Source: an optimization exercise on an open RTL-to-GDS flow (aim: small area, a short achievable clock period and few clock cycles per item). Production flows keep margins and buffers that such runs may drop. Where RTL was checked, it was by simulation tests only, not by an equivalence proof against the original. Some runs may be left out. An edit can pass the tests and still lose a function that they never use. For run 17, only the layout was checked, not whether the RTL still works.

==> flow/design.v <==
`timescale 1ns/1ps
module mult_serial #(parameter NA = 112, NB = 8, N = NA+NB)(
input  logic [NA-1:0] A,
input  logic [NB-1:0] B,
output logic [N-1:0]  P
);
assign P = A * B;
endmodule
`timescale 1ns/1ps
module exponentiation (
input logic clock,
input logic reset,
input logic start,
input logic [7:0] X,
input logic [3:0] Y,
output logic end_expo,
output logic [127:0] resultado
);
logic [119:0] S;
logic [7:0]   xr;
logic [3:0]   cnt;
logic         busy;
logic         load;
logic [119:0] prod;
assign load = start & ~busy;
mult_serial #(.NA(112), .NB(8)) MULT1 (.A(S[111:0]), .B(xr), .P(prod));
always_ff @(posedge clock or posedge reset) begin
    if (reset) begin
        busy     <= 1'b0;
        end_expo <= 1'b0;
        cnt      <= 4'd0;
    end else begin
        end_expo <= 1'b0;
        if (load) begin
            cnt <= Y - 4'd1;
            if (Y <= 4'd1 || X <= 8'd1) end_expo <= 1'b1;
            else                        busy     <= 1'b1;
        end else if (busy) begin
            cnt <= cnt - 4'd1;
            if (cnt == 4'd1) begin
                busy     <= 1'b0;
                end_expo <= 1'b1;
            end
        end
    end
end
always_ff @(posedge clock) begin
    if (load) begin
        xr <= X;
        S  <= (Y == 4'd0) ? 120'd1 : {112'd0, X};
    end else begin
        S  <= prod;
    end
end
assign resultado = {8'd0, S};
endmodule
==> flow/run.sh <==
#!/bin/bash
# synth_recipe.tcl (not shown) runs the flow's synth.tcl, then flattens the netlist and writes it again
# the make line also repeats each setting of config.mk as NAME=value (left out here)
make -C /OpenROAD-flow-scripts/flow DESIGN_CONFIG=/design/flow/config.mk WORK_HOME=/design/flow/orfs CLKGATE_MAP_FILE= SYNTH_SCRIPT=/design/flow/synth_recipe.tcl finish
==> flow/config.mk <==
export PLATFORM = sky130hd
export DESIGN_NAME = exponentiation
export DESIGN_NICKNAME = exponentiation
export VERILOG_FILES = /design/flow/design.v
export SDC_FILE = /design/flow/constraint.sdc
export NUM_CORES = 4
export LEC_CHECK = 0
export CAP_MARGIN = 20
export CORE_MARGIN = 2
export CORE_UTILIZATION = 40
export SLEW_MARGIN = 20
==> flow/constraint.sdc <==
create_clock -name core_clock -period 5.5 [get_ports {clock}]
set_input_delay 1.1000 -clock core_clock [delete_from_list [all_inputs] [get_ports {clock}]]
set_output_delay 1.1000 -clock core_clock [all_outputs]
set_load 0.01 [all_outputs]
### Clock network drawn from the DEF, run 1

Scale: 1 px per um.
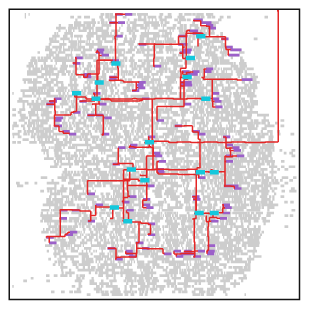
clock drivers -> cyan  # count 17
clock wires -> red  # length 2,850 um
flip-flops -> purple  # count 134
routed clock nets = 18

### Close-up of the layout, run 1

Window x 60 to 85, y 60 to 85 um. Cells in grey, sequential cells in the stronger grey; small squares are vias.
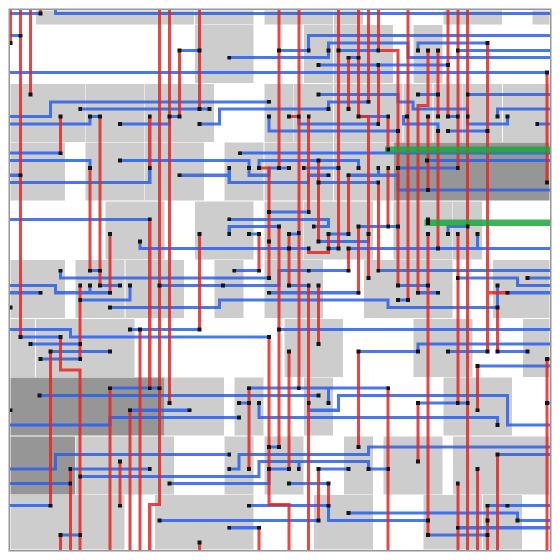
metal 1 -> blue
metal 3 -> green
metal 2 -> red
sequential cells in the window = 2
netlist names of flops here include = `S` (2)
most frequent = buf_4 (15), nor2_1 (6)
cells with their middle in the window = 53

==> metrics.csv, run 1 <==
stage;metric;value;unit
run_status;status;complete, but fails checks;
run_status;so_faults;negative setup slack;
global_route;top_usage_layer;met2;
cts;cts_resized;279;
timing;fin_crit;5820;ps
cts;hold_buffers;0;
timing;slew_headroom;53.4;%
routing;wl_met1;45.4;mm
routing;vias_per_cell;5.17;
global_route;track_usage;25.2;%
synth;syn_area;32400;um^2
timing;finalSetupViolCount;50;
timing;worst_pin_slew;699;ps
cells_and_area;dominant_cells;multi-input combinational cells;
min_path;hold_depth;1;
cts;cts_buffers;17;
routing;drt-initial-drc-count;1782;
cells_and_area;layout_commonest_cell;and2_1;
critical_path;critical_path_required;5850;ps
cells_and_area;postLayoutCellArea;42700;um^2
cells_and_area;multi_input_area_share;67.5;%
critical_path;crit_family;adder cells;
synth;ys_ff_latch;134;
timing;timing.final.ws_setup;-325;ps
min_path;hold_path_class;reg2reg;
critical_path;critical_path_class;reg2reg;
job;cap_viol_max_count;0;
critical_path;crit_fanout;6;
cells_and_area;seq_cells;134;
global_route;gr-total-overflow;0;
timing;slew_viol_final;0;
timing;finalClockSkew;14.9;ps
synth;yosys.area_share.simple;24.2;%
synth;synthMuxAreaShare;0.162;%
cells_and_area;top_regs;S (120), xr (8), cnt (4);
cells_and_area;finish.utilization;53.1;%
critical_path;worstSetupStartpointType;flop;
synth;netlist.area_leader.share;40.8;%
critical_path;crit-reg2reg-launch;xr[5]$_DFFE_PP_;
Testbench counts for the RTL of run 1, summed over its fixed seeds: cycles 2,496, items 384.
### Cell density map, run 1

Scale: 1 px per um. The die is cut into 29 by 29 equal tiles; dark purple is low, yellow is high, 0 to 100% covered.
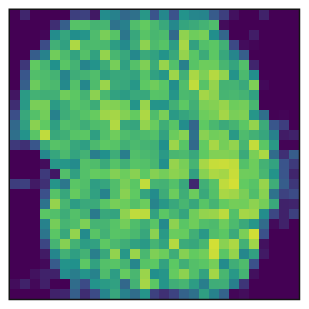
emptiest ninth of the die = top right
mean over tiles = 50%
fullest tile = 93%
tiles over 75% full = 20%

### Sequential cells coloured by netlist name, run 1

Scale: 1 px per um. Other sequential cells in the stronger grey, the rest of the logic in the fainter grey.
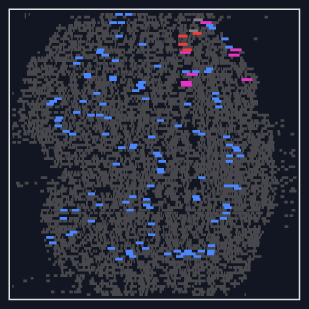
`xr` -> magenta  # sequential cells 8
`cnt` -> red  # sequential cells 4, where top middle
`S` -> blue  # sequential cells 120
not coloured = 2

### Cell placement, run 1

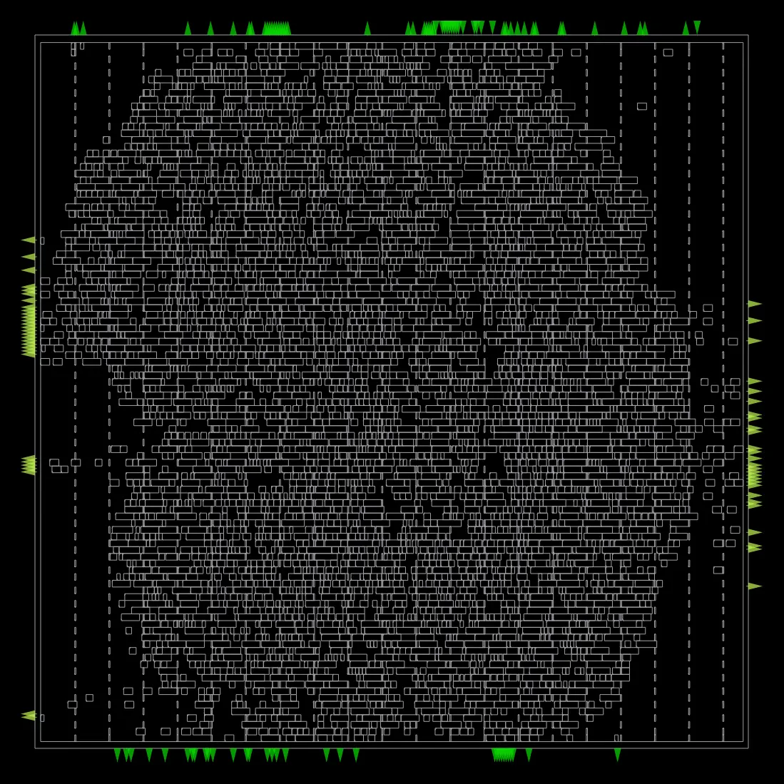

## Run 2: what changed since run 1
==> flow/design.v (replaced) <==
`timescale 1ns/1ps
module mult_serial #(parameter W = 40, N = W + 8) (
input  logic [W-1:0] A,
input  logic [7:0]   cin,
input  logic [3:0]   one, two, neg,
input  logic         top,
output logic [N-1:0] P
);
logic [N-1:0] r [0:5];
logic [W:0]   m [0:3];
localparam logic [N-1:0] K = -((N'(1) << (W+1)) + (N'(1) << (W+3)) + (N'(1) << (W+5)) + (N'(1) << (W+7)));
always_comb begin
    for (int i = 0; i < 4; i++) begin
        m[i] = (({1'b0, A} & {(W+1){one[i]}}) | ({A, 1'b0} & {(W+1){two[i]}})) ^ {(W+1){neg[i]}};
        r[i] = '0;
        r[i][2*i +: W+2] = {~neg[i], m[i]};
        if (i > 0) r[i][2*i-2] = neg[i-1];
    end
    r[4] = '0;
    r[4][N-1:8] = A & {W{top}};
    r[4][6] = neg[3];
    r[5] = K | N'(cin);
end
function automatic logic [2*N-1:0] csa(input logic [N-1:0] x, y, z);
    logic [N-1:0] s, cy;
    s  = x ^ y ^ z;
    cy = (x & y) | (x & z) | (y & z);
    csa = {cy[N-2:0], 1'b0, s};
endfunction
logic [N-1:0] s1, c1, s2, c2, s3, c3, s4, c4;
logic [2*N-1:0] t1, t2, t3, t4;
assign t1 = csa(r[0], r[1], r[2]);
assign t2 = csa(r[3], r[4], r[5]);
assign {c1, s1} = t1;
assign {c2, s2} = t2;
assign t3 = csa(s1, c1, s2);
assign {c3, s3} = t3;
assign t4 = csa(s3, c3, c2);
assign {c4, s4} = t4;
assign P = s4 + c4;
endmodule
`timescale 1ns/1ps
module exponentiation #(parameter W = 40, NC = 3) (
input logic clock,
input logic reset,
input logic start,
input logic [7:0] X,
input logic [3:0] Y,
output logic end_expo,
output logic [127:0] resultado
);
logic [W-1:0]  C [0:NC-1];       
logic [NC-1:0] sel;              
logic [3:0]    one, two, neg;    
logic          top;
logic [7:0]    carry;
logic [3:0]    cnt;              
logic          busy;
logic          load, triv, last;
logic [W-1:0]  a;
logic [W+7:0]  r;
logic [NC-1:0] upper_zero;       
logic [8:0]    xe;
assign load = start & ~busy;
assign triv = (Y <= 4'd1) || (X <= 8'd1);
assign xe   = {X, 1'b0};
always_comb begin
    a = '0;
    for (int i = 0; i < NC; i++)
        a = a | (C[i] & {W{sel[i]}});
end
always_comb begin
    upper_zero[NC-1] = 1'b1;
    for (int i = NC-2; i >= 0; i--)
        upper_zero[i] = upper_zero[i+1] & (C[i+1] == '0);
end
assign last = |(sel & upper_zero);
mult_serial #(.W(W)) MULT1 (.A(a), .cin(carry), .one(one), .two(two), .neg(neg), .top(top), .P(r));
always_ff @(posedge clock or posedge reset) begin
    if (reset) begin
        busy     <= 1'b0;
        end_expo <= 1'b0;
        cnt      <= 4'd0;
        sel      <= '0;
    end else begin
        end_expo <= 1'b0;
        if (load) begin
            cnt <= Y - 4'd1;
            sel <= 1;
            if (triv) end_expo <= 1'b1;
            else      busy     <= 1'b1;
        end else if (busy) begin
            if (last) begin
                sel <= 1;
                cnt <= cnt - 4'd1;
                if (cnt == 4'd1) begin
                    busy     <= 1'b0;
                    end_expo <= 1'b1;
                end
            end else begin
                sel <= sel << 1;
            end
        end
    end
end
always_ff @(posedge clock) begin
    if (load) begin
        for (int i = 0; i < 4; i++) begin
            one[i] <= xe[2*i+1] ^ xe[2*i];
            two[i] <= (xe[2*i+2] & ~xe[2*i+1] & ~xe[2*i]) | (~xe[2*i+2] & xe[2*i+1] & xe[2*i]);
            neg[i] <= xe[2*i+2];
        end
        top   <= X[7];
        carry <= 8'd0;
    end else if (busy) begin
        carry <= last ? 8'd0 : r[W+7:W];
    end
end
always_ff @(posedge clock) begin
    for (int i = 0; i < NC; i++) begin
        if (load) begin
            C[i] <= '0;
            if (i == 0) C[i][7:0] <= (Y == 4'd0) ? 8'd1 : X;
        end else if (busy) begin
            if (sel[i]) C[i] <= r[W-1:0];
            if (i > 0 && sel[i-1] && last) C[i][7:0] <= r[W+7:W];
        end
    end
end
always_comb begin
    resultado = '0;
    for (int i = 0; i < NC; i++)
        resultado[i*W +: W] = C[i];
end
endmodule
### Cell placement, run 2

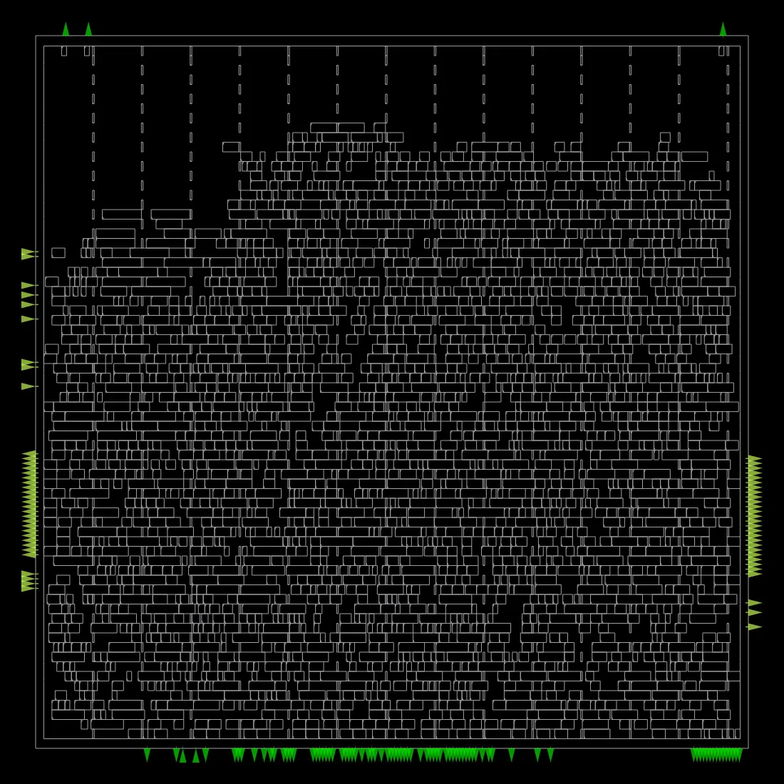
sequential cell area share: 14.7%
final std cells w/o fill: 2,780

==> run 2 against run 1 <==
  * Worst hold slack got worse by 69 ps
  * First-iteration DRC count fell by 27%
  * Maximum frequency shrank 1.9%
  * Flip-flop and latch count is 15 higher
  * Critical path depth increased by 3
  * The layout still fails its checks (negative setup slack)
  * Global-route usage is 2.8 points higher
  * Sequential share of layout area up 8.1 points
  * Worst setup slack got worse by 110 ps
  * Routed wire length down 44%
  * Die area fell by 51%
==> metrics.csv, run 2 <==
stage;metric;value;unit;change
routing;wl_met1;24.1;mm;-47%
timing;worst_pin_slew;1100;ps;+403 ps
critical_path;worstSetupStartpointType;flop;;
cells_and_area;seq_cells;149;;+11%
routing;drt-initial-drc-count;1296;;-27%
cts;hold_buffers;0;;unchanged
routing;vias_per_cell;5.62;;+8.7%
cts;cts_resized;119;;-57%
synth;netlist.area_leader.share;15.8;%;-25 points
min_path;hold_path_class;reg2reg;;
synth;synthMuxAreaShare;0.265;%;+0.10 points
timing;timing.final.ws_setup;-437;ps;-112 ps
timing;finalClockSkew;14.9;ps;-0.0317 ps
run_status;status;complete, but fails checks;;
timing;fin_crit;5940;ps;+112 ps
global_route;top_usage_layer;met2;;
cells_and_area;finish.utilization;57.0;%;+3.9 points
critical_path;crit-reg2reg-launch;sel[1]$_DFFE_PP0P_;;
cells_and_area;multi_input_area_share;55.3;%;-12 points
run_status;so_faults;negative setup slack;;
cts;cts_buffers;17;;unchanged
synth;yosys.area_share.simple;10.5;%;-14 points
critical_path;critical_path_required;5790;ps;-60 ps
synth;syn_area;15600;um^2;-52%
job;cap_viol_max_count;0;;unchanged
timing;finalSetupViolCount;37;;-26%
Testbench counts for the RTL of run 2, summed over its fixed seeds: cycles 3,498, items 384.
### Cell density map, run 2

Scale: 2 px per um. The die is cut into 20 by 20 equal tiles; dark purple is low, yellow is high, 0 to 100% covered.
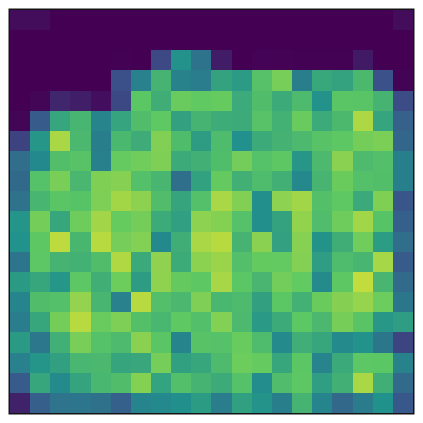
mean over tiles = 53%
emptiest ninth of the die = top left
fullest tile = 91%
tiles over 75% full = 21%
nearly empty tiles = 15%

### Close-up of the layout, run 2

Window x 38 to 63, y 38 to 63 um. Cells in grey, sequential cells in the stronger grey; small squares are vias.
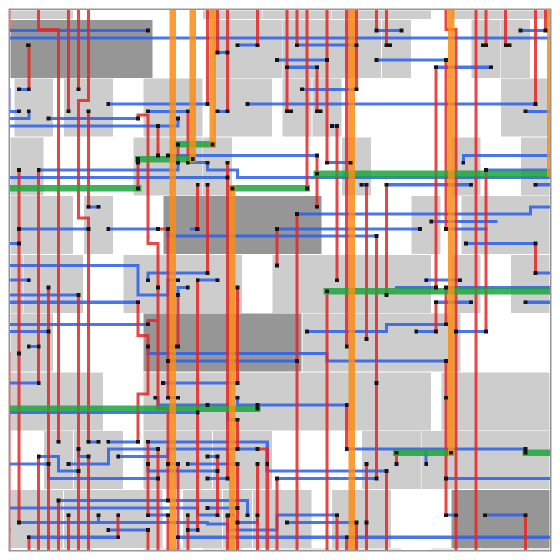

## Run 3: what changed since run 2
--- a/flow/design.v
+++ b/flow/design.v
@@ -58,5 +58,6 @@
 logic          busy;
 logic          load, triv, last;
-logic [W-1:0]  a;
+logic [W-1:0]  a;                
+logic [W-1:0]  a_next;
 logic [W+7:0]  r;
 logic [NC-1:0] upper_zero;       
@@ -66,9 +67,4 @@
 assign xe   = {X, 1'b0};
 always_comb begin
-    a = '0;
-    for (int i = 0; i < NC; i++)
-        a = a | (C[i] & {W{sel[i]}});
-end
-always_comb begin
     upper_zero[NC-1] = 1'b1;
     for (int i = NC-2; i >= 0; i--)
@@ -76,4 +72,13 @@
 end
 assign last = |(sel & upper_zero);
+always_comb begin
+    a_next = '0;
+    if (last) begin
+        a_next = sel[0] ? r[W-1:0] : C[0];
+    end else begin
+        for (int i = 0; i < NC-1; i++)
+            a_next = a_next | (C[i+1] & {W{sel[i]}});
+    end
+end
 mult_serial #(.W(W)) MULT1 (.A(a), .cin(carry), .one(one), .two(two), .neg(neg), .top(top), .P(r));
 always_ff @(posedge clock or posedge reset) begin
@@ -113,6 +118,8 @@
         top   <= X[7];
         carry <= 8'd0;
+        a     <= {{(W-8){1'b0}}, X};
     end else if (busy) begin
         carry <= last ? 8'd0 : r[W+7:W];
+        a     <= a_next;
     end
 end
--- a/flow/config.mk
+++ b/flow/config.mk
@@ -9,3 +9,4 @@
 export CORE_MARGIN = 2
 export CORE_UTILIZATION = 40
+export SETUP_SLACK_MARGIN = 1.2
 export SLEW_MARGIN = 20
### Close-up of the layout, run 3

Window x 41 to 66, y 41 to 66 um. Cells in grey, sequential cells in the stronger grey; small squares are vias.
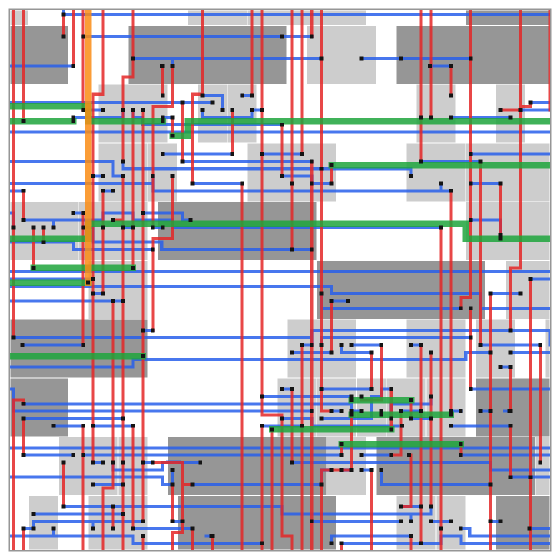
metal 1 -> blue
metal 2 -> red
metal 4 -> orange
metal 3 -> green
cells with their middle in the window = 36
sequential cells in the window = 8
netlist names of flops here include = `C` (6), `a` (2)
most frequent = dfxtp_1 (7)

### Clock network drawn from the DEF, run 3

Scale: 2 px per um.
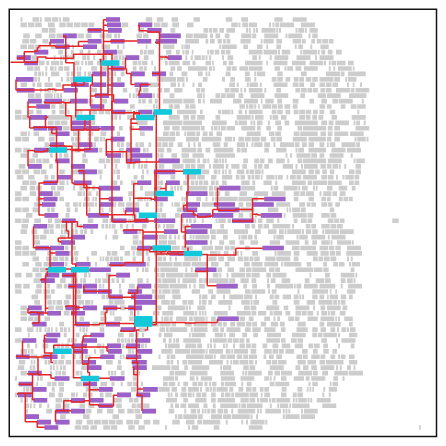
flip-flops -> purple  # count 189
clock drivers -> cyan  # count 17
clock wires -> red  # length 2,400 um
routed clock nets = 18

==> run 3 against run 2 <==
  * The run now finishes clean
  * Sequential share of layout area rose by 3.7 points
  * Utilization fell by 4.8 points
  * Synthesized cell count rose by 12%
  * Synthesized area rose by 12%
==> metrics.csv, run 3 <==
stage;metric;value;unit;change
timing;finalSetupViolCount;0;;-100%
min_path;hold_path_class;reg2reg;;
cts;clk_pin_slew;80;ps;
timing;finalClockSkew;10.7;ps;-4.15 ps
cells_and_area;multi_input_area_share;58.8;%;+3.6 points
cells_and_area;seq_cells;189;;+27%
routing;drt-initial-drc-count;1653;;+28%
cts;cts_resized;149;;+25%
timing;timing.final.ws_setup;259;ps;+696 ps
timing;fin_crit;5240;ps;-696 ps
cells_and_area;dominant_cells;multi-input combinational cells;;
synth;yosys.area_share.simple;10.3;%;-0.24 points
global_route;top_usage_layer;met2;;
timing;worst_pin_slew;1190;ps;+88.5 ps
critical_path;critical_path_required;5830;ps;+40 ps
cts;hold_buffers;0;;unchanged
routing;wl_met1;28.9;mm;+20%
run_status;status;no timing/DRC/antenna violations;;
synth;synthMuxAreaShare;0.710;%;+0.45 points
cells_and_area;seq_share;18.4;%;+3.7 points
job;cap_viol_max_count;0;;unchanged
synth;ys_seq_area_share;23.6;%;
cells_and_area;final_cells;2775;;-0.18%
synth;syn_area;17400;um^2;+12%
cts;cts_buffers;17;;unchanged
timing;fmax;191;MHz;
critical_path;crit-reg2reg-launch;two[0]$_DFFE_PP_;;
routing;vias_per_cell;5.89;;+4.9%
synth;netlist.area_leader.share;17.4;%;+1.7 points
Testbench counts for the RTL of run 3, summed over its fixed seeds: cycles 3,498, items 384.
### Sequential cells coloured by netlist name, run 3

Scale: 2 px per um. Other sequential cells in the stronger grey, the rest of the logic in the fainter grey.
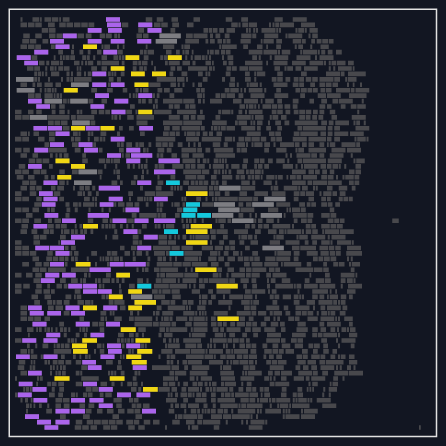

## Run 4: what changed since run 3
--- a/flow/config.mk
+++ b/flow/config.mk
@@ -9,4 +9,3 @@
 export CORE_MARGIN = 2
 export CORE_UTILIZATION = 40
-export SETUP_SLACK_MARGIN = 1.2
 export SLEW_MARGIN = 20
### Sequential cells coloured by netlist name, run 4

Scale: 2 px per um. Other sequential cells in the stronger grey, the rest of the logic in the fainter grey.
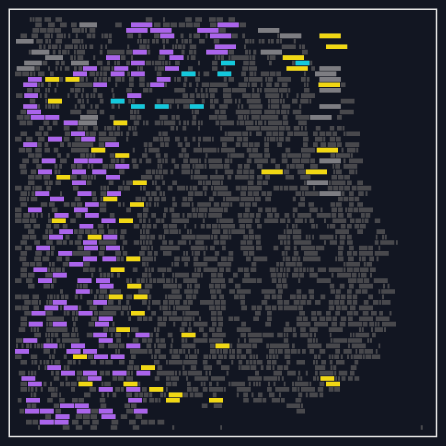
`carry` -> cyan  # sequential cells 8, where top middle
`a` -> yellow  # sequential cells 40, where spread over the die
`C` -> purple  # sequential cells 120
not coloured = 21

### Cell placement, run 4

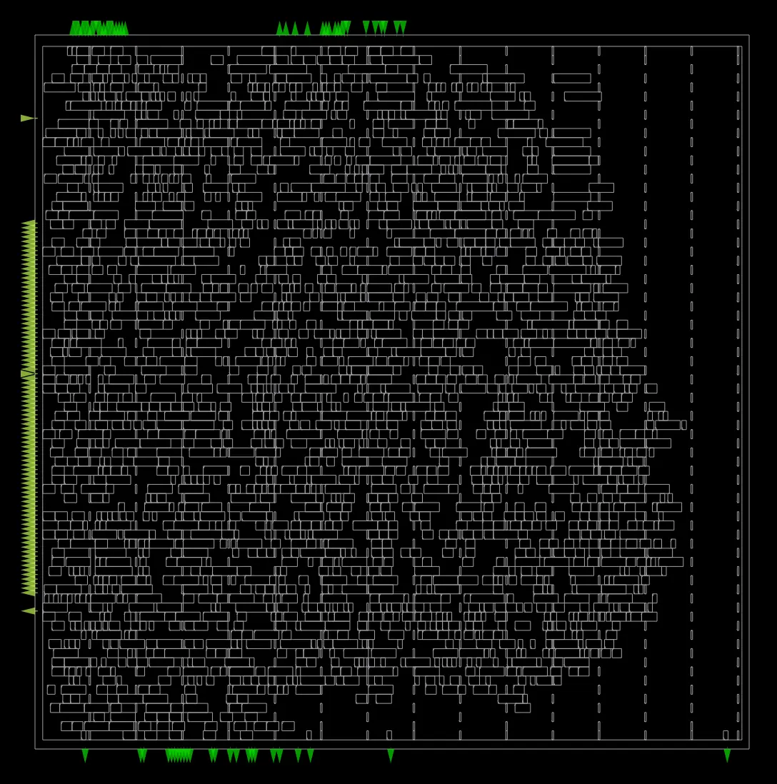
Core Util, Final: 48.0%
seq_cells: 189
tap cell count: 585
core area: 43,100 um^2

==> run 4 against run 3 <==
  * Utilization fell by 4.1 points
  * Critical path depth down 4
  * Synthesized cell count did not move
  * Final cell count shrank 1.3%
  * Die area unchanged
==> metrics.csv, run 4 <==
stage;metric;value;unit;change
routing;vias_per_cell;5.90;;about the same
synth;netlist.area_leader.share;17.4;%;unchanged
cts;hold_buffers;0;;unchanged
cells_and_area;layout-drive-gt1-share;9.56;%;
global_route;top_usage_layer;met2;;
synth;synthAdderAreaFrac;21.4;%;
floorplanning;num_rows;76;;
cts;clk_pin_slew;80;ps;about the same
cells_and_area;seq_share;19.9;%;+1.5 points
timing;finalClockSkew;18.6;ps;+7.84 ps
critical_path;crit_chain;buf_4 > a22oi_1 > xnor2_1 > ha_1 > inv_1 > fa_1 > inv_1 > fa_1 > ha_1 > a21oi_1 > o21bai_1 > or3_1 > o211ai_1 > buf_4 > nand2_1 > a31oi_1 > xnor2_1 > a221o_1;;
synth;synth_cell_types;67;;
timing;slew_viol_final;0;;
critical_path;critical_path_required;5860;ps;+30 ps
cells_and_area;final_cells;2739;;-1.3%
floorplanning;die_x;213;um;
run_status;status;no timing/DRC/antenna violations;;
place;numPortBuffers;135;;
routing;drc;0;;
global_route;track_usage;28.0;%;
cts;cts_resized;1;;-99%
cells_and_area;multi_input_area_share;58.0;%;-0.83 points
routing;detail-route-antenna-nets;0;;
min_path;hold_path_class;reg2reg;;
critical_path;arrival;5700;ps;
timing;fmax;187;MHz;-1.8%
cells_and_area;dominant_cells;multi-input combinational cells;;
cells_and_area;buffer_area_share;11.5;%;
routing;drt-initial-drc-count;1675;;+1.3%
synth;yosysTopAreaCell;dfxtp_1;;
job;cap_viol_max_count;0;;unchanged
critical_path;crit-reg2reg-launch;two[3]$_DFFE_PP_;;
timing;timing.final.ws_setup;165;ps;-93.7 ps
timing;worst_pin_slew;976;ps;-215 ps
critical_path;critPathBufInv;4;;
critical_path;crit_fanout;27;;
critical_path;cpPeakStageDelay;640;ps;
min_path;min-delay-start;a[12]$_SDFFE_PP0P_;;
synth;ys_seq_area_share;23.6;%;unchanged
cells_and_area;seq_area;4110;um^2;
cts;cts_buffers;17;;unchanged
synth;synthMuxAreaShare;0.710;%;unchanged
global_route;met2_usage;43.4;%;
timing;finalSetupViolCount;0;;unchanged
synth;yosys.area_share.simple;10.3;%;unchanged
routing;wl_met1;27.7;mm;-4.3%
timing;fin_crit;5340;ps;+93.7 ps
place;dp_slack;-75.9;ps;
global_route;grt_pass1_wl;96.6;mm;
cts;cts.sinks;189;;
synth;syn_area;17400;um^2;unchanged
### Close-up of the layout, run 4

Window x 41 to 66, y 41 to 66 um. Cells in grey, sequential cells in the stronger grey; small squares are vias.
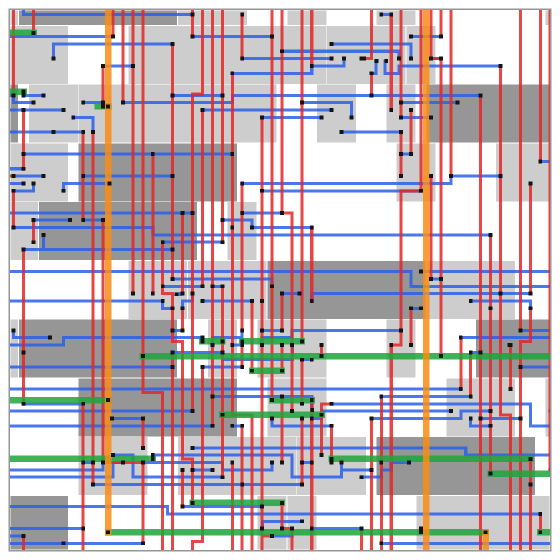

## Run 5: what changed since run 4
==> flow/design.v (replaced) <==
`timescale 1ns/1ps
module mult_serial #(parameter W = 40, N = W + 8) (
input  logic [W-1:0] A,
input  logic [3:0]   one, two, neg,
input  logic         top,
output logic [N-1:0] S,
output logic [N-1:0] C
);
logic [N-1:0] r [0:4];
logic [W:0]   m [0:3];
always_comb begin
    for (int i = 0; i < 4; i++) begin
        m[i] = (({1'b0, A} & {(W+1){one[i]}}) | ({A, 1'b0} & {(W+1){two[i]}})) ^ {(W+1){neg[i]}};
        r[i] = '0;
        r[i][2*i +: W+1] = m[i];
        if (i > 0) begin
            r[i][W+1+2*i] = ~neg[i];
            r[i][2*i-2]   = neg[i-1];
        end
    end
    r[0][W+1] = neg[0];
    r[0][W+2] = neg[0];
    r[0][W+3] = ~neg[0];
    r[0][W+4] = 1'b1;
    r[0][W+6] = 1'b1;
    r[4] = '0;
    r[4][N-1:8] = A & {W{top}};
    r[4][6] = neg[3];
end
function automatic logic [2*N-1:0] csa(input logic [N-1:0] x, y, z);
    logic [N-1:0] s, cy;
    s  = x ^ y ^ z;
    cy = (x & y) | (x & z) | (y & z);
    csa = {cy[N-2:0], 1'b0, s};
endfunction
logic [N-1:0] s1, c1, s3, c3;
logic [2*N-1:0] t1, t3, t4;
assign t1 = csa(r[0], r[1], r[2]);
assign {c1, s1} = t1;
assign t3 = csa(s1, c1, r[3]);
assign {c3, s3} = t3;
assign t4 = csa(s3, c3, r[4]);
assign {C, S} = t4;
endmodule
`timescale 1ns/1ps
module exponentiation #(parameter W = 30, NC = 4) (
input logic clock,
input logic reset,
input logic start,
input logic [7:0] X,
input logic [3:0] Y,
output logic end_expo,
output logic [127:0] resultado
);
logic [W-1:0]  C [0:NC-1];
logic [3:0]    one, two, neg;    
logic          top;
logic [3:0]    cnt;              
logic          busy;
logic          load, triv;
logic          s1_v;
logic [NC-1:0] s1_sel;
logic [W-1:0]  a;                
logic [W+7:0]  ps, pc, ms, mc;
logic          last1;
logic [NC-1:0] upper_zero;       
logic          s2_v, s2_last, s2_final;
logic [NC-1:0] s2_sel;
logic [7:0]    t;
logic [W+7:0]  r;
logic [8:0]    xe;
logic [NC-1:0] next_sel;         
logic          next_v;
assign load = start & ~busy;
assign triv = (Y <= 4'd1) || (X <= 8'd1);
assign xe   = {X, 1'b0};
always_comb begin
    upper_zero[NC-1] = 1'b1;
    for (int i = NC-2; i >= 0; i--)
        upper_zero[i] = upper_zero[i+1] & (C[i+1] == '0) & ~(s2_v & s2_sel[i+1]);
end
assign last1 = s1_sel[NC-1] | (|(s1_sel & upper_zero) & (a[W-1:W-8] == 8'd0));
mult_serial #(.W(W)) MULT1 (.A(a), .one(one), .two(two), .neg(neg), .top(top), .S(ms), .C(mc));
assign r = ps + pc + {{W{1'b0}}, t};
always_comb begin
    a = '0;
    for (int i = 0; i < NC; i++)
        a = a | (C[i] & {W{s1_sel[i]}});
end
always_comb begin
    next_v   = 1'b0;
    next_sel = NC'(1);
    if (s1_v && !(last1 && (cnt == 4'd1 || s1_sel[0]))) begin
        next_v   = 1'b1;
        next_sel = last1 ? NC'(1) : (s1_sel << 1);
    end else if (s2_v && s2_last && !s2_final && s2_sel[0]) begin
        next_v   = 1'b1;
    end
end
always_ff @(posedge clock or posedge reset) begin
    if (reset) begin
        busy     <= 1'b0;
        end_expo <= 1'b0;
        cnt      <= 4'd0;
        s1_v     <= 1'b0;
        s2_v     <= 1'b0;
    end else begin
        end_expo <= 1'b0;
        s2_v     <= s1_v;
        if (load) begin
            cnt <= Y - 4'd1;
            if (triv) end_expo <= 1'b1;
            else begin
                busy <= 1'b1;
                s1_v <= 1'b1;
            end
        end else begin
            s1_v <= next_v;
            if (s1_v && last1) cnt <= cnt - 4'd1;
            if (s2_v && s2_final) begin
                busy     <= 1'b0;
                end_expo <= 1'b1;
            end
        end
    end
end
always_ff @(posedge clock) begin
    if (load) begin
        for (int i = 0; i < 4; i++) begin
            one[i] <= xe[2*i+1] ^ xe[2*i];
            two[i] <= (xe[2*i+2] & ~xe[2*i+1] & ~xe[2*i]) | (~xe[2*i+2] & xe[2*i+1] & xe[2*i]);
            neg[i] <= xe[2*i+2];
        end
        top    <= X[7];
        s1_sel <= NC'(1);
        t      <= 8'd0;
    end else begin
        s1_sel <= next_sel;
        if (s2_v) t <= s2_last ? 8'd0 : r[W+7:W];
    end
    ps       <= ms;
    pc       <= mc;
    s2_sel   <= s1_sel;
    s2_last  <= last1;
    s2_final <= last1 && cnt == 4'd1;
end
always_ff @(posedge clock) begin
    for (int i = 0; i < NC; i++) begin
        if (load) begin
            C[i] <= '0;
            if (i == 0) C[i][7:0] <= (Y == 4'd0) ? 8'd1 : X;
        end else if (s2_v && s2_sel[i]) begin
            C[i] <= r[W-1:0];
        end
    end
end
always_comb begin
    resultado = '0;
    for (int i = 0; i < NC; i++)
        resultado[i*W +: W] = C[i];
end
endmodule
### Close-up of the layout, run 5

Window x 37 to 62, y 37 to 62 um. Cells in grey, sequential cells in the stronger grey; small squares are vias.
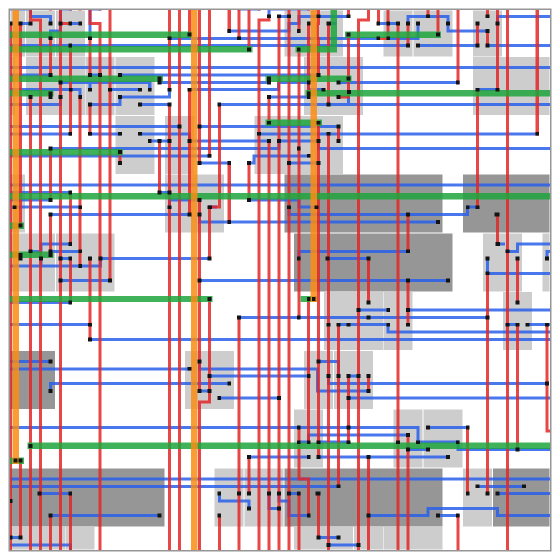
metal 4 -> orange
metal 2 -> red
metal 3 -> green
metal 1 -> blue
netlist names of flops here include = `C` (5)
cells with their middle in the window = 35
most frequent = nor2_1 (9), a22oi_1 (6), a21oi_1 (6)
sequential cells in the window = 5

==> run 5 against run 4 <==
  * Via count down 21%
  * Clock skew down 4.0 ps
  * Worst hold slack worse by 0.82 ps
  * Largest cell class unchanged
  * Clock-buffer cell count up 21
  * Global-route usage down 1.4 points
  * Utilization down 0.18 points
==> metrics.csv, run 5 <==
stage;metric;value;unit;change
run_status;status;no timing/DRC/antenna violations;;
timing;fmax;253;MHz;+35%
global_route;top_usage_layer;met2;;
floorplanning;n_tap_cell;468;;-20%
cells_and_area;finish.utilization;47.8;%;-0.18 points
synth;syn_area;14900;um^2;-15%
floorplanning;die_x;197;um;-7.6%
place;dp_slack;1760;ps;+1830 ps
routing;vias_per_cell;5.86;;-0.64%
routing;drt-initial-drc-count;1182;;-29%
cts;cts.sinks;230;;+22%
job;cap_viol_max_count;0;;unchanged
synth;ys_seq_area_share;32.6;%;+9.1 points
global_route;track_usage;26.6;%;-1.4 points
synth;synthAdderAreaFrac;19.7;%;-1.7 points
cells_and_area;buffer_area_share;8.92;%;-2.6 points
critical_path;crit-reg2reg-launch;ps[15]$_DFF_P_;;
cts;hold_buffers;0;;unchanged
critical_path;critical_path_required;6000;ps;+140 ps
floorplanning;num_rows;70;;-7.9%
timing;finalSetupViolCount;0;;unchanged
floorplanning;core-area;36600;um^2;-15%
cells_and_area;seq_share;27.7;%;+7.8 points
critical_path;arrival;4450;ps;-1250 ps
timing;fin_crit;3950;ps;-1380 ps
synth;yosysTopAreaCell;dfxtp_1;;
synth;yosys.area_share.simple;11.7;%;+1.4 points
timing;slew_viol_final;0;;unchanged
critical_path;critPathBufInv;1;;-3
cells_and_area;seq_cells;230;;+22%
place;numPortBuffers;135;;unchanged
critical_path;crit_fanout;8;;-70%
Testbench counts for the RTL of run 5, summed over its fixed seeds: cycles 5,567, items 384.
### Clock network drawn from the DEF, run 5

Scale: 2 px per um.
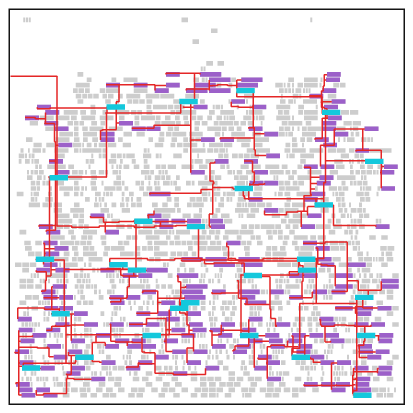
flip-flops -> purple  # count 230
clock drivers -> cyan  # count 27
clock wires -> red  # length 3,340 um
flops lie = spread over the die

### Cell density map, run 5

Scale: 2 px per um. The die is cut into 20 by 20 equal tiles; dark purple is low, yellow is high, 0 to 100% covered.
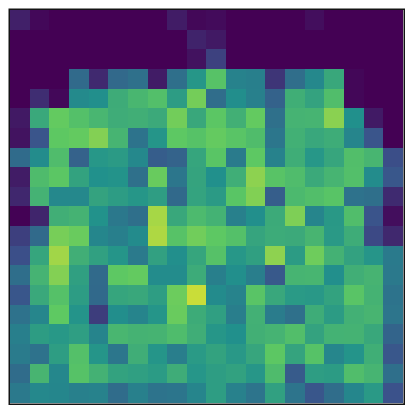

## Run 6: what changed since run 5
--- a/flow/config.mk
+++ b/flow/config.mk
@@ -9,3 +9,4 @@
 export CORE_MARGIN = 2
 export CORE_UTILIZATION = 40
+export SETUP_SLACK_MARGIN = 2.8
 export SLEW_MARGIN = 20
### Cell density map, run 6

Scale: 2 px per um. The die is cut into 20 by 20 equal tiles; dark purple is low, yellow is high, 0 to 100% covered.
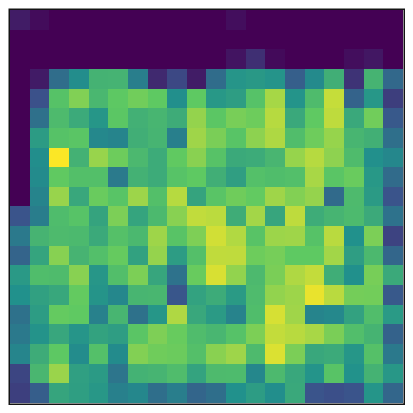
mean over tiles = 53%
emptiest ninth of the die = top left
densest ninth of the die = middle
tiles over 75% full = 24%
nearly empty tiles = 15%

==> run 6 against run 5 <==
  * Critical path depth unchanged
  * Clock skew down 1.0 ps
  * Via count up 9.1%
  * Synthesized area unchanged
  * First-iteration DRC count up 12%
  * Clock-buffer cell count up 1
  * Non-clock buffer count up 130
  * Worst hold slack worse by 9.6 ps
  * Flip-flop and latch count unchanged
==> metrics.csv, run 6 <==
stage;metric;value;unit;change
run_status;status;no timing/DRC/antenna violations;;
critical_path;crit-reg2reg-launch;ps[5]$_DFF_P_;;
global_route;top_usage_layer;met2;;
cells_and_area;clock_buffers;39;;
cells_and_area;seq_cells;230;;unchanged
min_path;hold_depth;2;;
cells_and_area;n_antenna_cell;0;;
synth;synthTopCellsByArea;dfxtp_1, fa_1, a22oi_1;;
critical_path;critPathBufInv;1;;unchanged
floorplanning;num_rows;70;;unchanged
routing;vias_per_cell;6.01;;+2.6%
floorplanning;die_y;197;um;
routing;routedWlPerCell;25.2;um;
critical_path;crit_fanout;4;;-4
floorplanning;die_x;197;um;unchanged
place;dp_slack;1820;ps;+63.1 ps
floorplanning;n_tap_cell;468;;unchanged
job;cap_viol_max_count;0;;unchanged
place;numPortBuffers;135;;unchanged
routing;drt-initial-drc-count;1325;;+12%
synth;ys_seq_area_share;32.6;%;unchanged
timing;fmax;307;MHz;+21%
global_route;grtUsageMet3;3.97;%;
critical_path;critical_path_required;5940;ps;-60 ps
place;dp_cells;2125;;
critical_path;arrival;3700;ps;-750 ps
cts;hold_buffers;0;;unchanged
synth;syn_area;14900;um^2;unchanged
timing;fin_crit;3260;ps;-691 ps
floorplanning;core-area;36600;um^2;unchanged
global_route;track_usage;29.5;%;+2.8 points
### Close-up of the layout, run 6

Window x 37 to 62, y 37 to 62 um. Cells in grey, sequential cells in the stronger grey; small squares are vias.
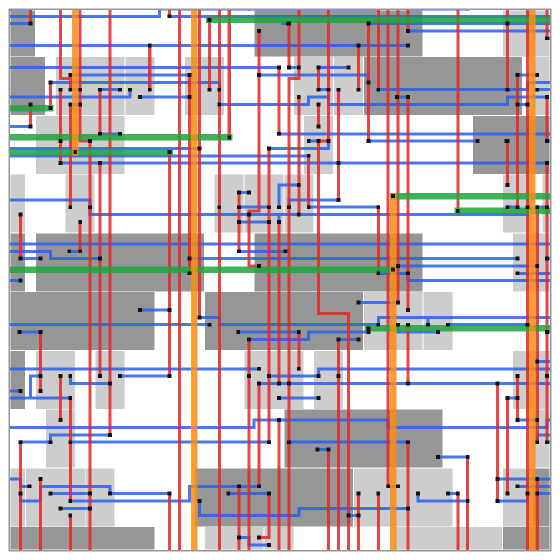
metal 4 -> orange
metal 3 -> green
metal 2 -> red
metal 1 -> blue
sequential cells in the window = 8
cells with their middle in the window = 35
most frequent = nor2_1 (8), nand2_1 (6)
netlist names of flops here include = `C` (8)

### Sequential cells coloured by netlist name, run 6

Scale: 2 px per um. Other sequential cells in the stronger grey, the rest of the logic in the fainter grey.
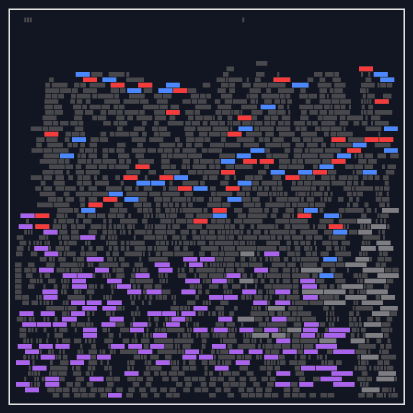

## Run 7: what changed since run 6
--- a/flow/config.mk
+++ b/flow/config.mk
@@ -9,4 +9,4 @@
 export CORE_MARGIN = 2
 export CORE_UTILIZATION = 40
-export SETUP_SLACK_MARGIN = 2.8
+export SETUP_SLACK_MARGIN = 2.2
 export SLEW_MARGIN = 20
### Sequential cells coloured by netlist name, run 7

Scale: 2 px per um. Other sequential cells in the stronger grey, the rest of the logic in the fainter grey.
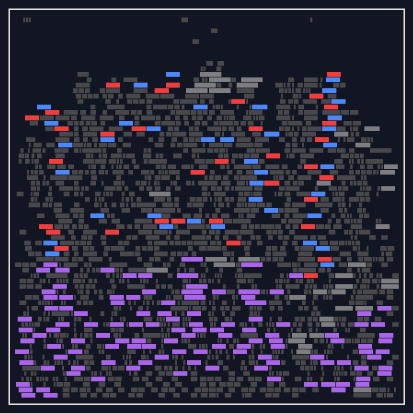
`pc` -> red  # sequential cells 34
`C` -> purple  # sequential cells 120, where a horizontal strip, bottom
`ps` -> blue  # sequential cells 38
not coloured = 38

### Cell density map, run 7

Scale: 2 px per um. The die is cut into 20 by 20 equal tiles; dark purple is low, yellow is high, 0 to 100% covered.
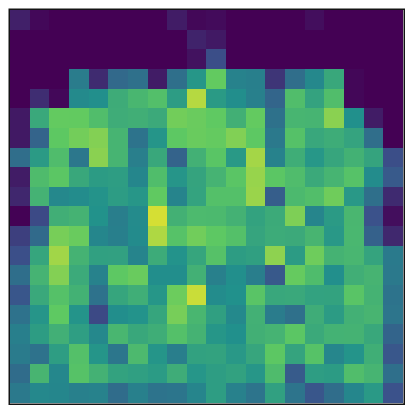
tiles over 75% full = 8.7%
densest ninth of the die = middle
nearly empty tiles = 16%

==> run 7 against run 6 <==
  * Critical path depth is 2 higher
  * Final cell count is 5.1% lower
  * Worst setup slack worse by 12 ps
  * Utilization is 8.0 points lower
  * Synthesized cell count stayed put
  * Still clean
  * Non-clock buffer count is 111 lower
  * Synthesized area stayed put
==> metrics.csv, run 7 <==
stage;metric;value;unit;change
global_route;top_usage_layer;met2;;
floorplanning;die_y;197;um;unchanged
place;numPortBuffers;135;;unchanged
cts;cts-htree-levels;1;;
run_status;status;no timing/DRC/antenna violations;;
timing;fmax;305;MHz;-0.35%
cells_and_area;final_cells;2196;;
timing;fin_crit;3270;ps;+11.6 ps
cells_and_area;buffer_area_share;9.54;%;
cells_and_area;clock_buffers;38;;-2.6%
critical_path;critical_path_required;5970;ps;+30 ps
cells_and_area;n_antenna_cell;0;;unchanged
place;dp_cells;2131;;+0.28%
min_path;min-delay-start;t[3]$_SDFFE_PP0P_;;
global_route;antenna_found_initial;0;;
floorplanning;num_rows;70;;unchanged
cells_and_area;multi_input_area_share;54.2;%;
cells_and_area;seq_cells;230;;unchanged
synth;yosys_warnings;5;;
cts;hold_buffers;0;;unchanged
global_route;grt.met1_usage;35.5;%;
synth;ys_seq_area_share;32.6;%;unchanged
place;dp_slack;1760;ps;-63.1 ps
critical_path;crit-reg2reg-launch;pc[3]$_DFF_P_;;
routing;drt-initial-drc-count;1177;;-11%
floorplanning;n_tap_cell;468;;unchanged
routing;dr.pass1.iters;6;;
floorplanning;core-area;36600;um^2;unchanged
floorplanning;num_io_pins;144;;
synth;syn_area;14900;um^2;unchanged
routing;top_layer_used;met4;;
global_route;track_usage;26.9;%;-2.6 points
synth;synthTopCellsByArea;dfxtp_1, fa_1, a22oi_1;;
floorplanning;die-area;38700;um^2;
job;cap_viol_max_count;0;;unchanged
timing;slew_headroom;35.4;%;
routing;routedWlPerCell;23.9;um;-5.4%
routing;routed_wl;52.4;mm;
place;post_dp_cell_area;16600;um^2;
timing;hold-worst-slack;455;ps;
routing;vias_per_cell;5.89;;-2.0%
critical_path;crit_fanout;4;;unchanged
floorplanning;die_x;197;um;unchanged
timing;hold_viol_final;0;;
global_route;grtUsageMet3;5.18;%;+1.2 points
cells_and_area;fillCellCount;3424;;
min_path;hold_depth;2;;unchanged
min_path;hold_path_class;reg2reg;;
critical_path;cp-startpoint;pc[3]$_DFF_P_;;
critical_path;worstSetupStartpointType;flop;;
critical_path;critPathBufInv;2;;+1
### Cell placement, run 7

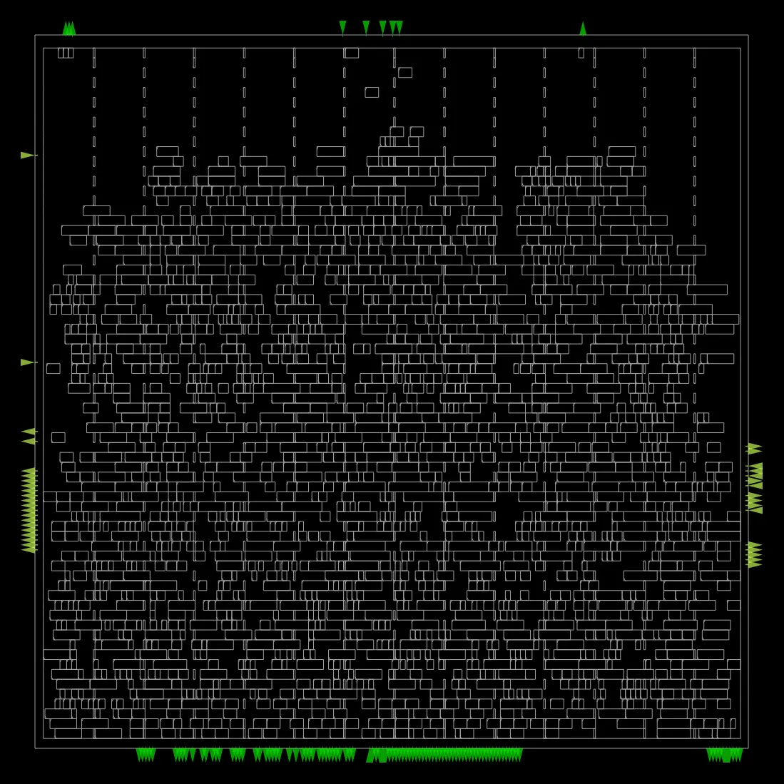

## Run 8: what changed since run 7
--- a/flow/config.mk
+++ b/flow/config.mk
@@ -8,5 +8,5 @@
 export CAP_MARGIN = 20
 export CORE_MARGIN = 2
-export CORE_UTILIZATION = 40
+export CORE_UTILIZATION = 65
 export SETUP_SLACK_MARGIN = 2.2
 export SLEW_MARGIN = 20
### Cell placement, run 8

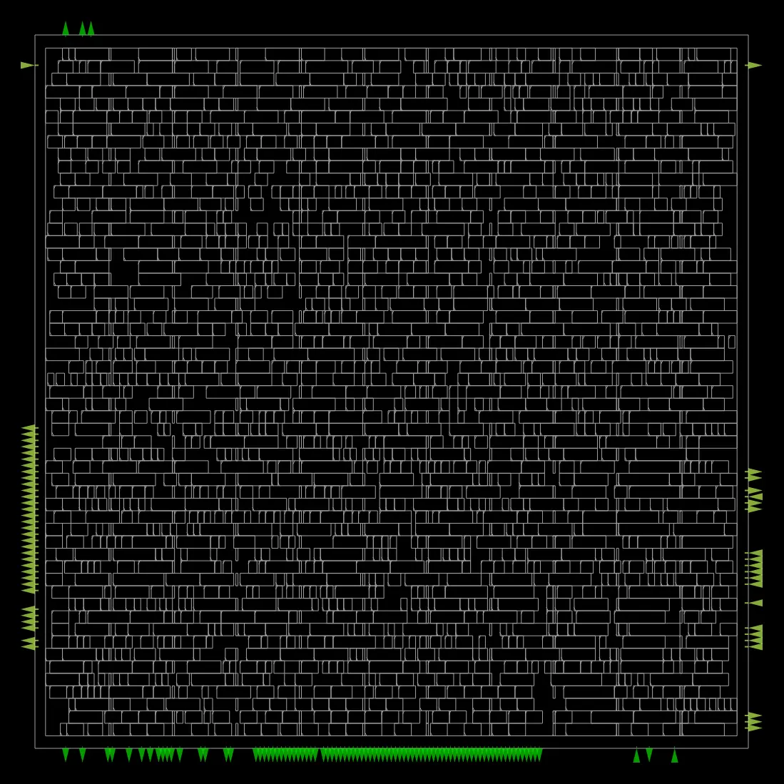
core area: 22,500 um^2
final std cells w/o fill: 2,001

### Clock network drawn from the DEF, run 8

Scale: 2 px per um.
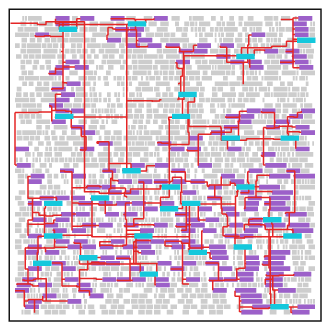
flip-flops -> purple  # count 230
clock drivers -> cyan  # count 26
clock wires -> red  # length 2,900 um
routed clock nets = 27
flops lie = spread over the die

==> run 8 against run 7 <==
  * Still clean
  * Global-route usage grew 13 points
  * Critical path depth decreased by 3
  * Worst hold slack better by 21 ps
  * Flip-flop and latch count stayed put
  * Clock-buffer cell count grew 1
  * Sequential share of layout area is 0.54 points higher
  * Die area down 38%
  * Clock skew grew 4.0 ps
  * Utilization grew 29 points
  * Highest routed layer unchanged
==> metrics.csv, run 8 <==
stage;metric;value;unit;change
floorplanning;n_tap_cell;285;;-39%
synth;synthTopCellsByArea;dfxtp_1, fa_1, a22oi_1;;
routing;routed_wl;49.5;mm;-5.5%
floorplanning;die_y;155;um;-21%
floorplanning;num_rows;55;;-21%
job;cap_viol_max_count;0;;unchanged
global_route;grtUsageMet3;5.96;%;+0.78 points
critical_path;critPathBufInv;0;;-2
timing;hold_viol_final;0;;unchanged
global_route;antenna_found_initial;0;;unchanged
floorplanning;die_x;155;um;-21%
routing;drt-initial-drc-count;1709;;+45%
place;dp_slack;1690;ps;-71.1 ps
cells_and_area;seq_cells;230;;unchanged
cells_and_area;fillCellCount;1529;;-55%
place;dp_cells;1942;;-8.9%
synth;yosys_warnings;5;;unchanged
global_route;top_usage_layer;met2;;
cts;hold_buffers;0;;unchanged
synth;syn_area;14900;um^2;unchanged
run_status;status;no timing/DRC/antenna violations;;
floorplanning;num_io_pins;144;;unchanged
cells_and_area;clock_buffers;39;;+2.6%
critical_path;crit-reg2reg-launch;ps[7]$_DFF_P_;;
critical_path;critical_path_required;5930;ps;-40 ps
synth;ys_seq_area_share;32.6;%;unchanged
min_path;hold_path_class;reg2reg;;
timing;hold-worst-slack;476;ps;+20.6 ps
min_path;min-delay-start;s1_v$_DFFE_PP0P_;;
routing;vias_per_cell;6.68;;+13%
cts;cts-htree-levels;1;;unchanged
timing;fin_crit;3280;ps;+3.62 ps
min_path;hold_depth;0;;-2
### Sequential cells coloured by netlist name, run 8

Scale: 2 px per um. Other sequential cells in the stronger grey, the rest of the logic in the fainter grey.
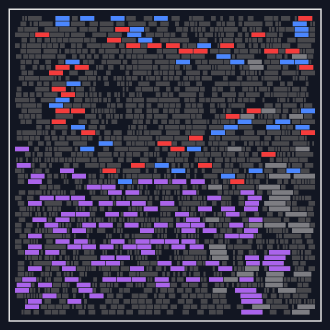

## Run 9: what changed since run 8
==> flow/flow/run.sh (new file) <==
#!/bin/bash
# The standard layout, with every port buffered by the smallest buffer
# (sky130_fd_sc_hd__buf_1), and adders left to abc instead of being mapped
# to full/half-adder cells before it.
set -euo pipefail
bash standard.sh ADDER_MAP_FILE= BUFFER_PORTS_ARGS="-buffer_cell sky130_fd_sc_hd__buf_1" finish > standard.log 2>&1
==> flow/standard.sh (new file) <==
#!/bin/bash
# synth_recipe.tcl (not shown) runs the flow's synth.tcl, then flattens the netlist and writes it again
# the make line also repeats each setting of config.mk as NAME=value (left out here)
make -C /OpenROAD-flow-scripts/flow DESIGN_CONFIG=/design/flow/config.mk WORK_HOME=/design/flow/orfs CLKGATE_MAP_FILE= SYNTH_SCRIPT=/design/flow/synth_recipe.tcl "${@:-finish}"
removed: flow/run.sh
### Sequential cells coloured by netlist name, run 9

Scale: 2 px per um. Other sequential cells in the stronger grey, the rest of the logic in the fainter grey.
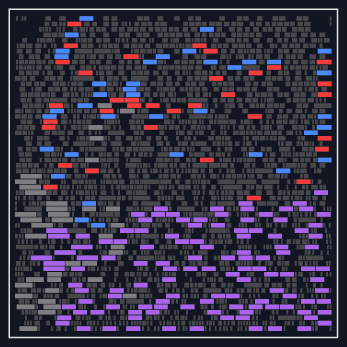
`ps` -> blue  # sequential cells 38
`C` -> purple  # sequential cells 120
`pc` -> red  # sequential cells 34
not coloured = 38

### Close-up of the layout, run 9

Window x 28 to 53, y 28 to 53 um. Cells in grey, sequential cells in the stronger grey; small squares are vias.
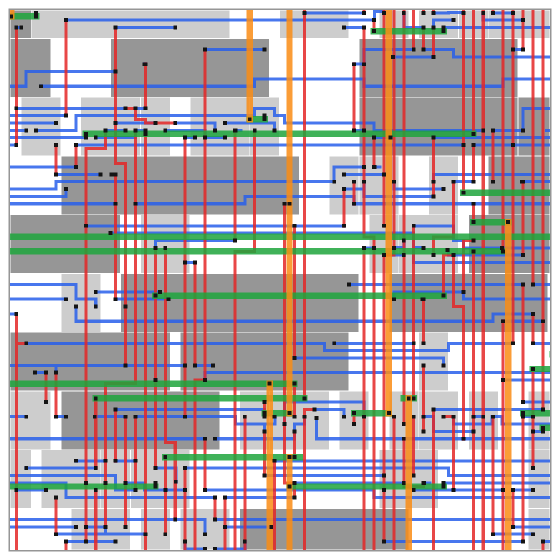
metal 4 -> orange
metal 3 -> green
metal 2 -> red
metal 1 -> blue
cells with their middle in the window = 39
netlist names of flops here include = `C` (6), `s1_sel` (3)
sequential cells in the window = 11
most frequent = nand2_1 (8), dfxtp_1 (6)

==> run 9 against run 8 <==
  * Still clean
  * Worst setup slack improved by 40 ps
  * Final cell count increased by 24%
  * Final area increased by 2.5%
  * Non-clock buffer count decreased by 7
  * Routed wire length increased by 4.1%
  * First-iteration DRC count decreased by 5.5%
  * Die area increased by 11%
  * Maximum frequency increased by 1.2%
==> metrics.csv, run 9 <==
stage;metric;value;unit;change
synth;syn_area;16500;um^2;+11%
critical_path;crit-reg2reg-launch;s1_sel[1]$_SDFF_PP0_;;
cells_and_area;largest_reg_flops;120;;
synth;yosys_warnings;5;;unchanged
floorplanning;n_tap_cell;330;;+16%
cells_and_area;seq_cells;230;;unchanged
floorplanning;num_io_pins;144;;unchanged
cells_and_area;multi_input_gates;1695;;
floorplanning;core-area;25000;um^2;+11%
cts;cts-htree-levels;1;;unchanged
floorplanning;die_y;163;um;+5.3%
critical_path;critPathBufInv;1;;+1
cells_and_area;clock_buffers;41;;+5.1%
critical_path;worstSetupStartpointType;flop;;
floorplanning;die_x;163;um;+5.3%
floorplanning;num_rows;58;;+5.5%
min_path;hold_path_class;in2async;;
critical_path;critical_path_required;5960;ps;+30 ps
cts;hold_buffers;0;;unchanged
global_route;antenna_found_initial;0;;unchanged
global_route;track_usage;37.6;%;
place;dp_cells;2432;;+25%
routing;routed_wl;51.6;mm;+4.1%
run_status;status;no timing/DRC/antenna violations;;
cells_and_area;fillCellCount;2125;;+39%
synth;ys_seq_area_share;29.3;%;-3.3 points
routing;drt-initial-drc-count;1615;;-5.5%
timing;hold_viol_final;0;;unchanged
critical_path;arrival;3700;ps;
global_route;grtUsageMet3;4.82;%;-1.1 points
synth;yosysMostFrequentCell;nand2_1;;
synth;synthTopCellsByArea;dfxtp_1, xnor2_1, a22oi_1;;
global_route;top_usage_layer;met2;;
routing;wl_met1;20.7;mm;
job;cap_viol_max_count;0;;unchanged
timing;hold-worst-slack;467;ps;-8.74 ps
place;post_dp_cell_area;17000;um^2;
routing;vias_per_cell;6.33;;-5.2%
place;dp_slack;1950;ps;+265 ps
### Cell placement, run 9

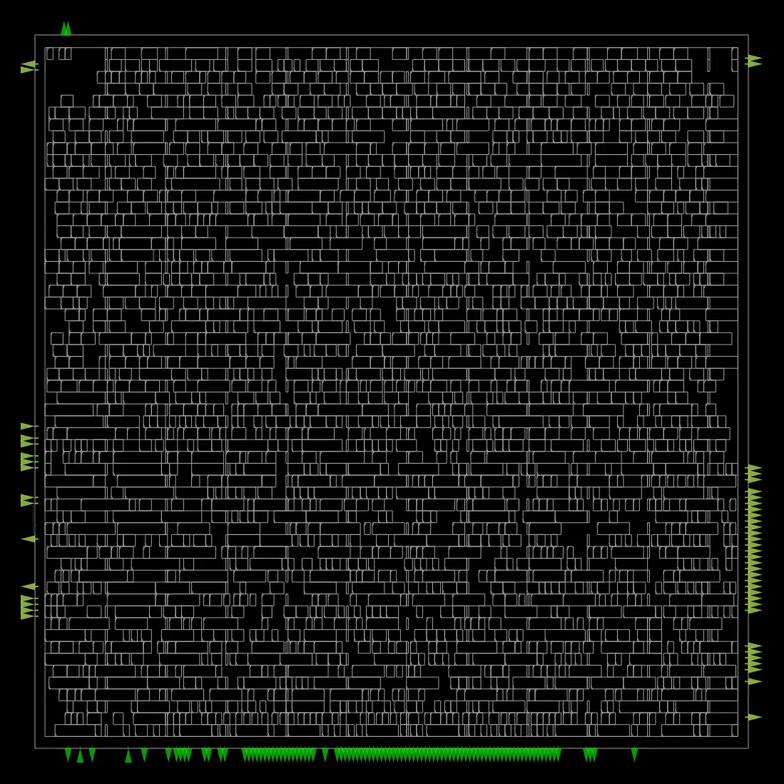

## Run 10: what changed since run 9
==> flow/flow/run.sh (replaced) <==
#!/bin/bash
# The standard layout, with every port buffered by the smallest buffer
# (sky130_fd_sc_hd__buf_1) instead of the one buffer_ports picks by itself.
set -euo pipefail
bash standard.sh BUFFER_PORTS_ARGS="-buffer_cell sky130_fd_sc_hd__buf_1" finish > standard.log 2>&1
--- a/flow/config.mk
+++ b/flow/config.mk
@@ -9,4 +9,5 @@
 export CORE_MARGIN = 2
 export CORE_UTILIZATION = 65
+export CTS_BUF_LIST = sky130_fd_sc_hd__clkbuf_4 sky130_fd_sc_hd__clkbuf_8
 export SETUP_SLACK_MARGIN = 2.2
 export SLEW_MARGIN = 20
### Cell placement, run 10

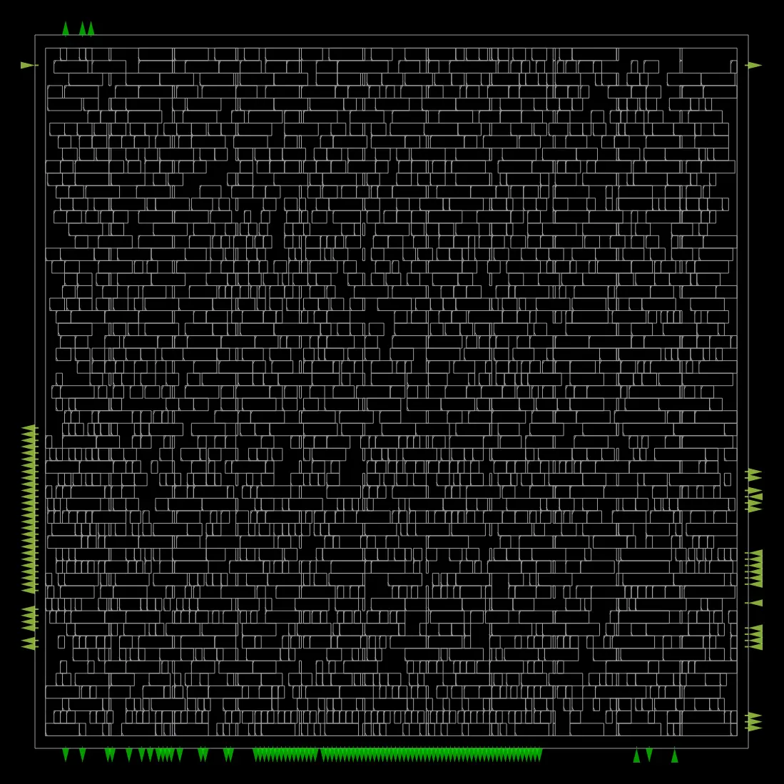
sequential cell area share: 28.9%
final std cells w/o fill: 2,026

### Close-up of the layout, run 10

Window x 26 to 51, y 26 to 51 um. Cells in grey, sequential cells in the stronger grey; small squares are vias.
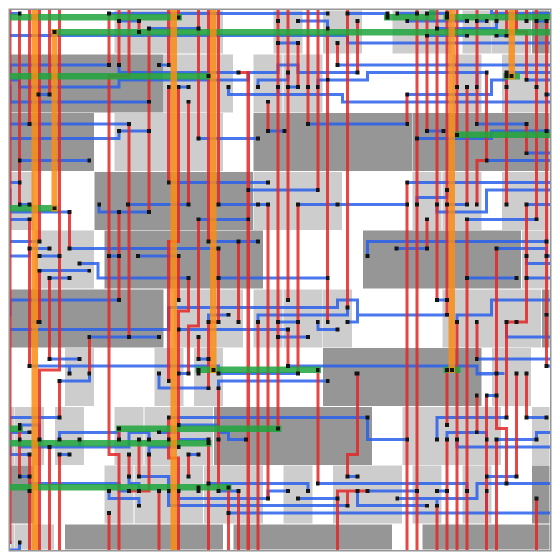
metal 1 -> blue
metal 3 -> green
metal 2 -> red
metal 4 -> orange
sequential cells in the window = 10
netlist names of flops here include = `C` (10)
most frequent = nand2_1 (13), dfxtp_1 (10), nor2_1 (10)
cells with their middle in the window = 53

==> run 10 against run 9 <==
  * Via count down 16%
  * Clock-buffer cell count up 15
  * Flip-flop and latch count unchanged
  * Utilization up 2.3 points
  * Final cell count down 18%
  * Register-to-register slack worse by 60 ps
  * Non-clock buffer count up 9
  * Sequential share of layout area up 2.1 points
  * Final area down 7.3%
  * Maximum frequency down 1.9%
  * Critical path type unchanged
==> metrics.csv, run 10 <==
stage;metric;value;unit;change
floorplanning;die_y;155;um;-5.0%
floorplanning;die_x;155;um;-5.0%
cells_and_area;largest_reg_flops;120;;unchanged
timing;hold_viol_final;0;;unchanged
cts;cts-htree-levels;2;;+1
floorplanning;core-area;22500;um^2;-10%
global_route;top_usage_layer;met2;;
routing;vias_per_cell;6.55;;+3.5%
min_path;hold_path_class;in2async;;
critical_path;critical_path_required;5890;ps;-70 ps
place;post_dp_cell_area;15500;um^2;-9.3%
global_route;grtUsageMet3;7.49;%;+2.7 points
routing;wl_met1;18.7;mm;-9.5%
run_status;status;no timing/DRC/antenna violations;;
routing;routed_wl;48.9;mm;-5.3%
synth;yosys_warnings;5;;unchanged
job;cap_viol_max_count;0;;unchanged
floorplanning;n_tap_cell;285;;-14%
global_route;track_usage;39.8;%;+2.2 points
cells_and_area;clock_buffers;56;;+37%
floorplanning;num_rows;55;;-5.2%
cells_and_area;fillCellCount;1745;;-18%
global_route;antenna_found_initial;0;;unchanged
place;dp_cells;1941;;-20%
critical_path;critPathBufInv;2;;+1
### Cell density map, run 10

Scale: 2 px per um. The die is cut into 16 by 16 equal tiles; dark purple is low, yellow is high, 0 to 100% covered.
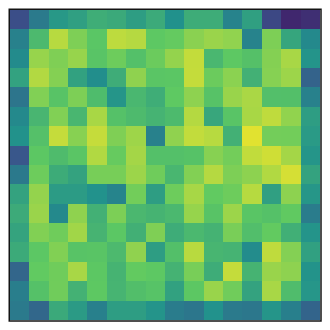

## Run 11: what changed since run 10
--- a/flow/config.mk
+++ b/flow/config.mk
@@ -6,8 +6,8 @@
 export NUM_CORES = 4
 export LEC_CHECK = 0
+export ABC_AREA = 1
 export CAP_MARGIN = 20
 export CORE_MARGIN = 2
 export CORE_UTILIZATION = 65
-export CTS_BUF_LIST = sky130_fd_sc_hd__clkbuf_4 sky130_fd_sc_hd__clkbuf_8
 export SETUP_SLACK_MARGIN = 2.2
 export SLEW_MARGIN = 20
### Cell density map, run 11

Scale: 2 px per um. The die is cut into 16 by 16 equal tiles; dark purple is low, yellow is high, 0 to 100% covered.
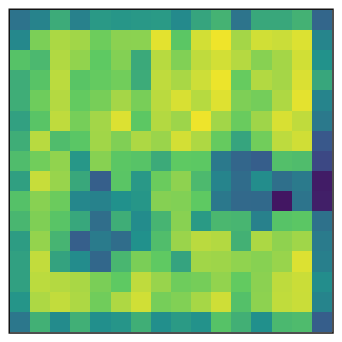
mean over tiles = 70%
emptiest ninth of the die = right middle
tiles over 75% full = 50%
fullest tile = 98%

### Cell placement, run 11

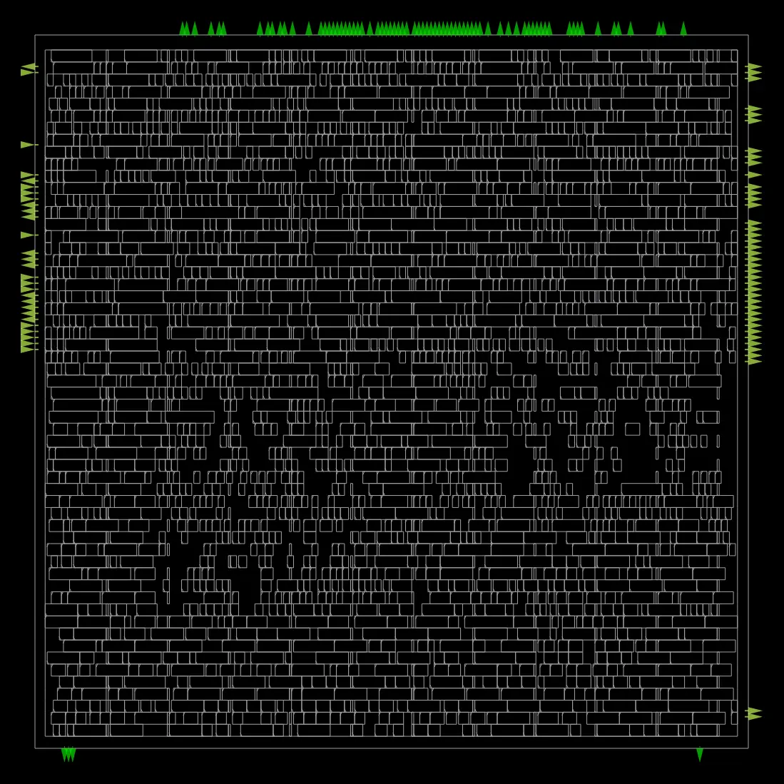
final std cells w/o fill: 2,521
Core Util, Final: 76.4%
FP Rows: 57
number of fill cells in the layout: 1,761
tap cell count: 324

==> run 11 against run 10 <==
  * Die area increased by 7.8%
  * Sequential share of layout area is 2.6 points lower
  * Worst setup slack improved by 43 ps
  * Final cell count rose by 24%
  * Via count increased by 16%
  * Clock-buffer cell count is 21 lower
  * Global-route usage up 2.0 points
  * Worst hold slack worse by 3.8 ps
  * Critical path type unchanged
  * Critical endpoint is now ps[16]$_DFF_P_
==> metrics.csv, run 11 <==
stage;metric;value;unit;change
run_status;status;no timing/DRC/antenna violations;;
global_route;antenna_found_initial;0;;unchanged
cells_and_area;seq_share;26.2;%;-2.6 points
routing;route.met3.wl;6.10;mm;
cts;cts_tree;built;;
timing;fmax;307;MHz;
synth;synth_xor_area_share;7.69;%;
cells_and_area;buffer_area_share;6.93;%;
critical_path;critPathBufInv;2;;unchanged
routing;top_layer_used;met4;;
critical_path;reg2reg_depth;9;;
cts;cts-root-buf;clkbuf_16;;
cells_and_area;clock_buffers;35;;-38%
timing;finalSetupViolCount;0;;
cells_and_area;largest_reg_flops;120;;unchanged
floorplanning;core-area;24200;um^2;+7.8%
routing;routed_wl;55.1;mm;+13%
synth;ys.flop_type;dfxtp_1;;
routing;vias_per_cell;6.12;;-6.5%
cells_and_area;multi_input_gates;1421;;
routing;wl_met1;20.7;mm;+10%
floorplanning;die_y;161;um;+3.8%
global_route;top_usage_layer;met2;;
place;dp_cells;2423;;+25%
critical_path;critical_path_required;5920;ps;+30 ps
min_path;hold_path_class;reg2reg;;
timing;hold_viol_final;0;;unchanged
min_path;min-delay-start;s1_v$_DFFE_PP0P_;;
synth;yosys_warnings;5;;unchanged
critical_path;cp.depth;9;;
place;dp_slack;1590;ps;
global_route;grtUsageMet3;7.42;%;-0.071 points
timing;timing.final.ws_setup;2240;ps;
global_route;track_usage;41.9;%;+2.0 points
synth;avgSynthCellArea;7.90;um^2;
synth;async_reset_ff_share;3.48;%;
floorplanning;die_x;161;um;+3.8%
cts;cts-htree-levels;1;;-1
critical_path;critical_path_class;reg2reg;;
cells_and_area;clk_share;4.82;%;
place;post_dp_cell_area;16700;um^2;+7.8%
### Clock network drawn from the DEF, run 11

Scale: 2 px per um.
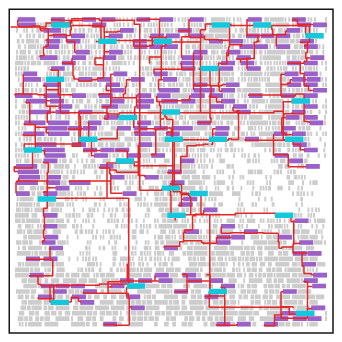

## Run 12: what changed since run 11
--- a/flow/config.mk
+++ b/flow/config.mk
@@ -6,8 +6,7 @@
 export NUM_CORES = 4
 export LEC_CHECK = 0
-export ABC_AREA = 1
 export CAP_MARGIN = 20
 export CORE_MARGIN = 2
 export CORE_UTILIZATION = 65
-export SETUP_SLACK_MARGIN = 2.2
+export SETUP_SLACK_MARGIN = 2.4
 export SLEW_MARGIN = 20
### Clock network drawn from the DEF, run 12

Scale: 2 px per um.
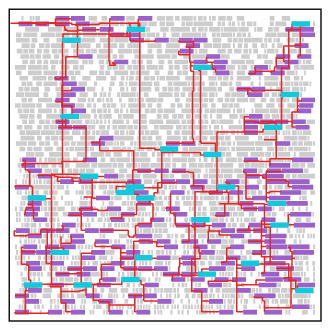
flip-flops -> purple  # count 230
clock drivers -> cyan  # count 26
clock wires -> red  # length 2,860 um
flops lie = spread over the die

### Cell placement, run 12

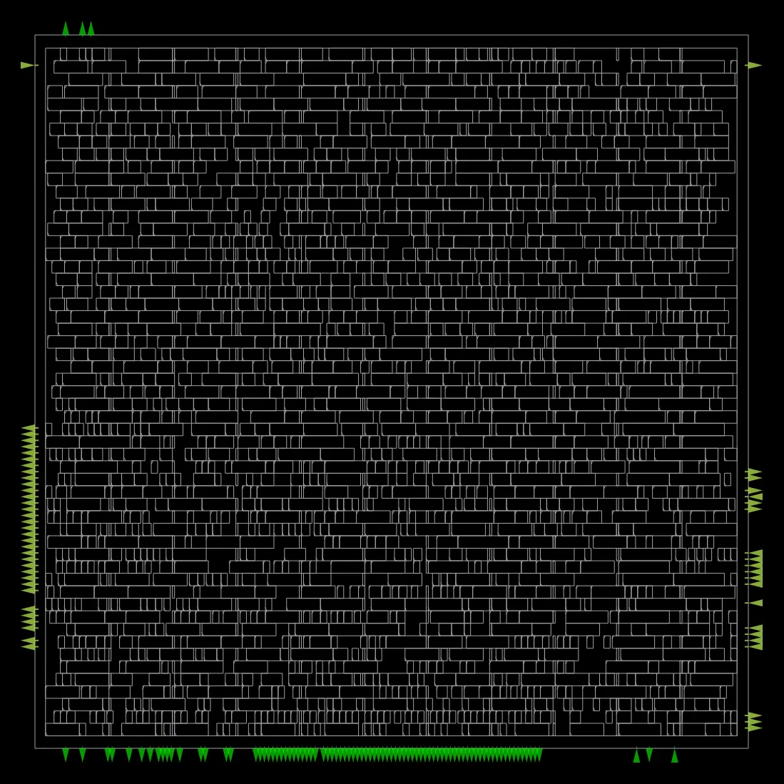
number of fill cells in the layout: 1,517
FP Rows: 55
Core Util, Final: 79.6%
seq_cells: 230
final std cells w/o fill: 2,038

==> run 12 against run 11 <==
  * Still clean
  * Routed wire length fell by 7.3%
  * Worst hold slack got worse by 2.4 ps
  * Critical path depth rose by 2
  * Critical endpoint is now C[3][17]$_SDFFE_PP0P_
==> metrics.csv, run 12 <==
stage;metric;value;unit;change
routing;routed_wl;51.1;mm;-7.3%
floorplanning;die-area;24100;um^2;
cells_and_area;final_cell_mix;dfxtp_1, buf_1, nand2_1, a21oi_1, nor2_1;;
routing;vias_per_cell;6.61;;+8.0%
critical_path;critical_path_class;reg2reg;;
routing;route.met3.wl;5.27;mm;-14%
routing;wl_met1;19.0;mm;-8.2%
place;dp_slack;1830;ps;+244 ps
cells_and_area;clock_buffers;34;;-2.9%
global_route;top_usage_layer;met2;;
critical_path;critical_path_required;5860;ps;-60 ps
cts;hold_buffers;0;;
synth;avgSynthCellArea;9.31;um^2;+18%
global_route;first_global_vias;12900;;
cells_and_area;clk_share;4.92;%;+0.098 points
global_route;grtUsageMet3;7.47;%;+0.044 points
synth;netlist.area_leader.share;27.2;%;
critical_path;reg2reg_depth;11;;+2
cts;cts.sinks;230;;
run_status;status;no timing/DRC/antenna violations;;
cells_and_area;buffer_area_share;6.18;%;-0.75 points
timing;finalSetupViolCount;0;;unchanged
routing;drc;0;;
floorplanning;core-area;22500;um^2;-7.2%
synth;async_reset_ff_share;3.48;%;unchanged
synth;yosys_warnings;5;;unchanged
global_route;antenna_found_initial;0;;unchanged
floorplanning;die_x;155;um;-3.7%
cells_and_area;largest_reg_flops;120;;unchanged
critical_path;cp.depth;11;;+2
timing;fmax;306;MHz;-0.48%
cts;cts-root-buf;clkbuf_16;;
floorplanning;n_tap_cell;285;;-12%
min_path;hold_path_class;in2async;;
timing;worst_pin_slew;1040;ps;
routing;num_vias;13500;;
cts;cts_tree;built;;
critical_path;critPathBufInv;0;;-2
synth;synth_xor_area_share;9.78;%;+2.1 points
cells_and_area;seq_share;27.1;%;+0.91 points
timing;hold_viol_final;0;;unchanged
cells_and_area;multi_input_gates;1220;;-14%
global_route;met2_usage;63.7;%;
place;dp_cells;1941;;-20%
routing;top_layer_used;met4;;
synth;ys.flop_type;dfxtp_1;;
synth;synth_compound_area_share;21.7;%;
floorplanning;die_y;155;um;-3.7%
cts;cts-htree-levels;1;;unchanged
place;post_dp_cell_area;15500;um^2;-7.2%
global_route;track_usage;40.8;%;-1.1 points
### Sequential cells coloured by netlist name, run 12

Scale: 2 px per um. Other sequential cells in the stronger grey, the rest of the logic in the fainter grey.
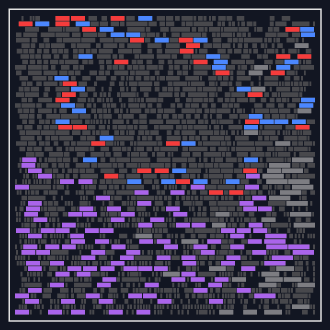

## Run 13: what changed since run 12
--- a/flow/config.mk
+++ b/flow/config.mk
@@ -9,4 +9,4 @@
 export CORE_MARGIN = 2
 export CORE_UTILIZATION = 65
-export SETUP_SLACK_MARGIN = 2.4
+export SETUP_SLACK_MARGIN = 1.8
 export SLEW_MARGIN = 20
### Sequential cells coloured by netlist name, run 13

Scale: 2 px per um. Other sequential cells in the stronger grey, the rest of the logic in the fainter grey.
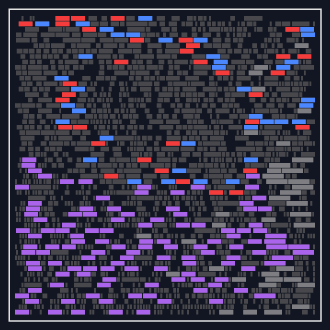
`ps` -> blue  # sequential cells 38
`pc` -> red  # sequential cells 34
`C` -> purple  # sequential cells 120
not coloured = 38

### Clock network drawn from the DEF, run 13

Scale: 2 px per um.
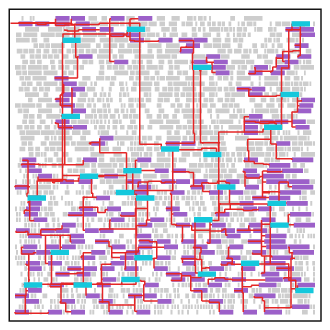
clock wires -> red  # length 2,860 um
clock drivers -> cyan  # count 26
flip-flops -> purple  # count 230
flops lie = spread over the die
routed clock nets = 27

==> run 13 against run 12 <==
  * Clock-buffer cell count is the same
  * Final cell count shrank 2.5%
  * Highest routed layer unchanged
  * Via count shrank 2.4%
  * Register-to-register slack lost 350 ps
  * Critical path depth shrank 3
  * Synthesized area is the same
  * Critical path type unchanged
==> metrics.csv, run 13 <==
stage;metric;value;unit;change
synth;synth_xor_area_share;9.78;%;unchanged
routing;routed_wl;47.9;mm;-6.1%
critical_path;cp.depth;8;;-3
place;dp_slack;1830;ps;unchanged
global_route;grtUsageMet3;5.99;%;-1.5 points
synth;yosys_warnings;5;;unchanged
floorplanning;die_y;155;um;unchanged
floorplanning;n_tap_cell;285;;unchanged
cells_and_area;largest_reg_flops;120;;unchanged
global_route;track_usage;39.4;%;-1.4 points
critical_path;critical_path_class;reg2reg;;
cells_and_area;seq_share;29.6;%;+2.4 points
timing;finalSetupViolCount;0;;unchanged
cells_and_area;seq_cells;230;;unchanged
cells_and_area;clock_buffers;34;;unchanged
synth;ys.flop_type;dfxtp_1;;
routing;drc;0;;unchanged
min_path;hold_path_class;in2async;;
cts;hold_buffers;0;;unchanged
cells_and_area;clk_share;5.38;%;+0.46 points
critical_path;critical_path_required;5900;ps;+40 ps
run_status;status;no timing/DRC/antenna violations;;
cells_and_area;buffer_area_share;4.05;%;-2.1 points
timing;hold_viol_final;0;;unchanged
floorplanning;die-area;24100;um^2;unchanged
synth;synth_compound_area_share;21.7;%;unchanged
floorplanning;num_rows;55;;unchanged
global_route;antenna_found_initial;1;;+1
floorplanning;core-area;22500;um^2;unchanged
floorplanning;die_x;155;um;unchanged
synth;async_reset_ff_share;3.48;%;unchanged
### Cell placement, run 13

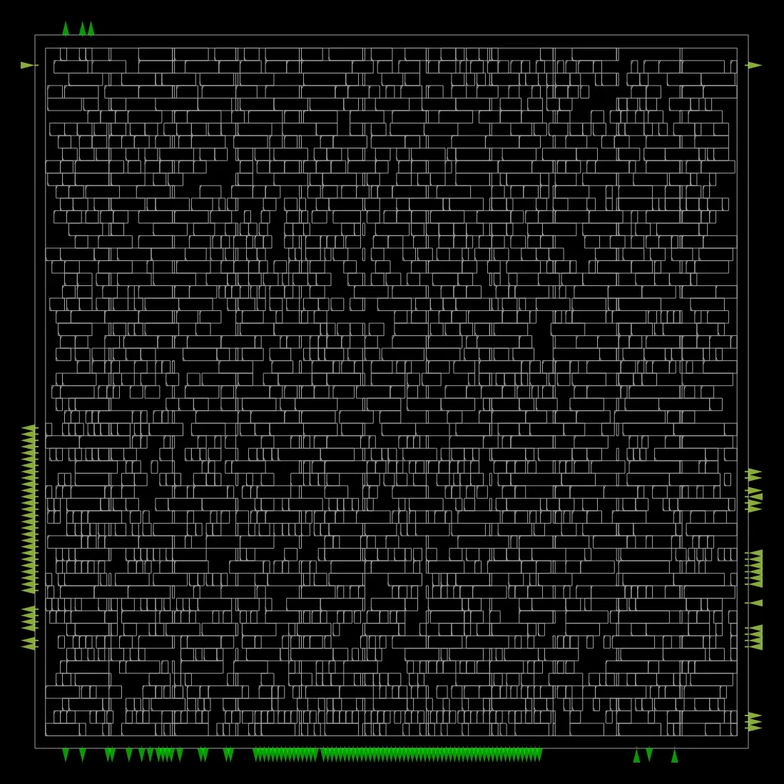

## Run 14: what changed since run 13
--- a/flow/config.mk
+++ b/flow/config.mk
@@ -9,4 +9,4 @@
 export CORE_MARGIN = 2
 export CORE_UTILIZATION = 65
-export SETUP_SLACK_MARGIN = 1.8
+export SETUP_SLACK_MARGIN = 2.0
 export SLEW_MARGIN = 20
### Cell placement, run 14

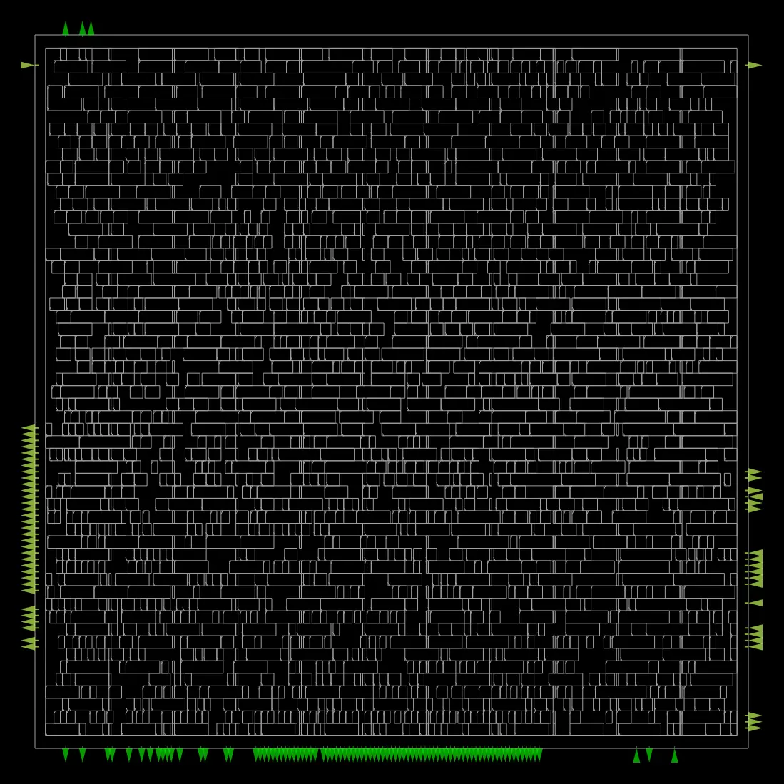
tap cell count: 285
final std cells w/o fill: 1,991

==> run 14 against run 13 <==
  * Critical endpoint is now ps[23]$_DFF_P_
  * Flip-flop and latch count did not move
  * Non-clock buffer count grew 2
  * Final area up 1.2%
  * Largest cell class unchanged
  * Clock-buffer cell count did not move
  * Via count shrank 0.15%
  * Sequential share of layout area shrank 0.33 points
  * Maximum frequency grew 4.5%
  * Routed wire length grew 0.65%
  * Utilization is 0.85 points higher
  * Still clean
==> metrics.csv, run 14 <==
stage;metric;value;unit;change
run_status;status;no timing/DRC/antenna violations;;
global_route;grt_pass1_wl;73.0;mm;
synth;synth_xor_area_share;9.78;%;unchanged
global_route;first_global_vias;12500;;
place;dp_slack;1830;ps;unchanged
synth;synth_compound_area_share;21.7;%;unchanged
cts;clk_pin_slew;60;ps;
routing;drc;0;;unchanged
global_route;grt.met1_usage;53.2;%;
min_path;hold_path_class;reg2reg;;
cts;hold_buffers;0;;unchanged
global_route;track_usage;39.5;%;about the same
critical_path;critical_path_required;5900;ps;about the same
cells_and_area;buffer_area_share;4.17;%;+0.12 points
synth;yosys_warnings;5;;unchanged
cts;insertion_delay;540;ps;
routing;wl_met1;18.3;mm;
critical_path;critical_path_class;reg2reg;;
place;numPortBuffers;135;;
timing;finalSetupViolCount;0;;unchanged
cells_and_area;clk_share;5.32;%;-0.062 points
timing;hold_viol_final;0;;unchanged
cells_and_area;seq_share;29.2;%;-0.33 points
floorplanning;die_y;155;um;unchanged
floorplanning;num_io_pins;144;;
cells_and_area;layout_commonest_cell;dfxtp_1;;
floorplanning;die-area;24100;um^2;unchanged
global_route;antenna_found_initial;1;;unchanged
critical_path;cp.depth;8;;unchanged
floorplanning;core-area;22500;um^2;unchanged
timing;worst_pin_slew;998;ps;
global_route;grtUsageMet3;6.07;%;+0.084 points
floorplanning;die_x;155;um;unchanged
cells_and_area;clock_buffers;34;;unchanged
cells_and_area;seq_cells;230;;unchanged
floorplanning;num_rows;55;;unchanged
cells_and_area;largest_reg_flops;120;;unchanged
synth;ys.flop_type;dfxtp_1;;
synth;async_reset_ff_share;3.48;%;unchanged
synth;yosys-top-cells-count;dfxtp_1, a22oi_1, nand2_1, a21oi_1, xnor2_1;;
### Close-up of the layout, run 14

Window x 26 to 51, y 26 to 51 um. Cells in grey, sequential cells in the stronger grey; small squares are vias.
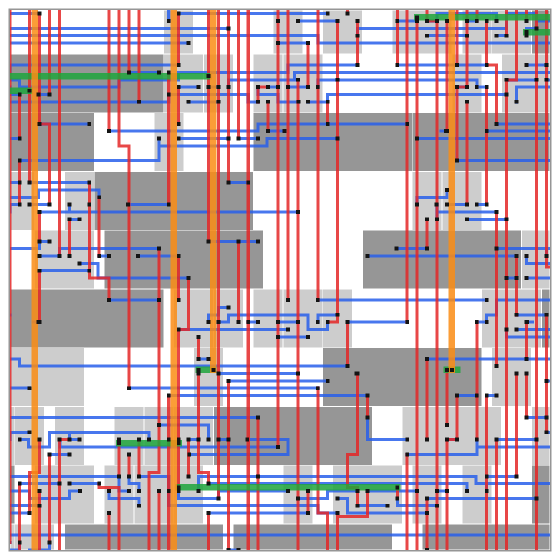
metal 4 -> orange
metal 1 -> blue
metal 3 -> green
metal 2 -> red
cells with their middle in the window = 52
sequential cells in the window = 10
netlist names of flops here include = `C` (10)
most frequent = nand2_1 (14), dfxtp_1 (10), nor2_1 (10)

### Sequential cells coloured by netlist name, run 14

Scale: 2 px per um. Other sequential cells in the stronger grey, the rest of the logic in the fainter grey.
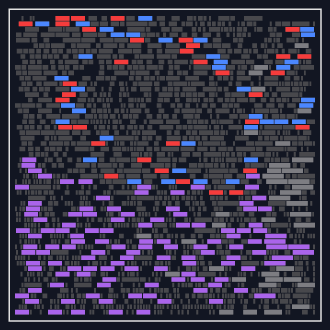

## Run 15: what changed since run 14
--- a/flow/config.mk
+++ b/flow/config.mk
@@ -9,4 +9,4 @@
 export CORE_MARGIN = 2
 export CORE_UTILIZATION = 65
-export SETUP_SLACK_MARGIN = 2.0
+export SETUP_SLACK_MARGIN = 2.2
 export SLEW_MARGIN = 20
### Sequential cells coloured by netlist name, run 15

Scale: 2 px per um. Other sequential cells in the stronger grey, the rest of the logic in the fainter grey.
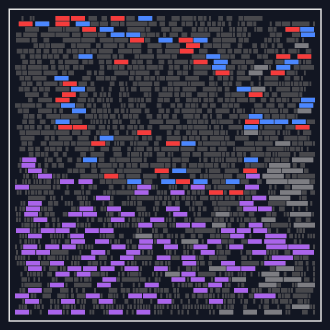
`pc` -> red  # sequential cells 34
`C` -> purple  # sequential cells 120
`ps` -> blue  # sequential cells 38
not coloured = 38

### Cell placement, run 15

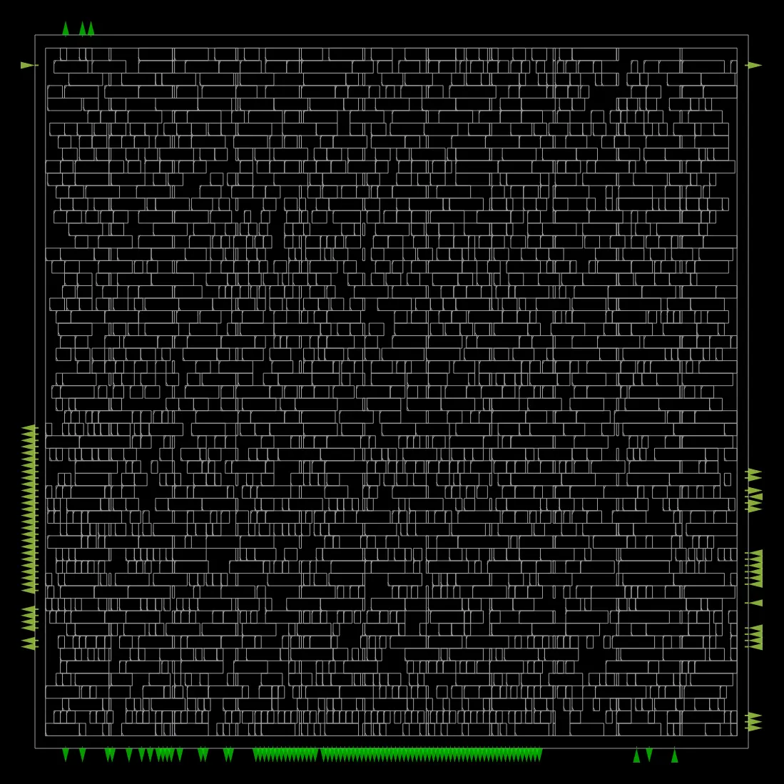
Core Util, Final: 75.2%
number of fill cells in the layout: 1,707
final std cells w/o fill: 2,004

==> run 15 against run 14 <==
  * Via count is 1.1% higher
  * Final cell count is 0.65% higher
  * Utilization is 1.5 points higher
  * Flip-flop and latch count stayed put
==> metrics.csv, run 15 <==
stage;metric;value;unit;change
global_route;grt.met1_usage;53.2;%;+0.076 points
global_route;antenna_found_initial;0;;-1
routing;drc;0;;unchanged
synth;postSynthCellCount;1596;;
cts;hold_buffers;0;;unchanged
place;dp_slack;1830;ps;unchanged
cells_and_area;buffer_area_share;4.71;%;+0.54 points
routing;detailroute.wirelength.met2;22.1;mm;
run_status;status;no timing/DRC/antenna violations;;
floorplanning;core-area;22500;um^2;unchanged
routing;wl_met1;18.4;mm;+0.44%
cells_and_area;seq_share;28.7;%;-0.53 points
critical_path;cpPeakStageDelay;540;ps;
critical_path;critical_path_class;reg2reg;;
synth;async_reset_ff_share;3.48;%;unchanged
min_path;hold_path_class;reg2reg;;
cells_and_area;largest_reg_flops;120;;unchanged
global_route;grtUsageMet3;6.41;%;+0.33 points
synth;synth_xor_area_share;9.78;%;unchanged
synth;yosys-top-cells-count;dfxtp_1, a22oi_1, nand2_1, a21oi_1, xnor2_1;;
synth;synth_compound_area_share;21.7;%;unchanged
floorplanning;die_x;155;um;unchanged
timing;worst_pin_slew;958;ps;-40.7 ps
floorplanning;n_tap_cell;285;;unchanged
floorplanning;die_y;155;um;unchanged
floorplanning;die-area;24100;um^2;unchanged
floorplanning;num_rows;55;;unchanged
critical_path;critical_path_required;5860;ps;-40 ps
synth;syn_area;14900;um^2;
timing;finalClockSkew;18.8;ps;
cells_and_area;seq_cells;230;;unchanged
global_route;grt_pass1_wl;73.5;mm;+0.67%
cts;insertion_delay;540;ps;about the same
global_route;track_usage;39.7;%;+0.29 points
synth;ys.flop_type;dfxtp_1;;
place;numPortBuffers;135;;unchanged
cells_and_area;clk_share;5.21;%;-0.11 points
floorplanning;num_io_pins;144;;unchanged
cells_and_area;n_antenna_cell;0;;
cts;cts_buffers;26;;
### Cell density map, run 15

Scale: 2 px per um. The die is cut into 16 by 16 equal tiles; dark purple is low, yellow is high, 0 to 100% covered.
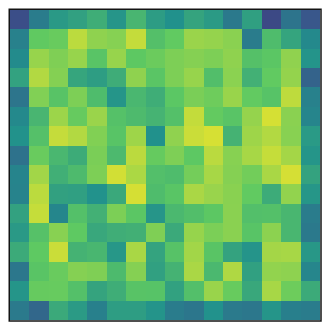

## Run 16: what changed since run 15
--- a/flow/config.mk
+++ b/flow/config.mk
@@ -9,4 +9,6 @@
 export CORE_MARGIN = 2
 export CORE_UTILIZATION = 65
+export GPL_ROUTABILITY_DRIVEN = 0
+export GPL_TIMING_DRIVEN = 0
 export SETUP_SLACK_MARGIN = 2.2
 export SLEW_MARGIN = 20
### Cell density map, run 16

Scale: 2 px per um. The die is cut into 16 by 16 equal tiles; dark purple is low, yellow is high, 0 to 100% covered.
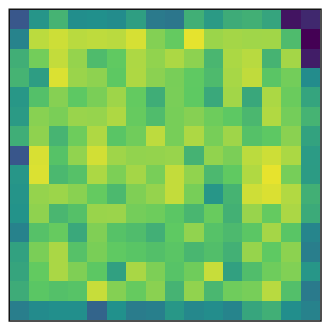
mean over tiles = 72%
nearly empty tiles = 0.40%
fullest tile = 97%
tiles over 75% full = 53%

### Clock network drawn from the DEF, run 16

Scale: 2 px per um.
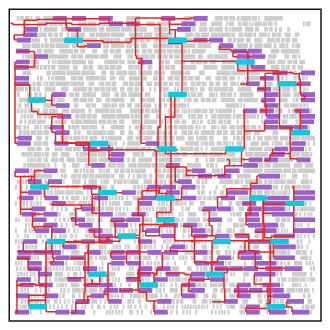
flip-flops -> purple  # count 230
clock wires -> red  # length 2,850 um
clock drivers -> cyan  # count 25
flops lie = spread over the die

==> run 16 against run 15 <==
  * Clock skew down 4.7 ps
  * Critical path depth fell by 1
  * Via count up 3.7%
  * Register-to-register slack worse by 70 ps
  * Worst hold slack worse by 54 ps
  * Synthesized area stayed put
  * Synthesized cell count unchanged
  * Flip-flop and latch count is the same
  * Non-clock buffer count up 87
  * Routed wire length grew 4.1%
  * Critical endpoint is now t[5]$_SDFFE_PP0P_
  * Largest cell class unchanged
==> metrics.csv, run 16 <==
stage;metric;value;unit;change
timing;fin_crit;3340;ps;
global_route;grtUsageMet3;9.28;%;+2.9 points
timing;worst_pin_slew;916;ps;-41.3 ps
cells_and_area;largest_reg_flops;120;;unchanged
global_route;gr-total-overflow;0;;
place;dp_slack;1310;ps;-518 ps
routing;detail-route-antenna-nets;0;;
cts;insertion_delay;560;ps;+20 ps
cells_and_area;clk_share;4.77;%;-0.44 points
global_route;track_usage;41.2;%;+1.4 points
synth;synth_compound_area_share;21.7;%;unchanged
critical_path;critical_path_class;reg2reg;;
global_route;antenna_found_initial;0;;unchanged
place;numPortBuffers;135;;unchanged
critical_path;cpPeakStageDelay;580;ps;+40 ps
run_status;status;no timing/DRC/antenna violations;;
synth;postSynthCellCount;1596;;unchanged
routing;wl_met1;19.3;mm;+4.8%
cells_and_area;fillCellCount;1567;;-8.2%
cells_and_area;buffer_area_share;6.71;%;+2.0 points
floorplanning;core-area;22500;um^2;unchanged
routing;detailroute.wirelength.met2;22.5;mm;+1.7%
critical_path;critical_path_required;5940;ps;+80 ps
synth;yosys-top-cells-count;dfxtp_1, a22oi_1, nand2_1, a21oi_1, xnor2_1;;
cells_and_area;final_cells;2090;;+4.3%
cells_and_area;n_antenna_cell;0;;unchanged
floorplanning;num_rows;55;;unchanged
synth;ys_ff_latch;230;;
synth;async_reset_ff_share;3.48;%;unchanged
timing;finalClockSkew;14.1;ps;-4.73 ps
synth;synth_xor_area_share;9.78;%;unchanged
synth;synthTopCellsByArea;dfxtp_1, fa_1, a22oi_1;;
floorplanning;n_tap_cell;285;;unchanged
cts;hold_buffers;0;;unchanged
floorplanning;start_util;66.0;%;
floorplanning;die_y;155;um;unchanged
cells_and_area;seq_share;27.5;%;-1.2 points
min_path;hold_path_class;reg2reg;;
floorplanning;die_x;155;um;unchanged
cells_and_area;finish.utilization;78.3;%;+3.1 points
critical_path;cp.depth;12;;
global_route;grt_pass1_wl;75.4;mm;+2.7%
synth;syn_area;14900;um^2;unchanged
cts;cts_buffers;25;;-3.8%
global_route;grt.met1_usage;55.5;%;+2.2 points
cells_and_area;seq_cells;230;;unchanged
routing;drc;0;;unchanged
synth;ys.flop_type;dfxtp_1;;
floorplanning;num_io_pins;144;;unchanged
### Sequential cells coloured by netlist name, run 16

Scale: 2 px per um. Other sequential cells in the stronger grey, the rest of the logic in the fainter grey.
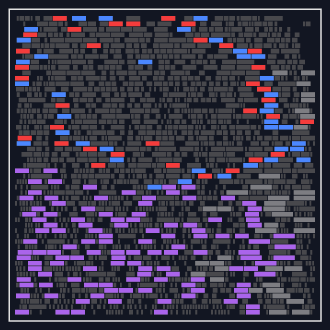

## Run 17: what changed since run 16
--- a/flow/design.v
+++ b/flow/design.v
@@ -44,5 +44,5 @@
 endmodule
 `timescale 1ns/1ps
-module exponentiation #(parameter W = 30, NC = 4) (
+module exponentiation #(parameter W = 32, NC = 4) (
 input logic clock,
 input logic reset,
--- a/flow/config.mk
+++ b/flow/config.mk
@@ -9,6 +9,4 @@
 export CORE_MARGIN = 2
 export CORE_UTILIZATION = 65
-export GPL_ROUTABILITY_DRIVEN = 0
-export GPL_TIMING_DRIVEN = 0
 export SETUP_SLACK_MARGIN = 2.2
 export SLEW_MARGIN = 20
### Sequential cells coloured by netlist name, run 17

Scale: 2 px per um. Other sequential cells in the stronger grey, the rest of the logic in the fainter grey.
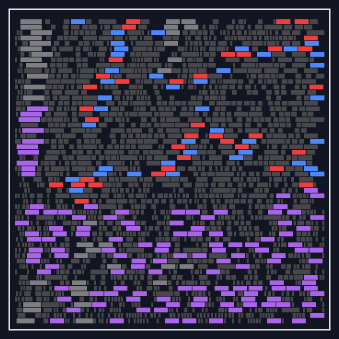
`ps` -> blue  # sequential cells 40
`C` -> purple  # sequential cells 128
`pc` -> red  # sequential cells 36
not coloured = 38

### Cell density map, run 17

Scale: 2 px per um. The die is cut into 16 by 16 equal tiles; dark purple is low, yellow is high, 0 to 100% covered.
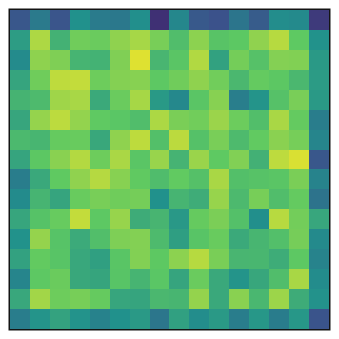
tiles over 75% full = 41%
mean over tiles = 68%
fullest tile = 95%

==> run 17 against run 16 <==
  * Still clean
  * Routed wire length increased by 0.62%
  * First-iteration DRC count decreased by 5.1%
  * Final area about the same
  * Maximum frequency decreased by 1.1%
  * Global-route usage decreased by 2.2 points
==> metrics.csv, run 17 <==
stage;metric;value;unit;change
floorplanning;n_tap_cell;319;;+12%
floorplanning;die_y;160;um;+2.8%
floorplanning;die_x;160;um;+2.8%
timing;fin_crit;3370;ps;+36.6 ps
place;numPortBuffers;143;;+5.9%
routing;drc;0;;unchanged
run_status;status;no timing/DRC/antenna violations;;
floorplanning;num_io_pins;144;;unchanged
floorplanning;start_util;66.6;%;+0.56 points
floorplanning;core-area;23600;um^2;+4.9%
routing;wl_met1;19.5;mm;+0.89%
routing;detailroute.wirelength.met2;23.0;mm;+2.3%
synth;synth_xor_area_share;9.03;%;-0.75 points
critical_path;critical_path_required;5910;ps;-30 ps
global_route;grt_pass1_wl;77.7;mm;+3.0%
cells_and_area;seq_cells;242;;+5.2%
routing;detail-route-antenna-nets;0;;unchanged
global_route;gr-total-overflow;0;;unchanged
synth;syn_area;15700;um^2;+5.8%
critical_path;cpPeakStageDelay;600;ps;+20 ps
floorplanning;num_rows;56;;+1.8%
global_route;antenna_found_initial;0;;unchanged
timing;worst_pin_slew;1190;ps;+273 ps
cells_and_area;buffer_area_share;4.58;%;-2.1 points
synth;async_reset_ff_share;3.31;%;-0.17 points
critical_path;cp.depth;8;;-4
cells_and_area;clk_share;4.98;%;+0.21 points
global_route;grtUsageMet3;6.46;%;-2.8 points
synth;ys.flop_type;dfxtp_1;;
cells_and_area;finish.utilization;74.6;%;-3.7 points
place;dp_slack;1810;ps;+493 ps
global_route;grt.met1_usage;51.7;%;-3.8 points
cts;insertion_delay;550;ps;about the same
cts;hold_buffers;0;;unchanged
critical_path;critical_path_class;reg2reg;;

static timing again, ports no longer ideal:
In the flow no input, the clock included, has a driving cell. The finished layouts below were timed again as built, in two steps. Step 1 sets driving cells, clkbuf_16 on the clock port and buf_2 on the other inputs (assumed; they add their load-dependent delay and slew). Step 2 times the ports against the registers' clock, not the clock port: input delays grow and output delays shrink by t, the midpoint of the rising clock arrivals with the driver on. a / b / c = ideal ports / drivers / drivers and shift; a / b = the first two.
run | t, ns | setup slack, ns | worst setup path after step 2 | latest minus earliest clock arrival (ns) | slew at the worst register clock pin (ns)
run 1 | 0.532 | -0.325 / -0.325 / -0.325 | register to register | 0.015 / 0.015 | 0.07 / 0.07
run 2 | 0.484 | -0.437 / -0.437 / -0.437 | register to register | 0.015 / 0.015 | 0.08 / 0.08
run 3 | 0.504 | 0.259 / 0.259 / 0.259 | register to register | 0.010 / 0.011 | 0.08 / 0.08
run 4 | 0.521 | 0.165 / 0.165 / 0.165 | register to register | 0.018 / 0.018 | 0.09 / 0.09
run 5 | 0.599 | 1.547 / 1.547 / 1.547 | register to register | 0.015 / 0.015 | 0.07 / 0.07
run 6 | 0.602 | 2.238 / 2.238 / 2.238 | register to register | 0.014 / 0.014 | 0.07 / 0.07
run 7 | 0.594 | 2.226 / 2.226 / 1.944 | input to register | 0.014 / 0.014 | 0.07 / 0.07
run 8 | 0.599 | 2.223 / 2.223 / 1.764 | input to register | 0.018 / 0.018 | 0.07 / 0.07
run 9 | 0.588 | 2.263 / 2.263 / 2.143 | input to register | 0.017 / 0.018 | 0.07 / 0.07
run 10 | 0.587 | 2.200 / 2.200 / 1.918 | input to register | 0.030 / 0.029 | 0.07 / 0.07
run 11 | 0.605 | 2.243 / 2.243 / 2.243 | register to register | 0.015 / 0.015 | 0.07 / 0.07
run 12 | 0.579 | 2.227 / 2.227 / 1.950 | input to register | 0.029 / 0.029 | 0.07 / 0.07
run 13 | 0.580 | 1.875 / 1.875 / 1.875 | register to register | 0.018 / 0.018 | 0.06 / 0.06
run 14 | 0.581 | 2.031 / 2.031 / 1.913 | input to register | 0.023 / 0.023 | 0.06 / 0.06
run 15 | 0.578 | 2.235 / 2.235 / 1.910 | input to register | 0.019 / 0.018 | 0.06 / 0.06
run 16 | 0.601 | 2.163 / 2.163 / 2.163 | register to register | 0.017 / 0.017 | 0.07 / 0.07
run 17 | 0.595 | 2.127 / 2.127 / 2.127 | register to register | 0.013 / 0.014 | 0.07 / 0.07
The setup slack of run 8, which loses most, moves by 0.000 ns with the drivers and by -0.459 ns with both steps.
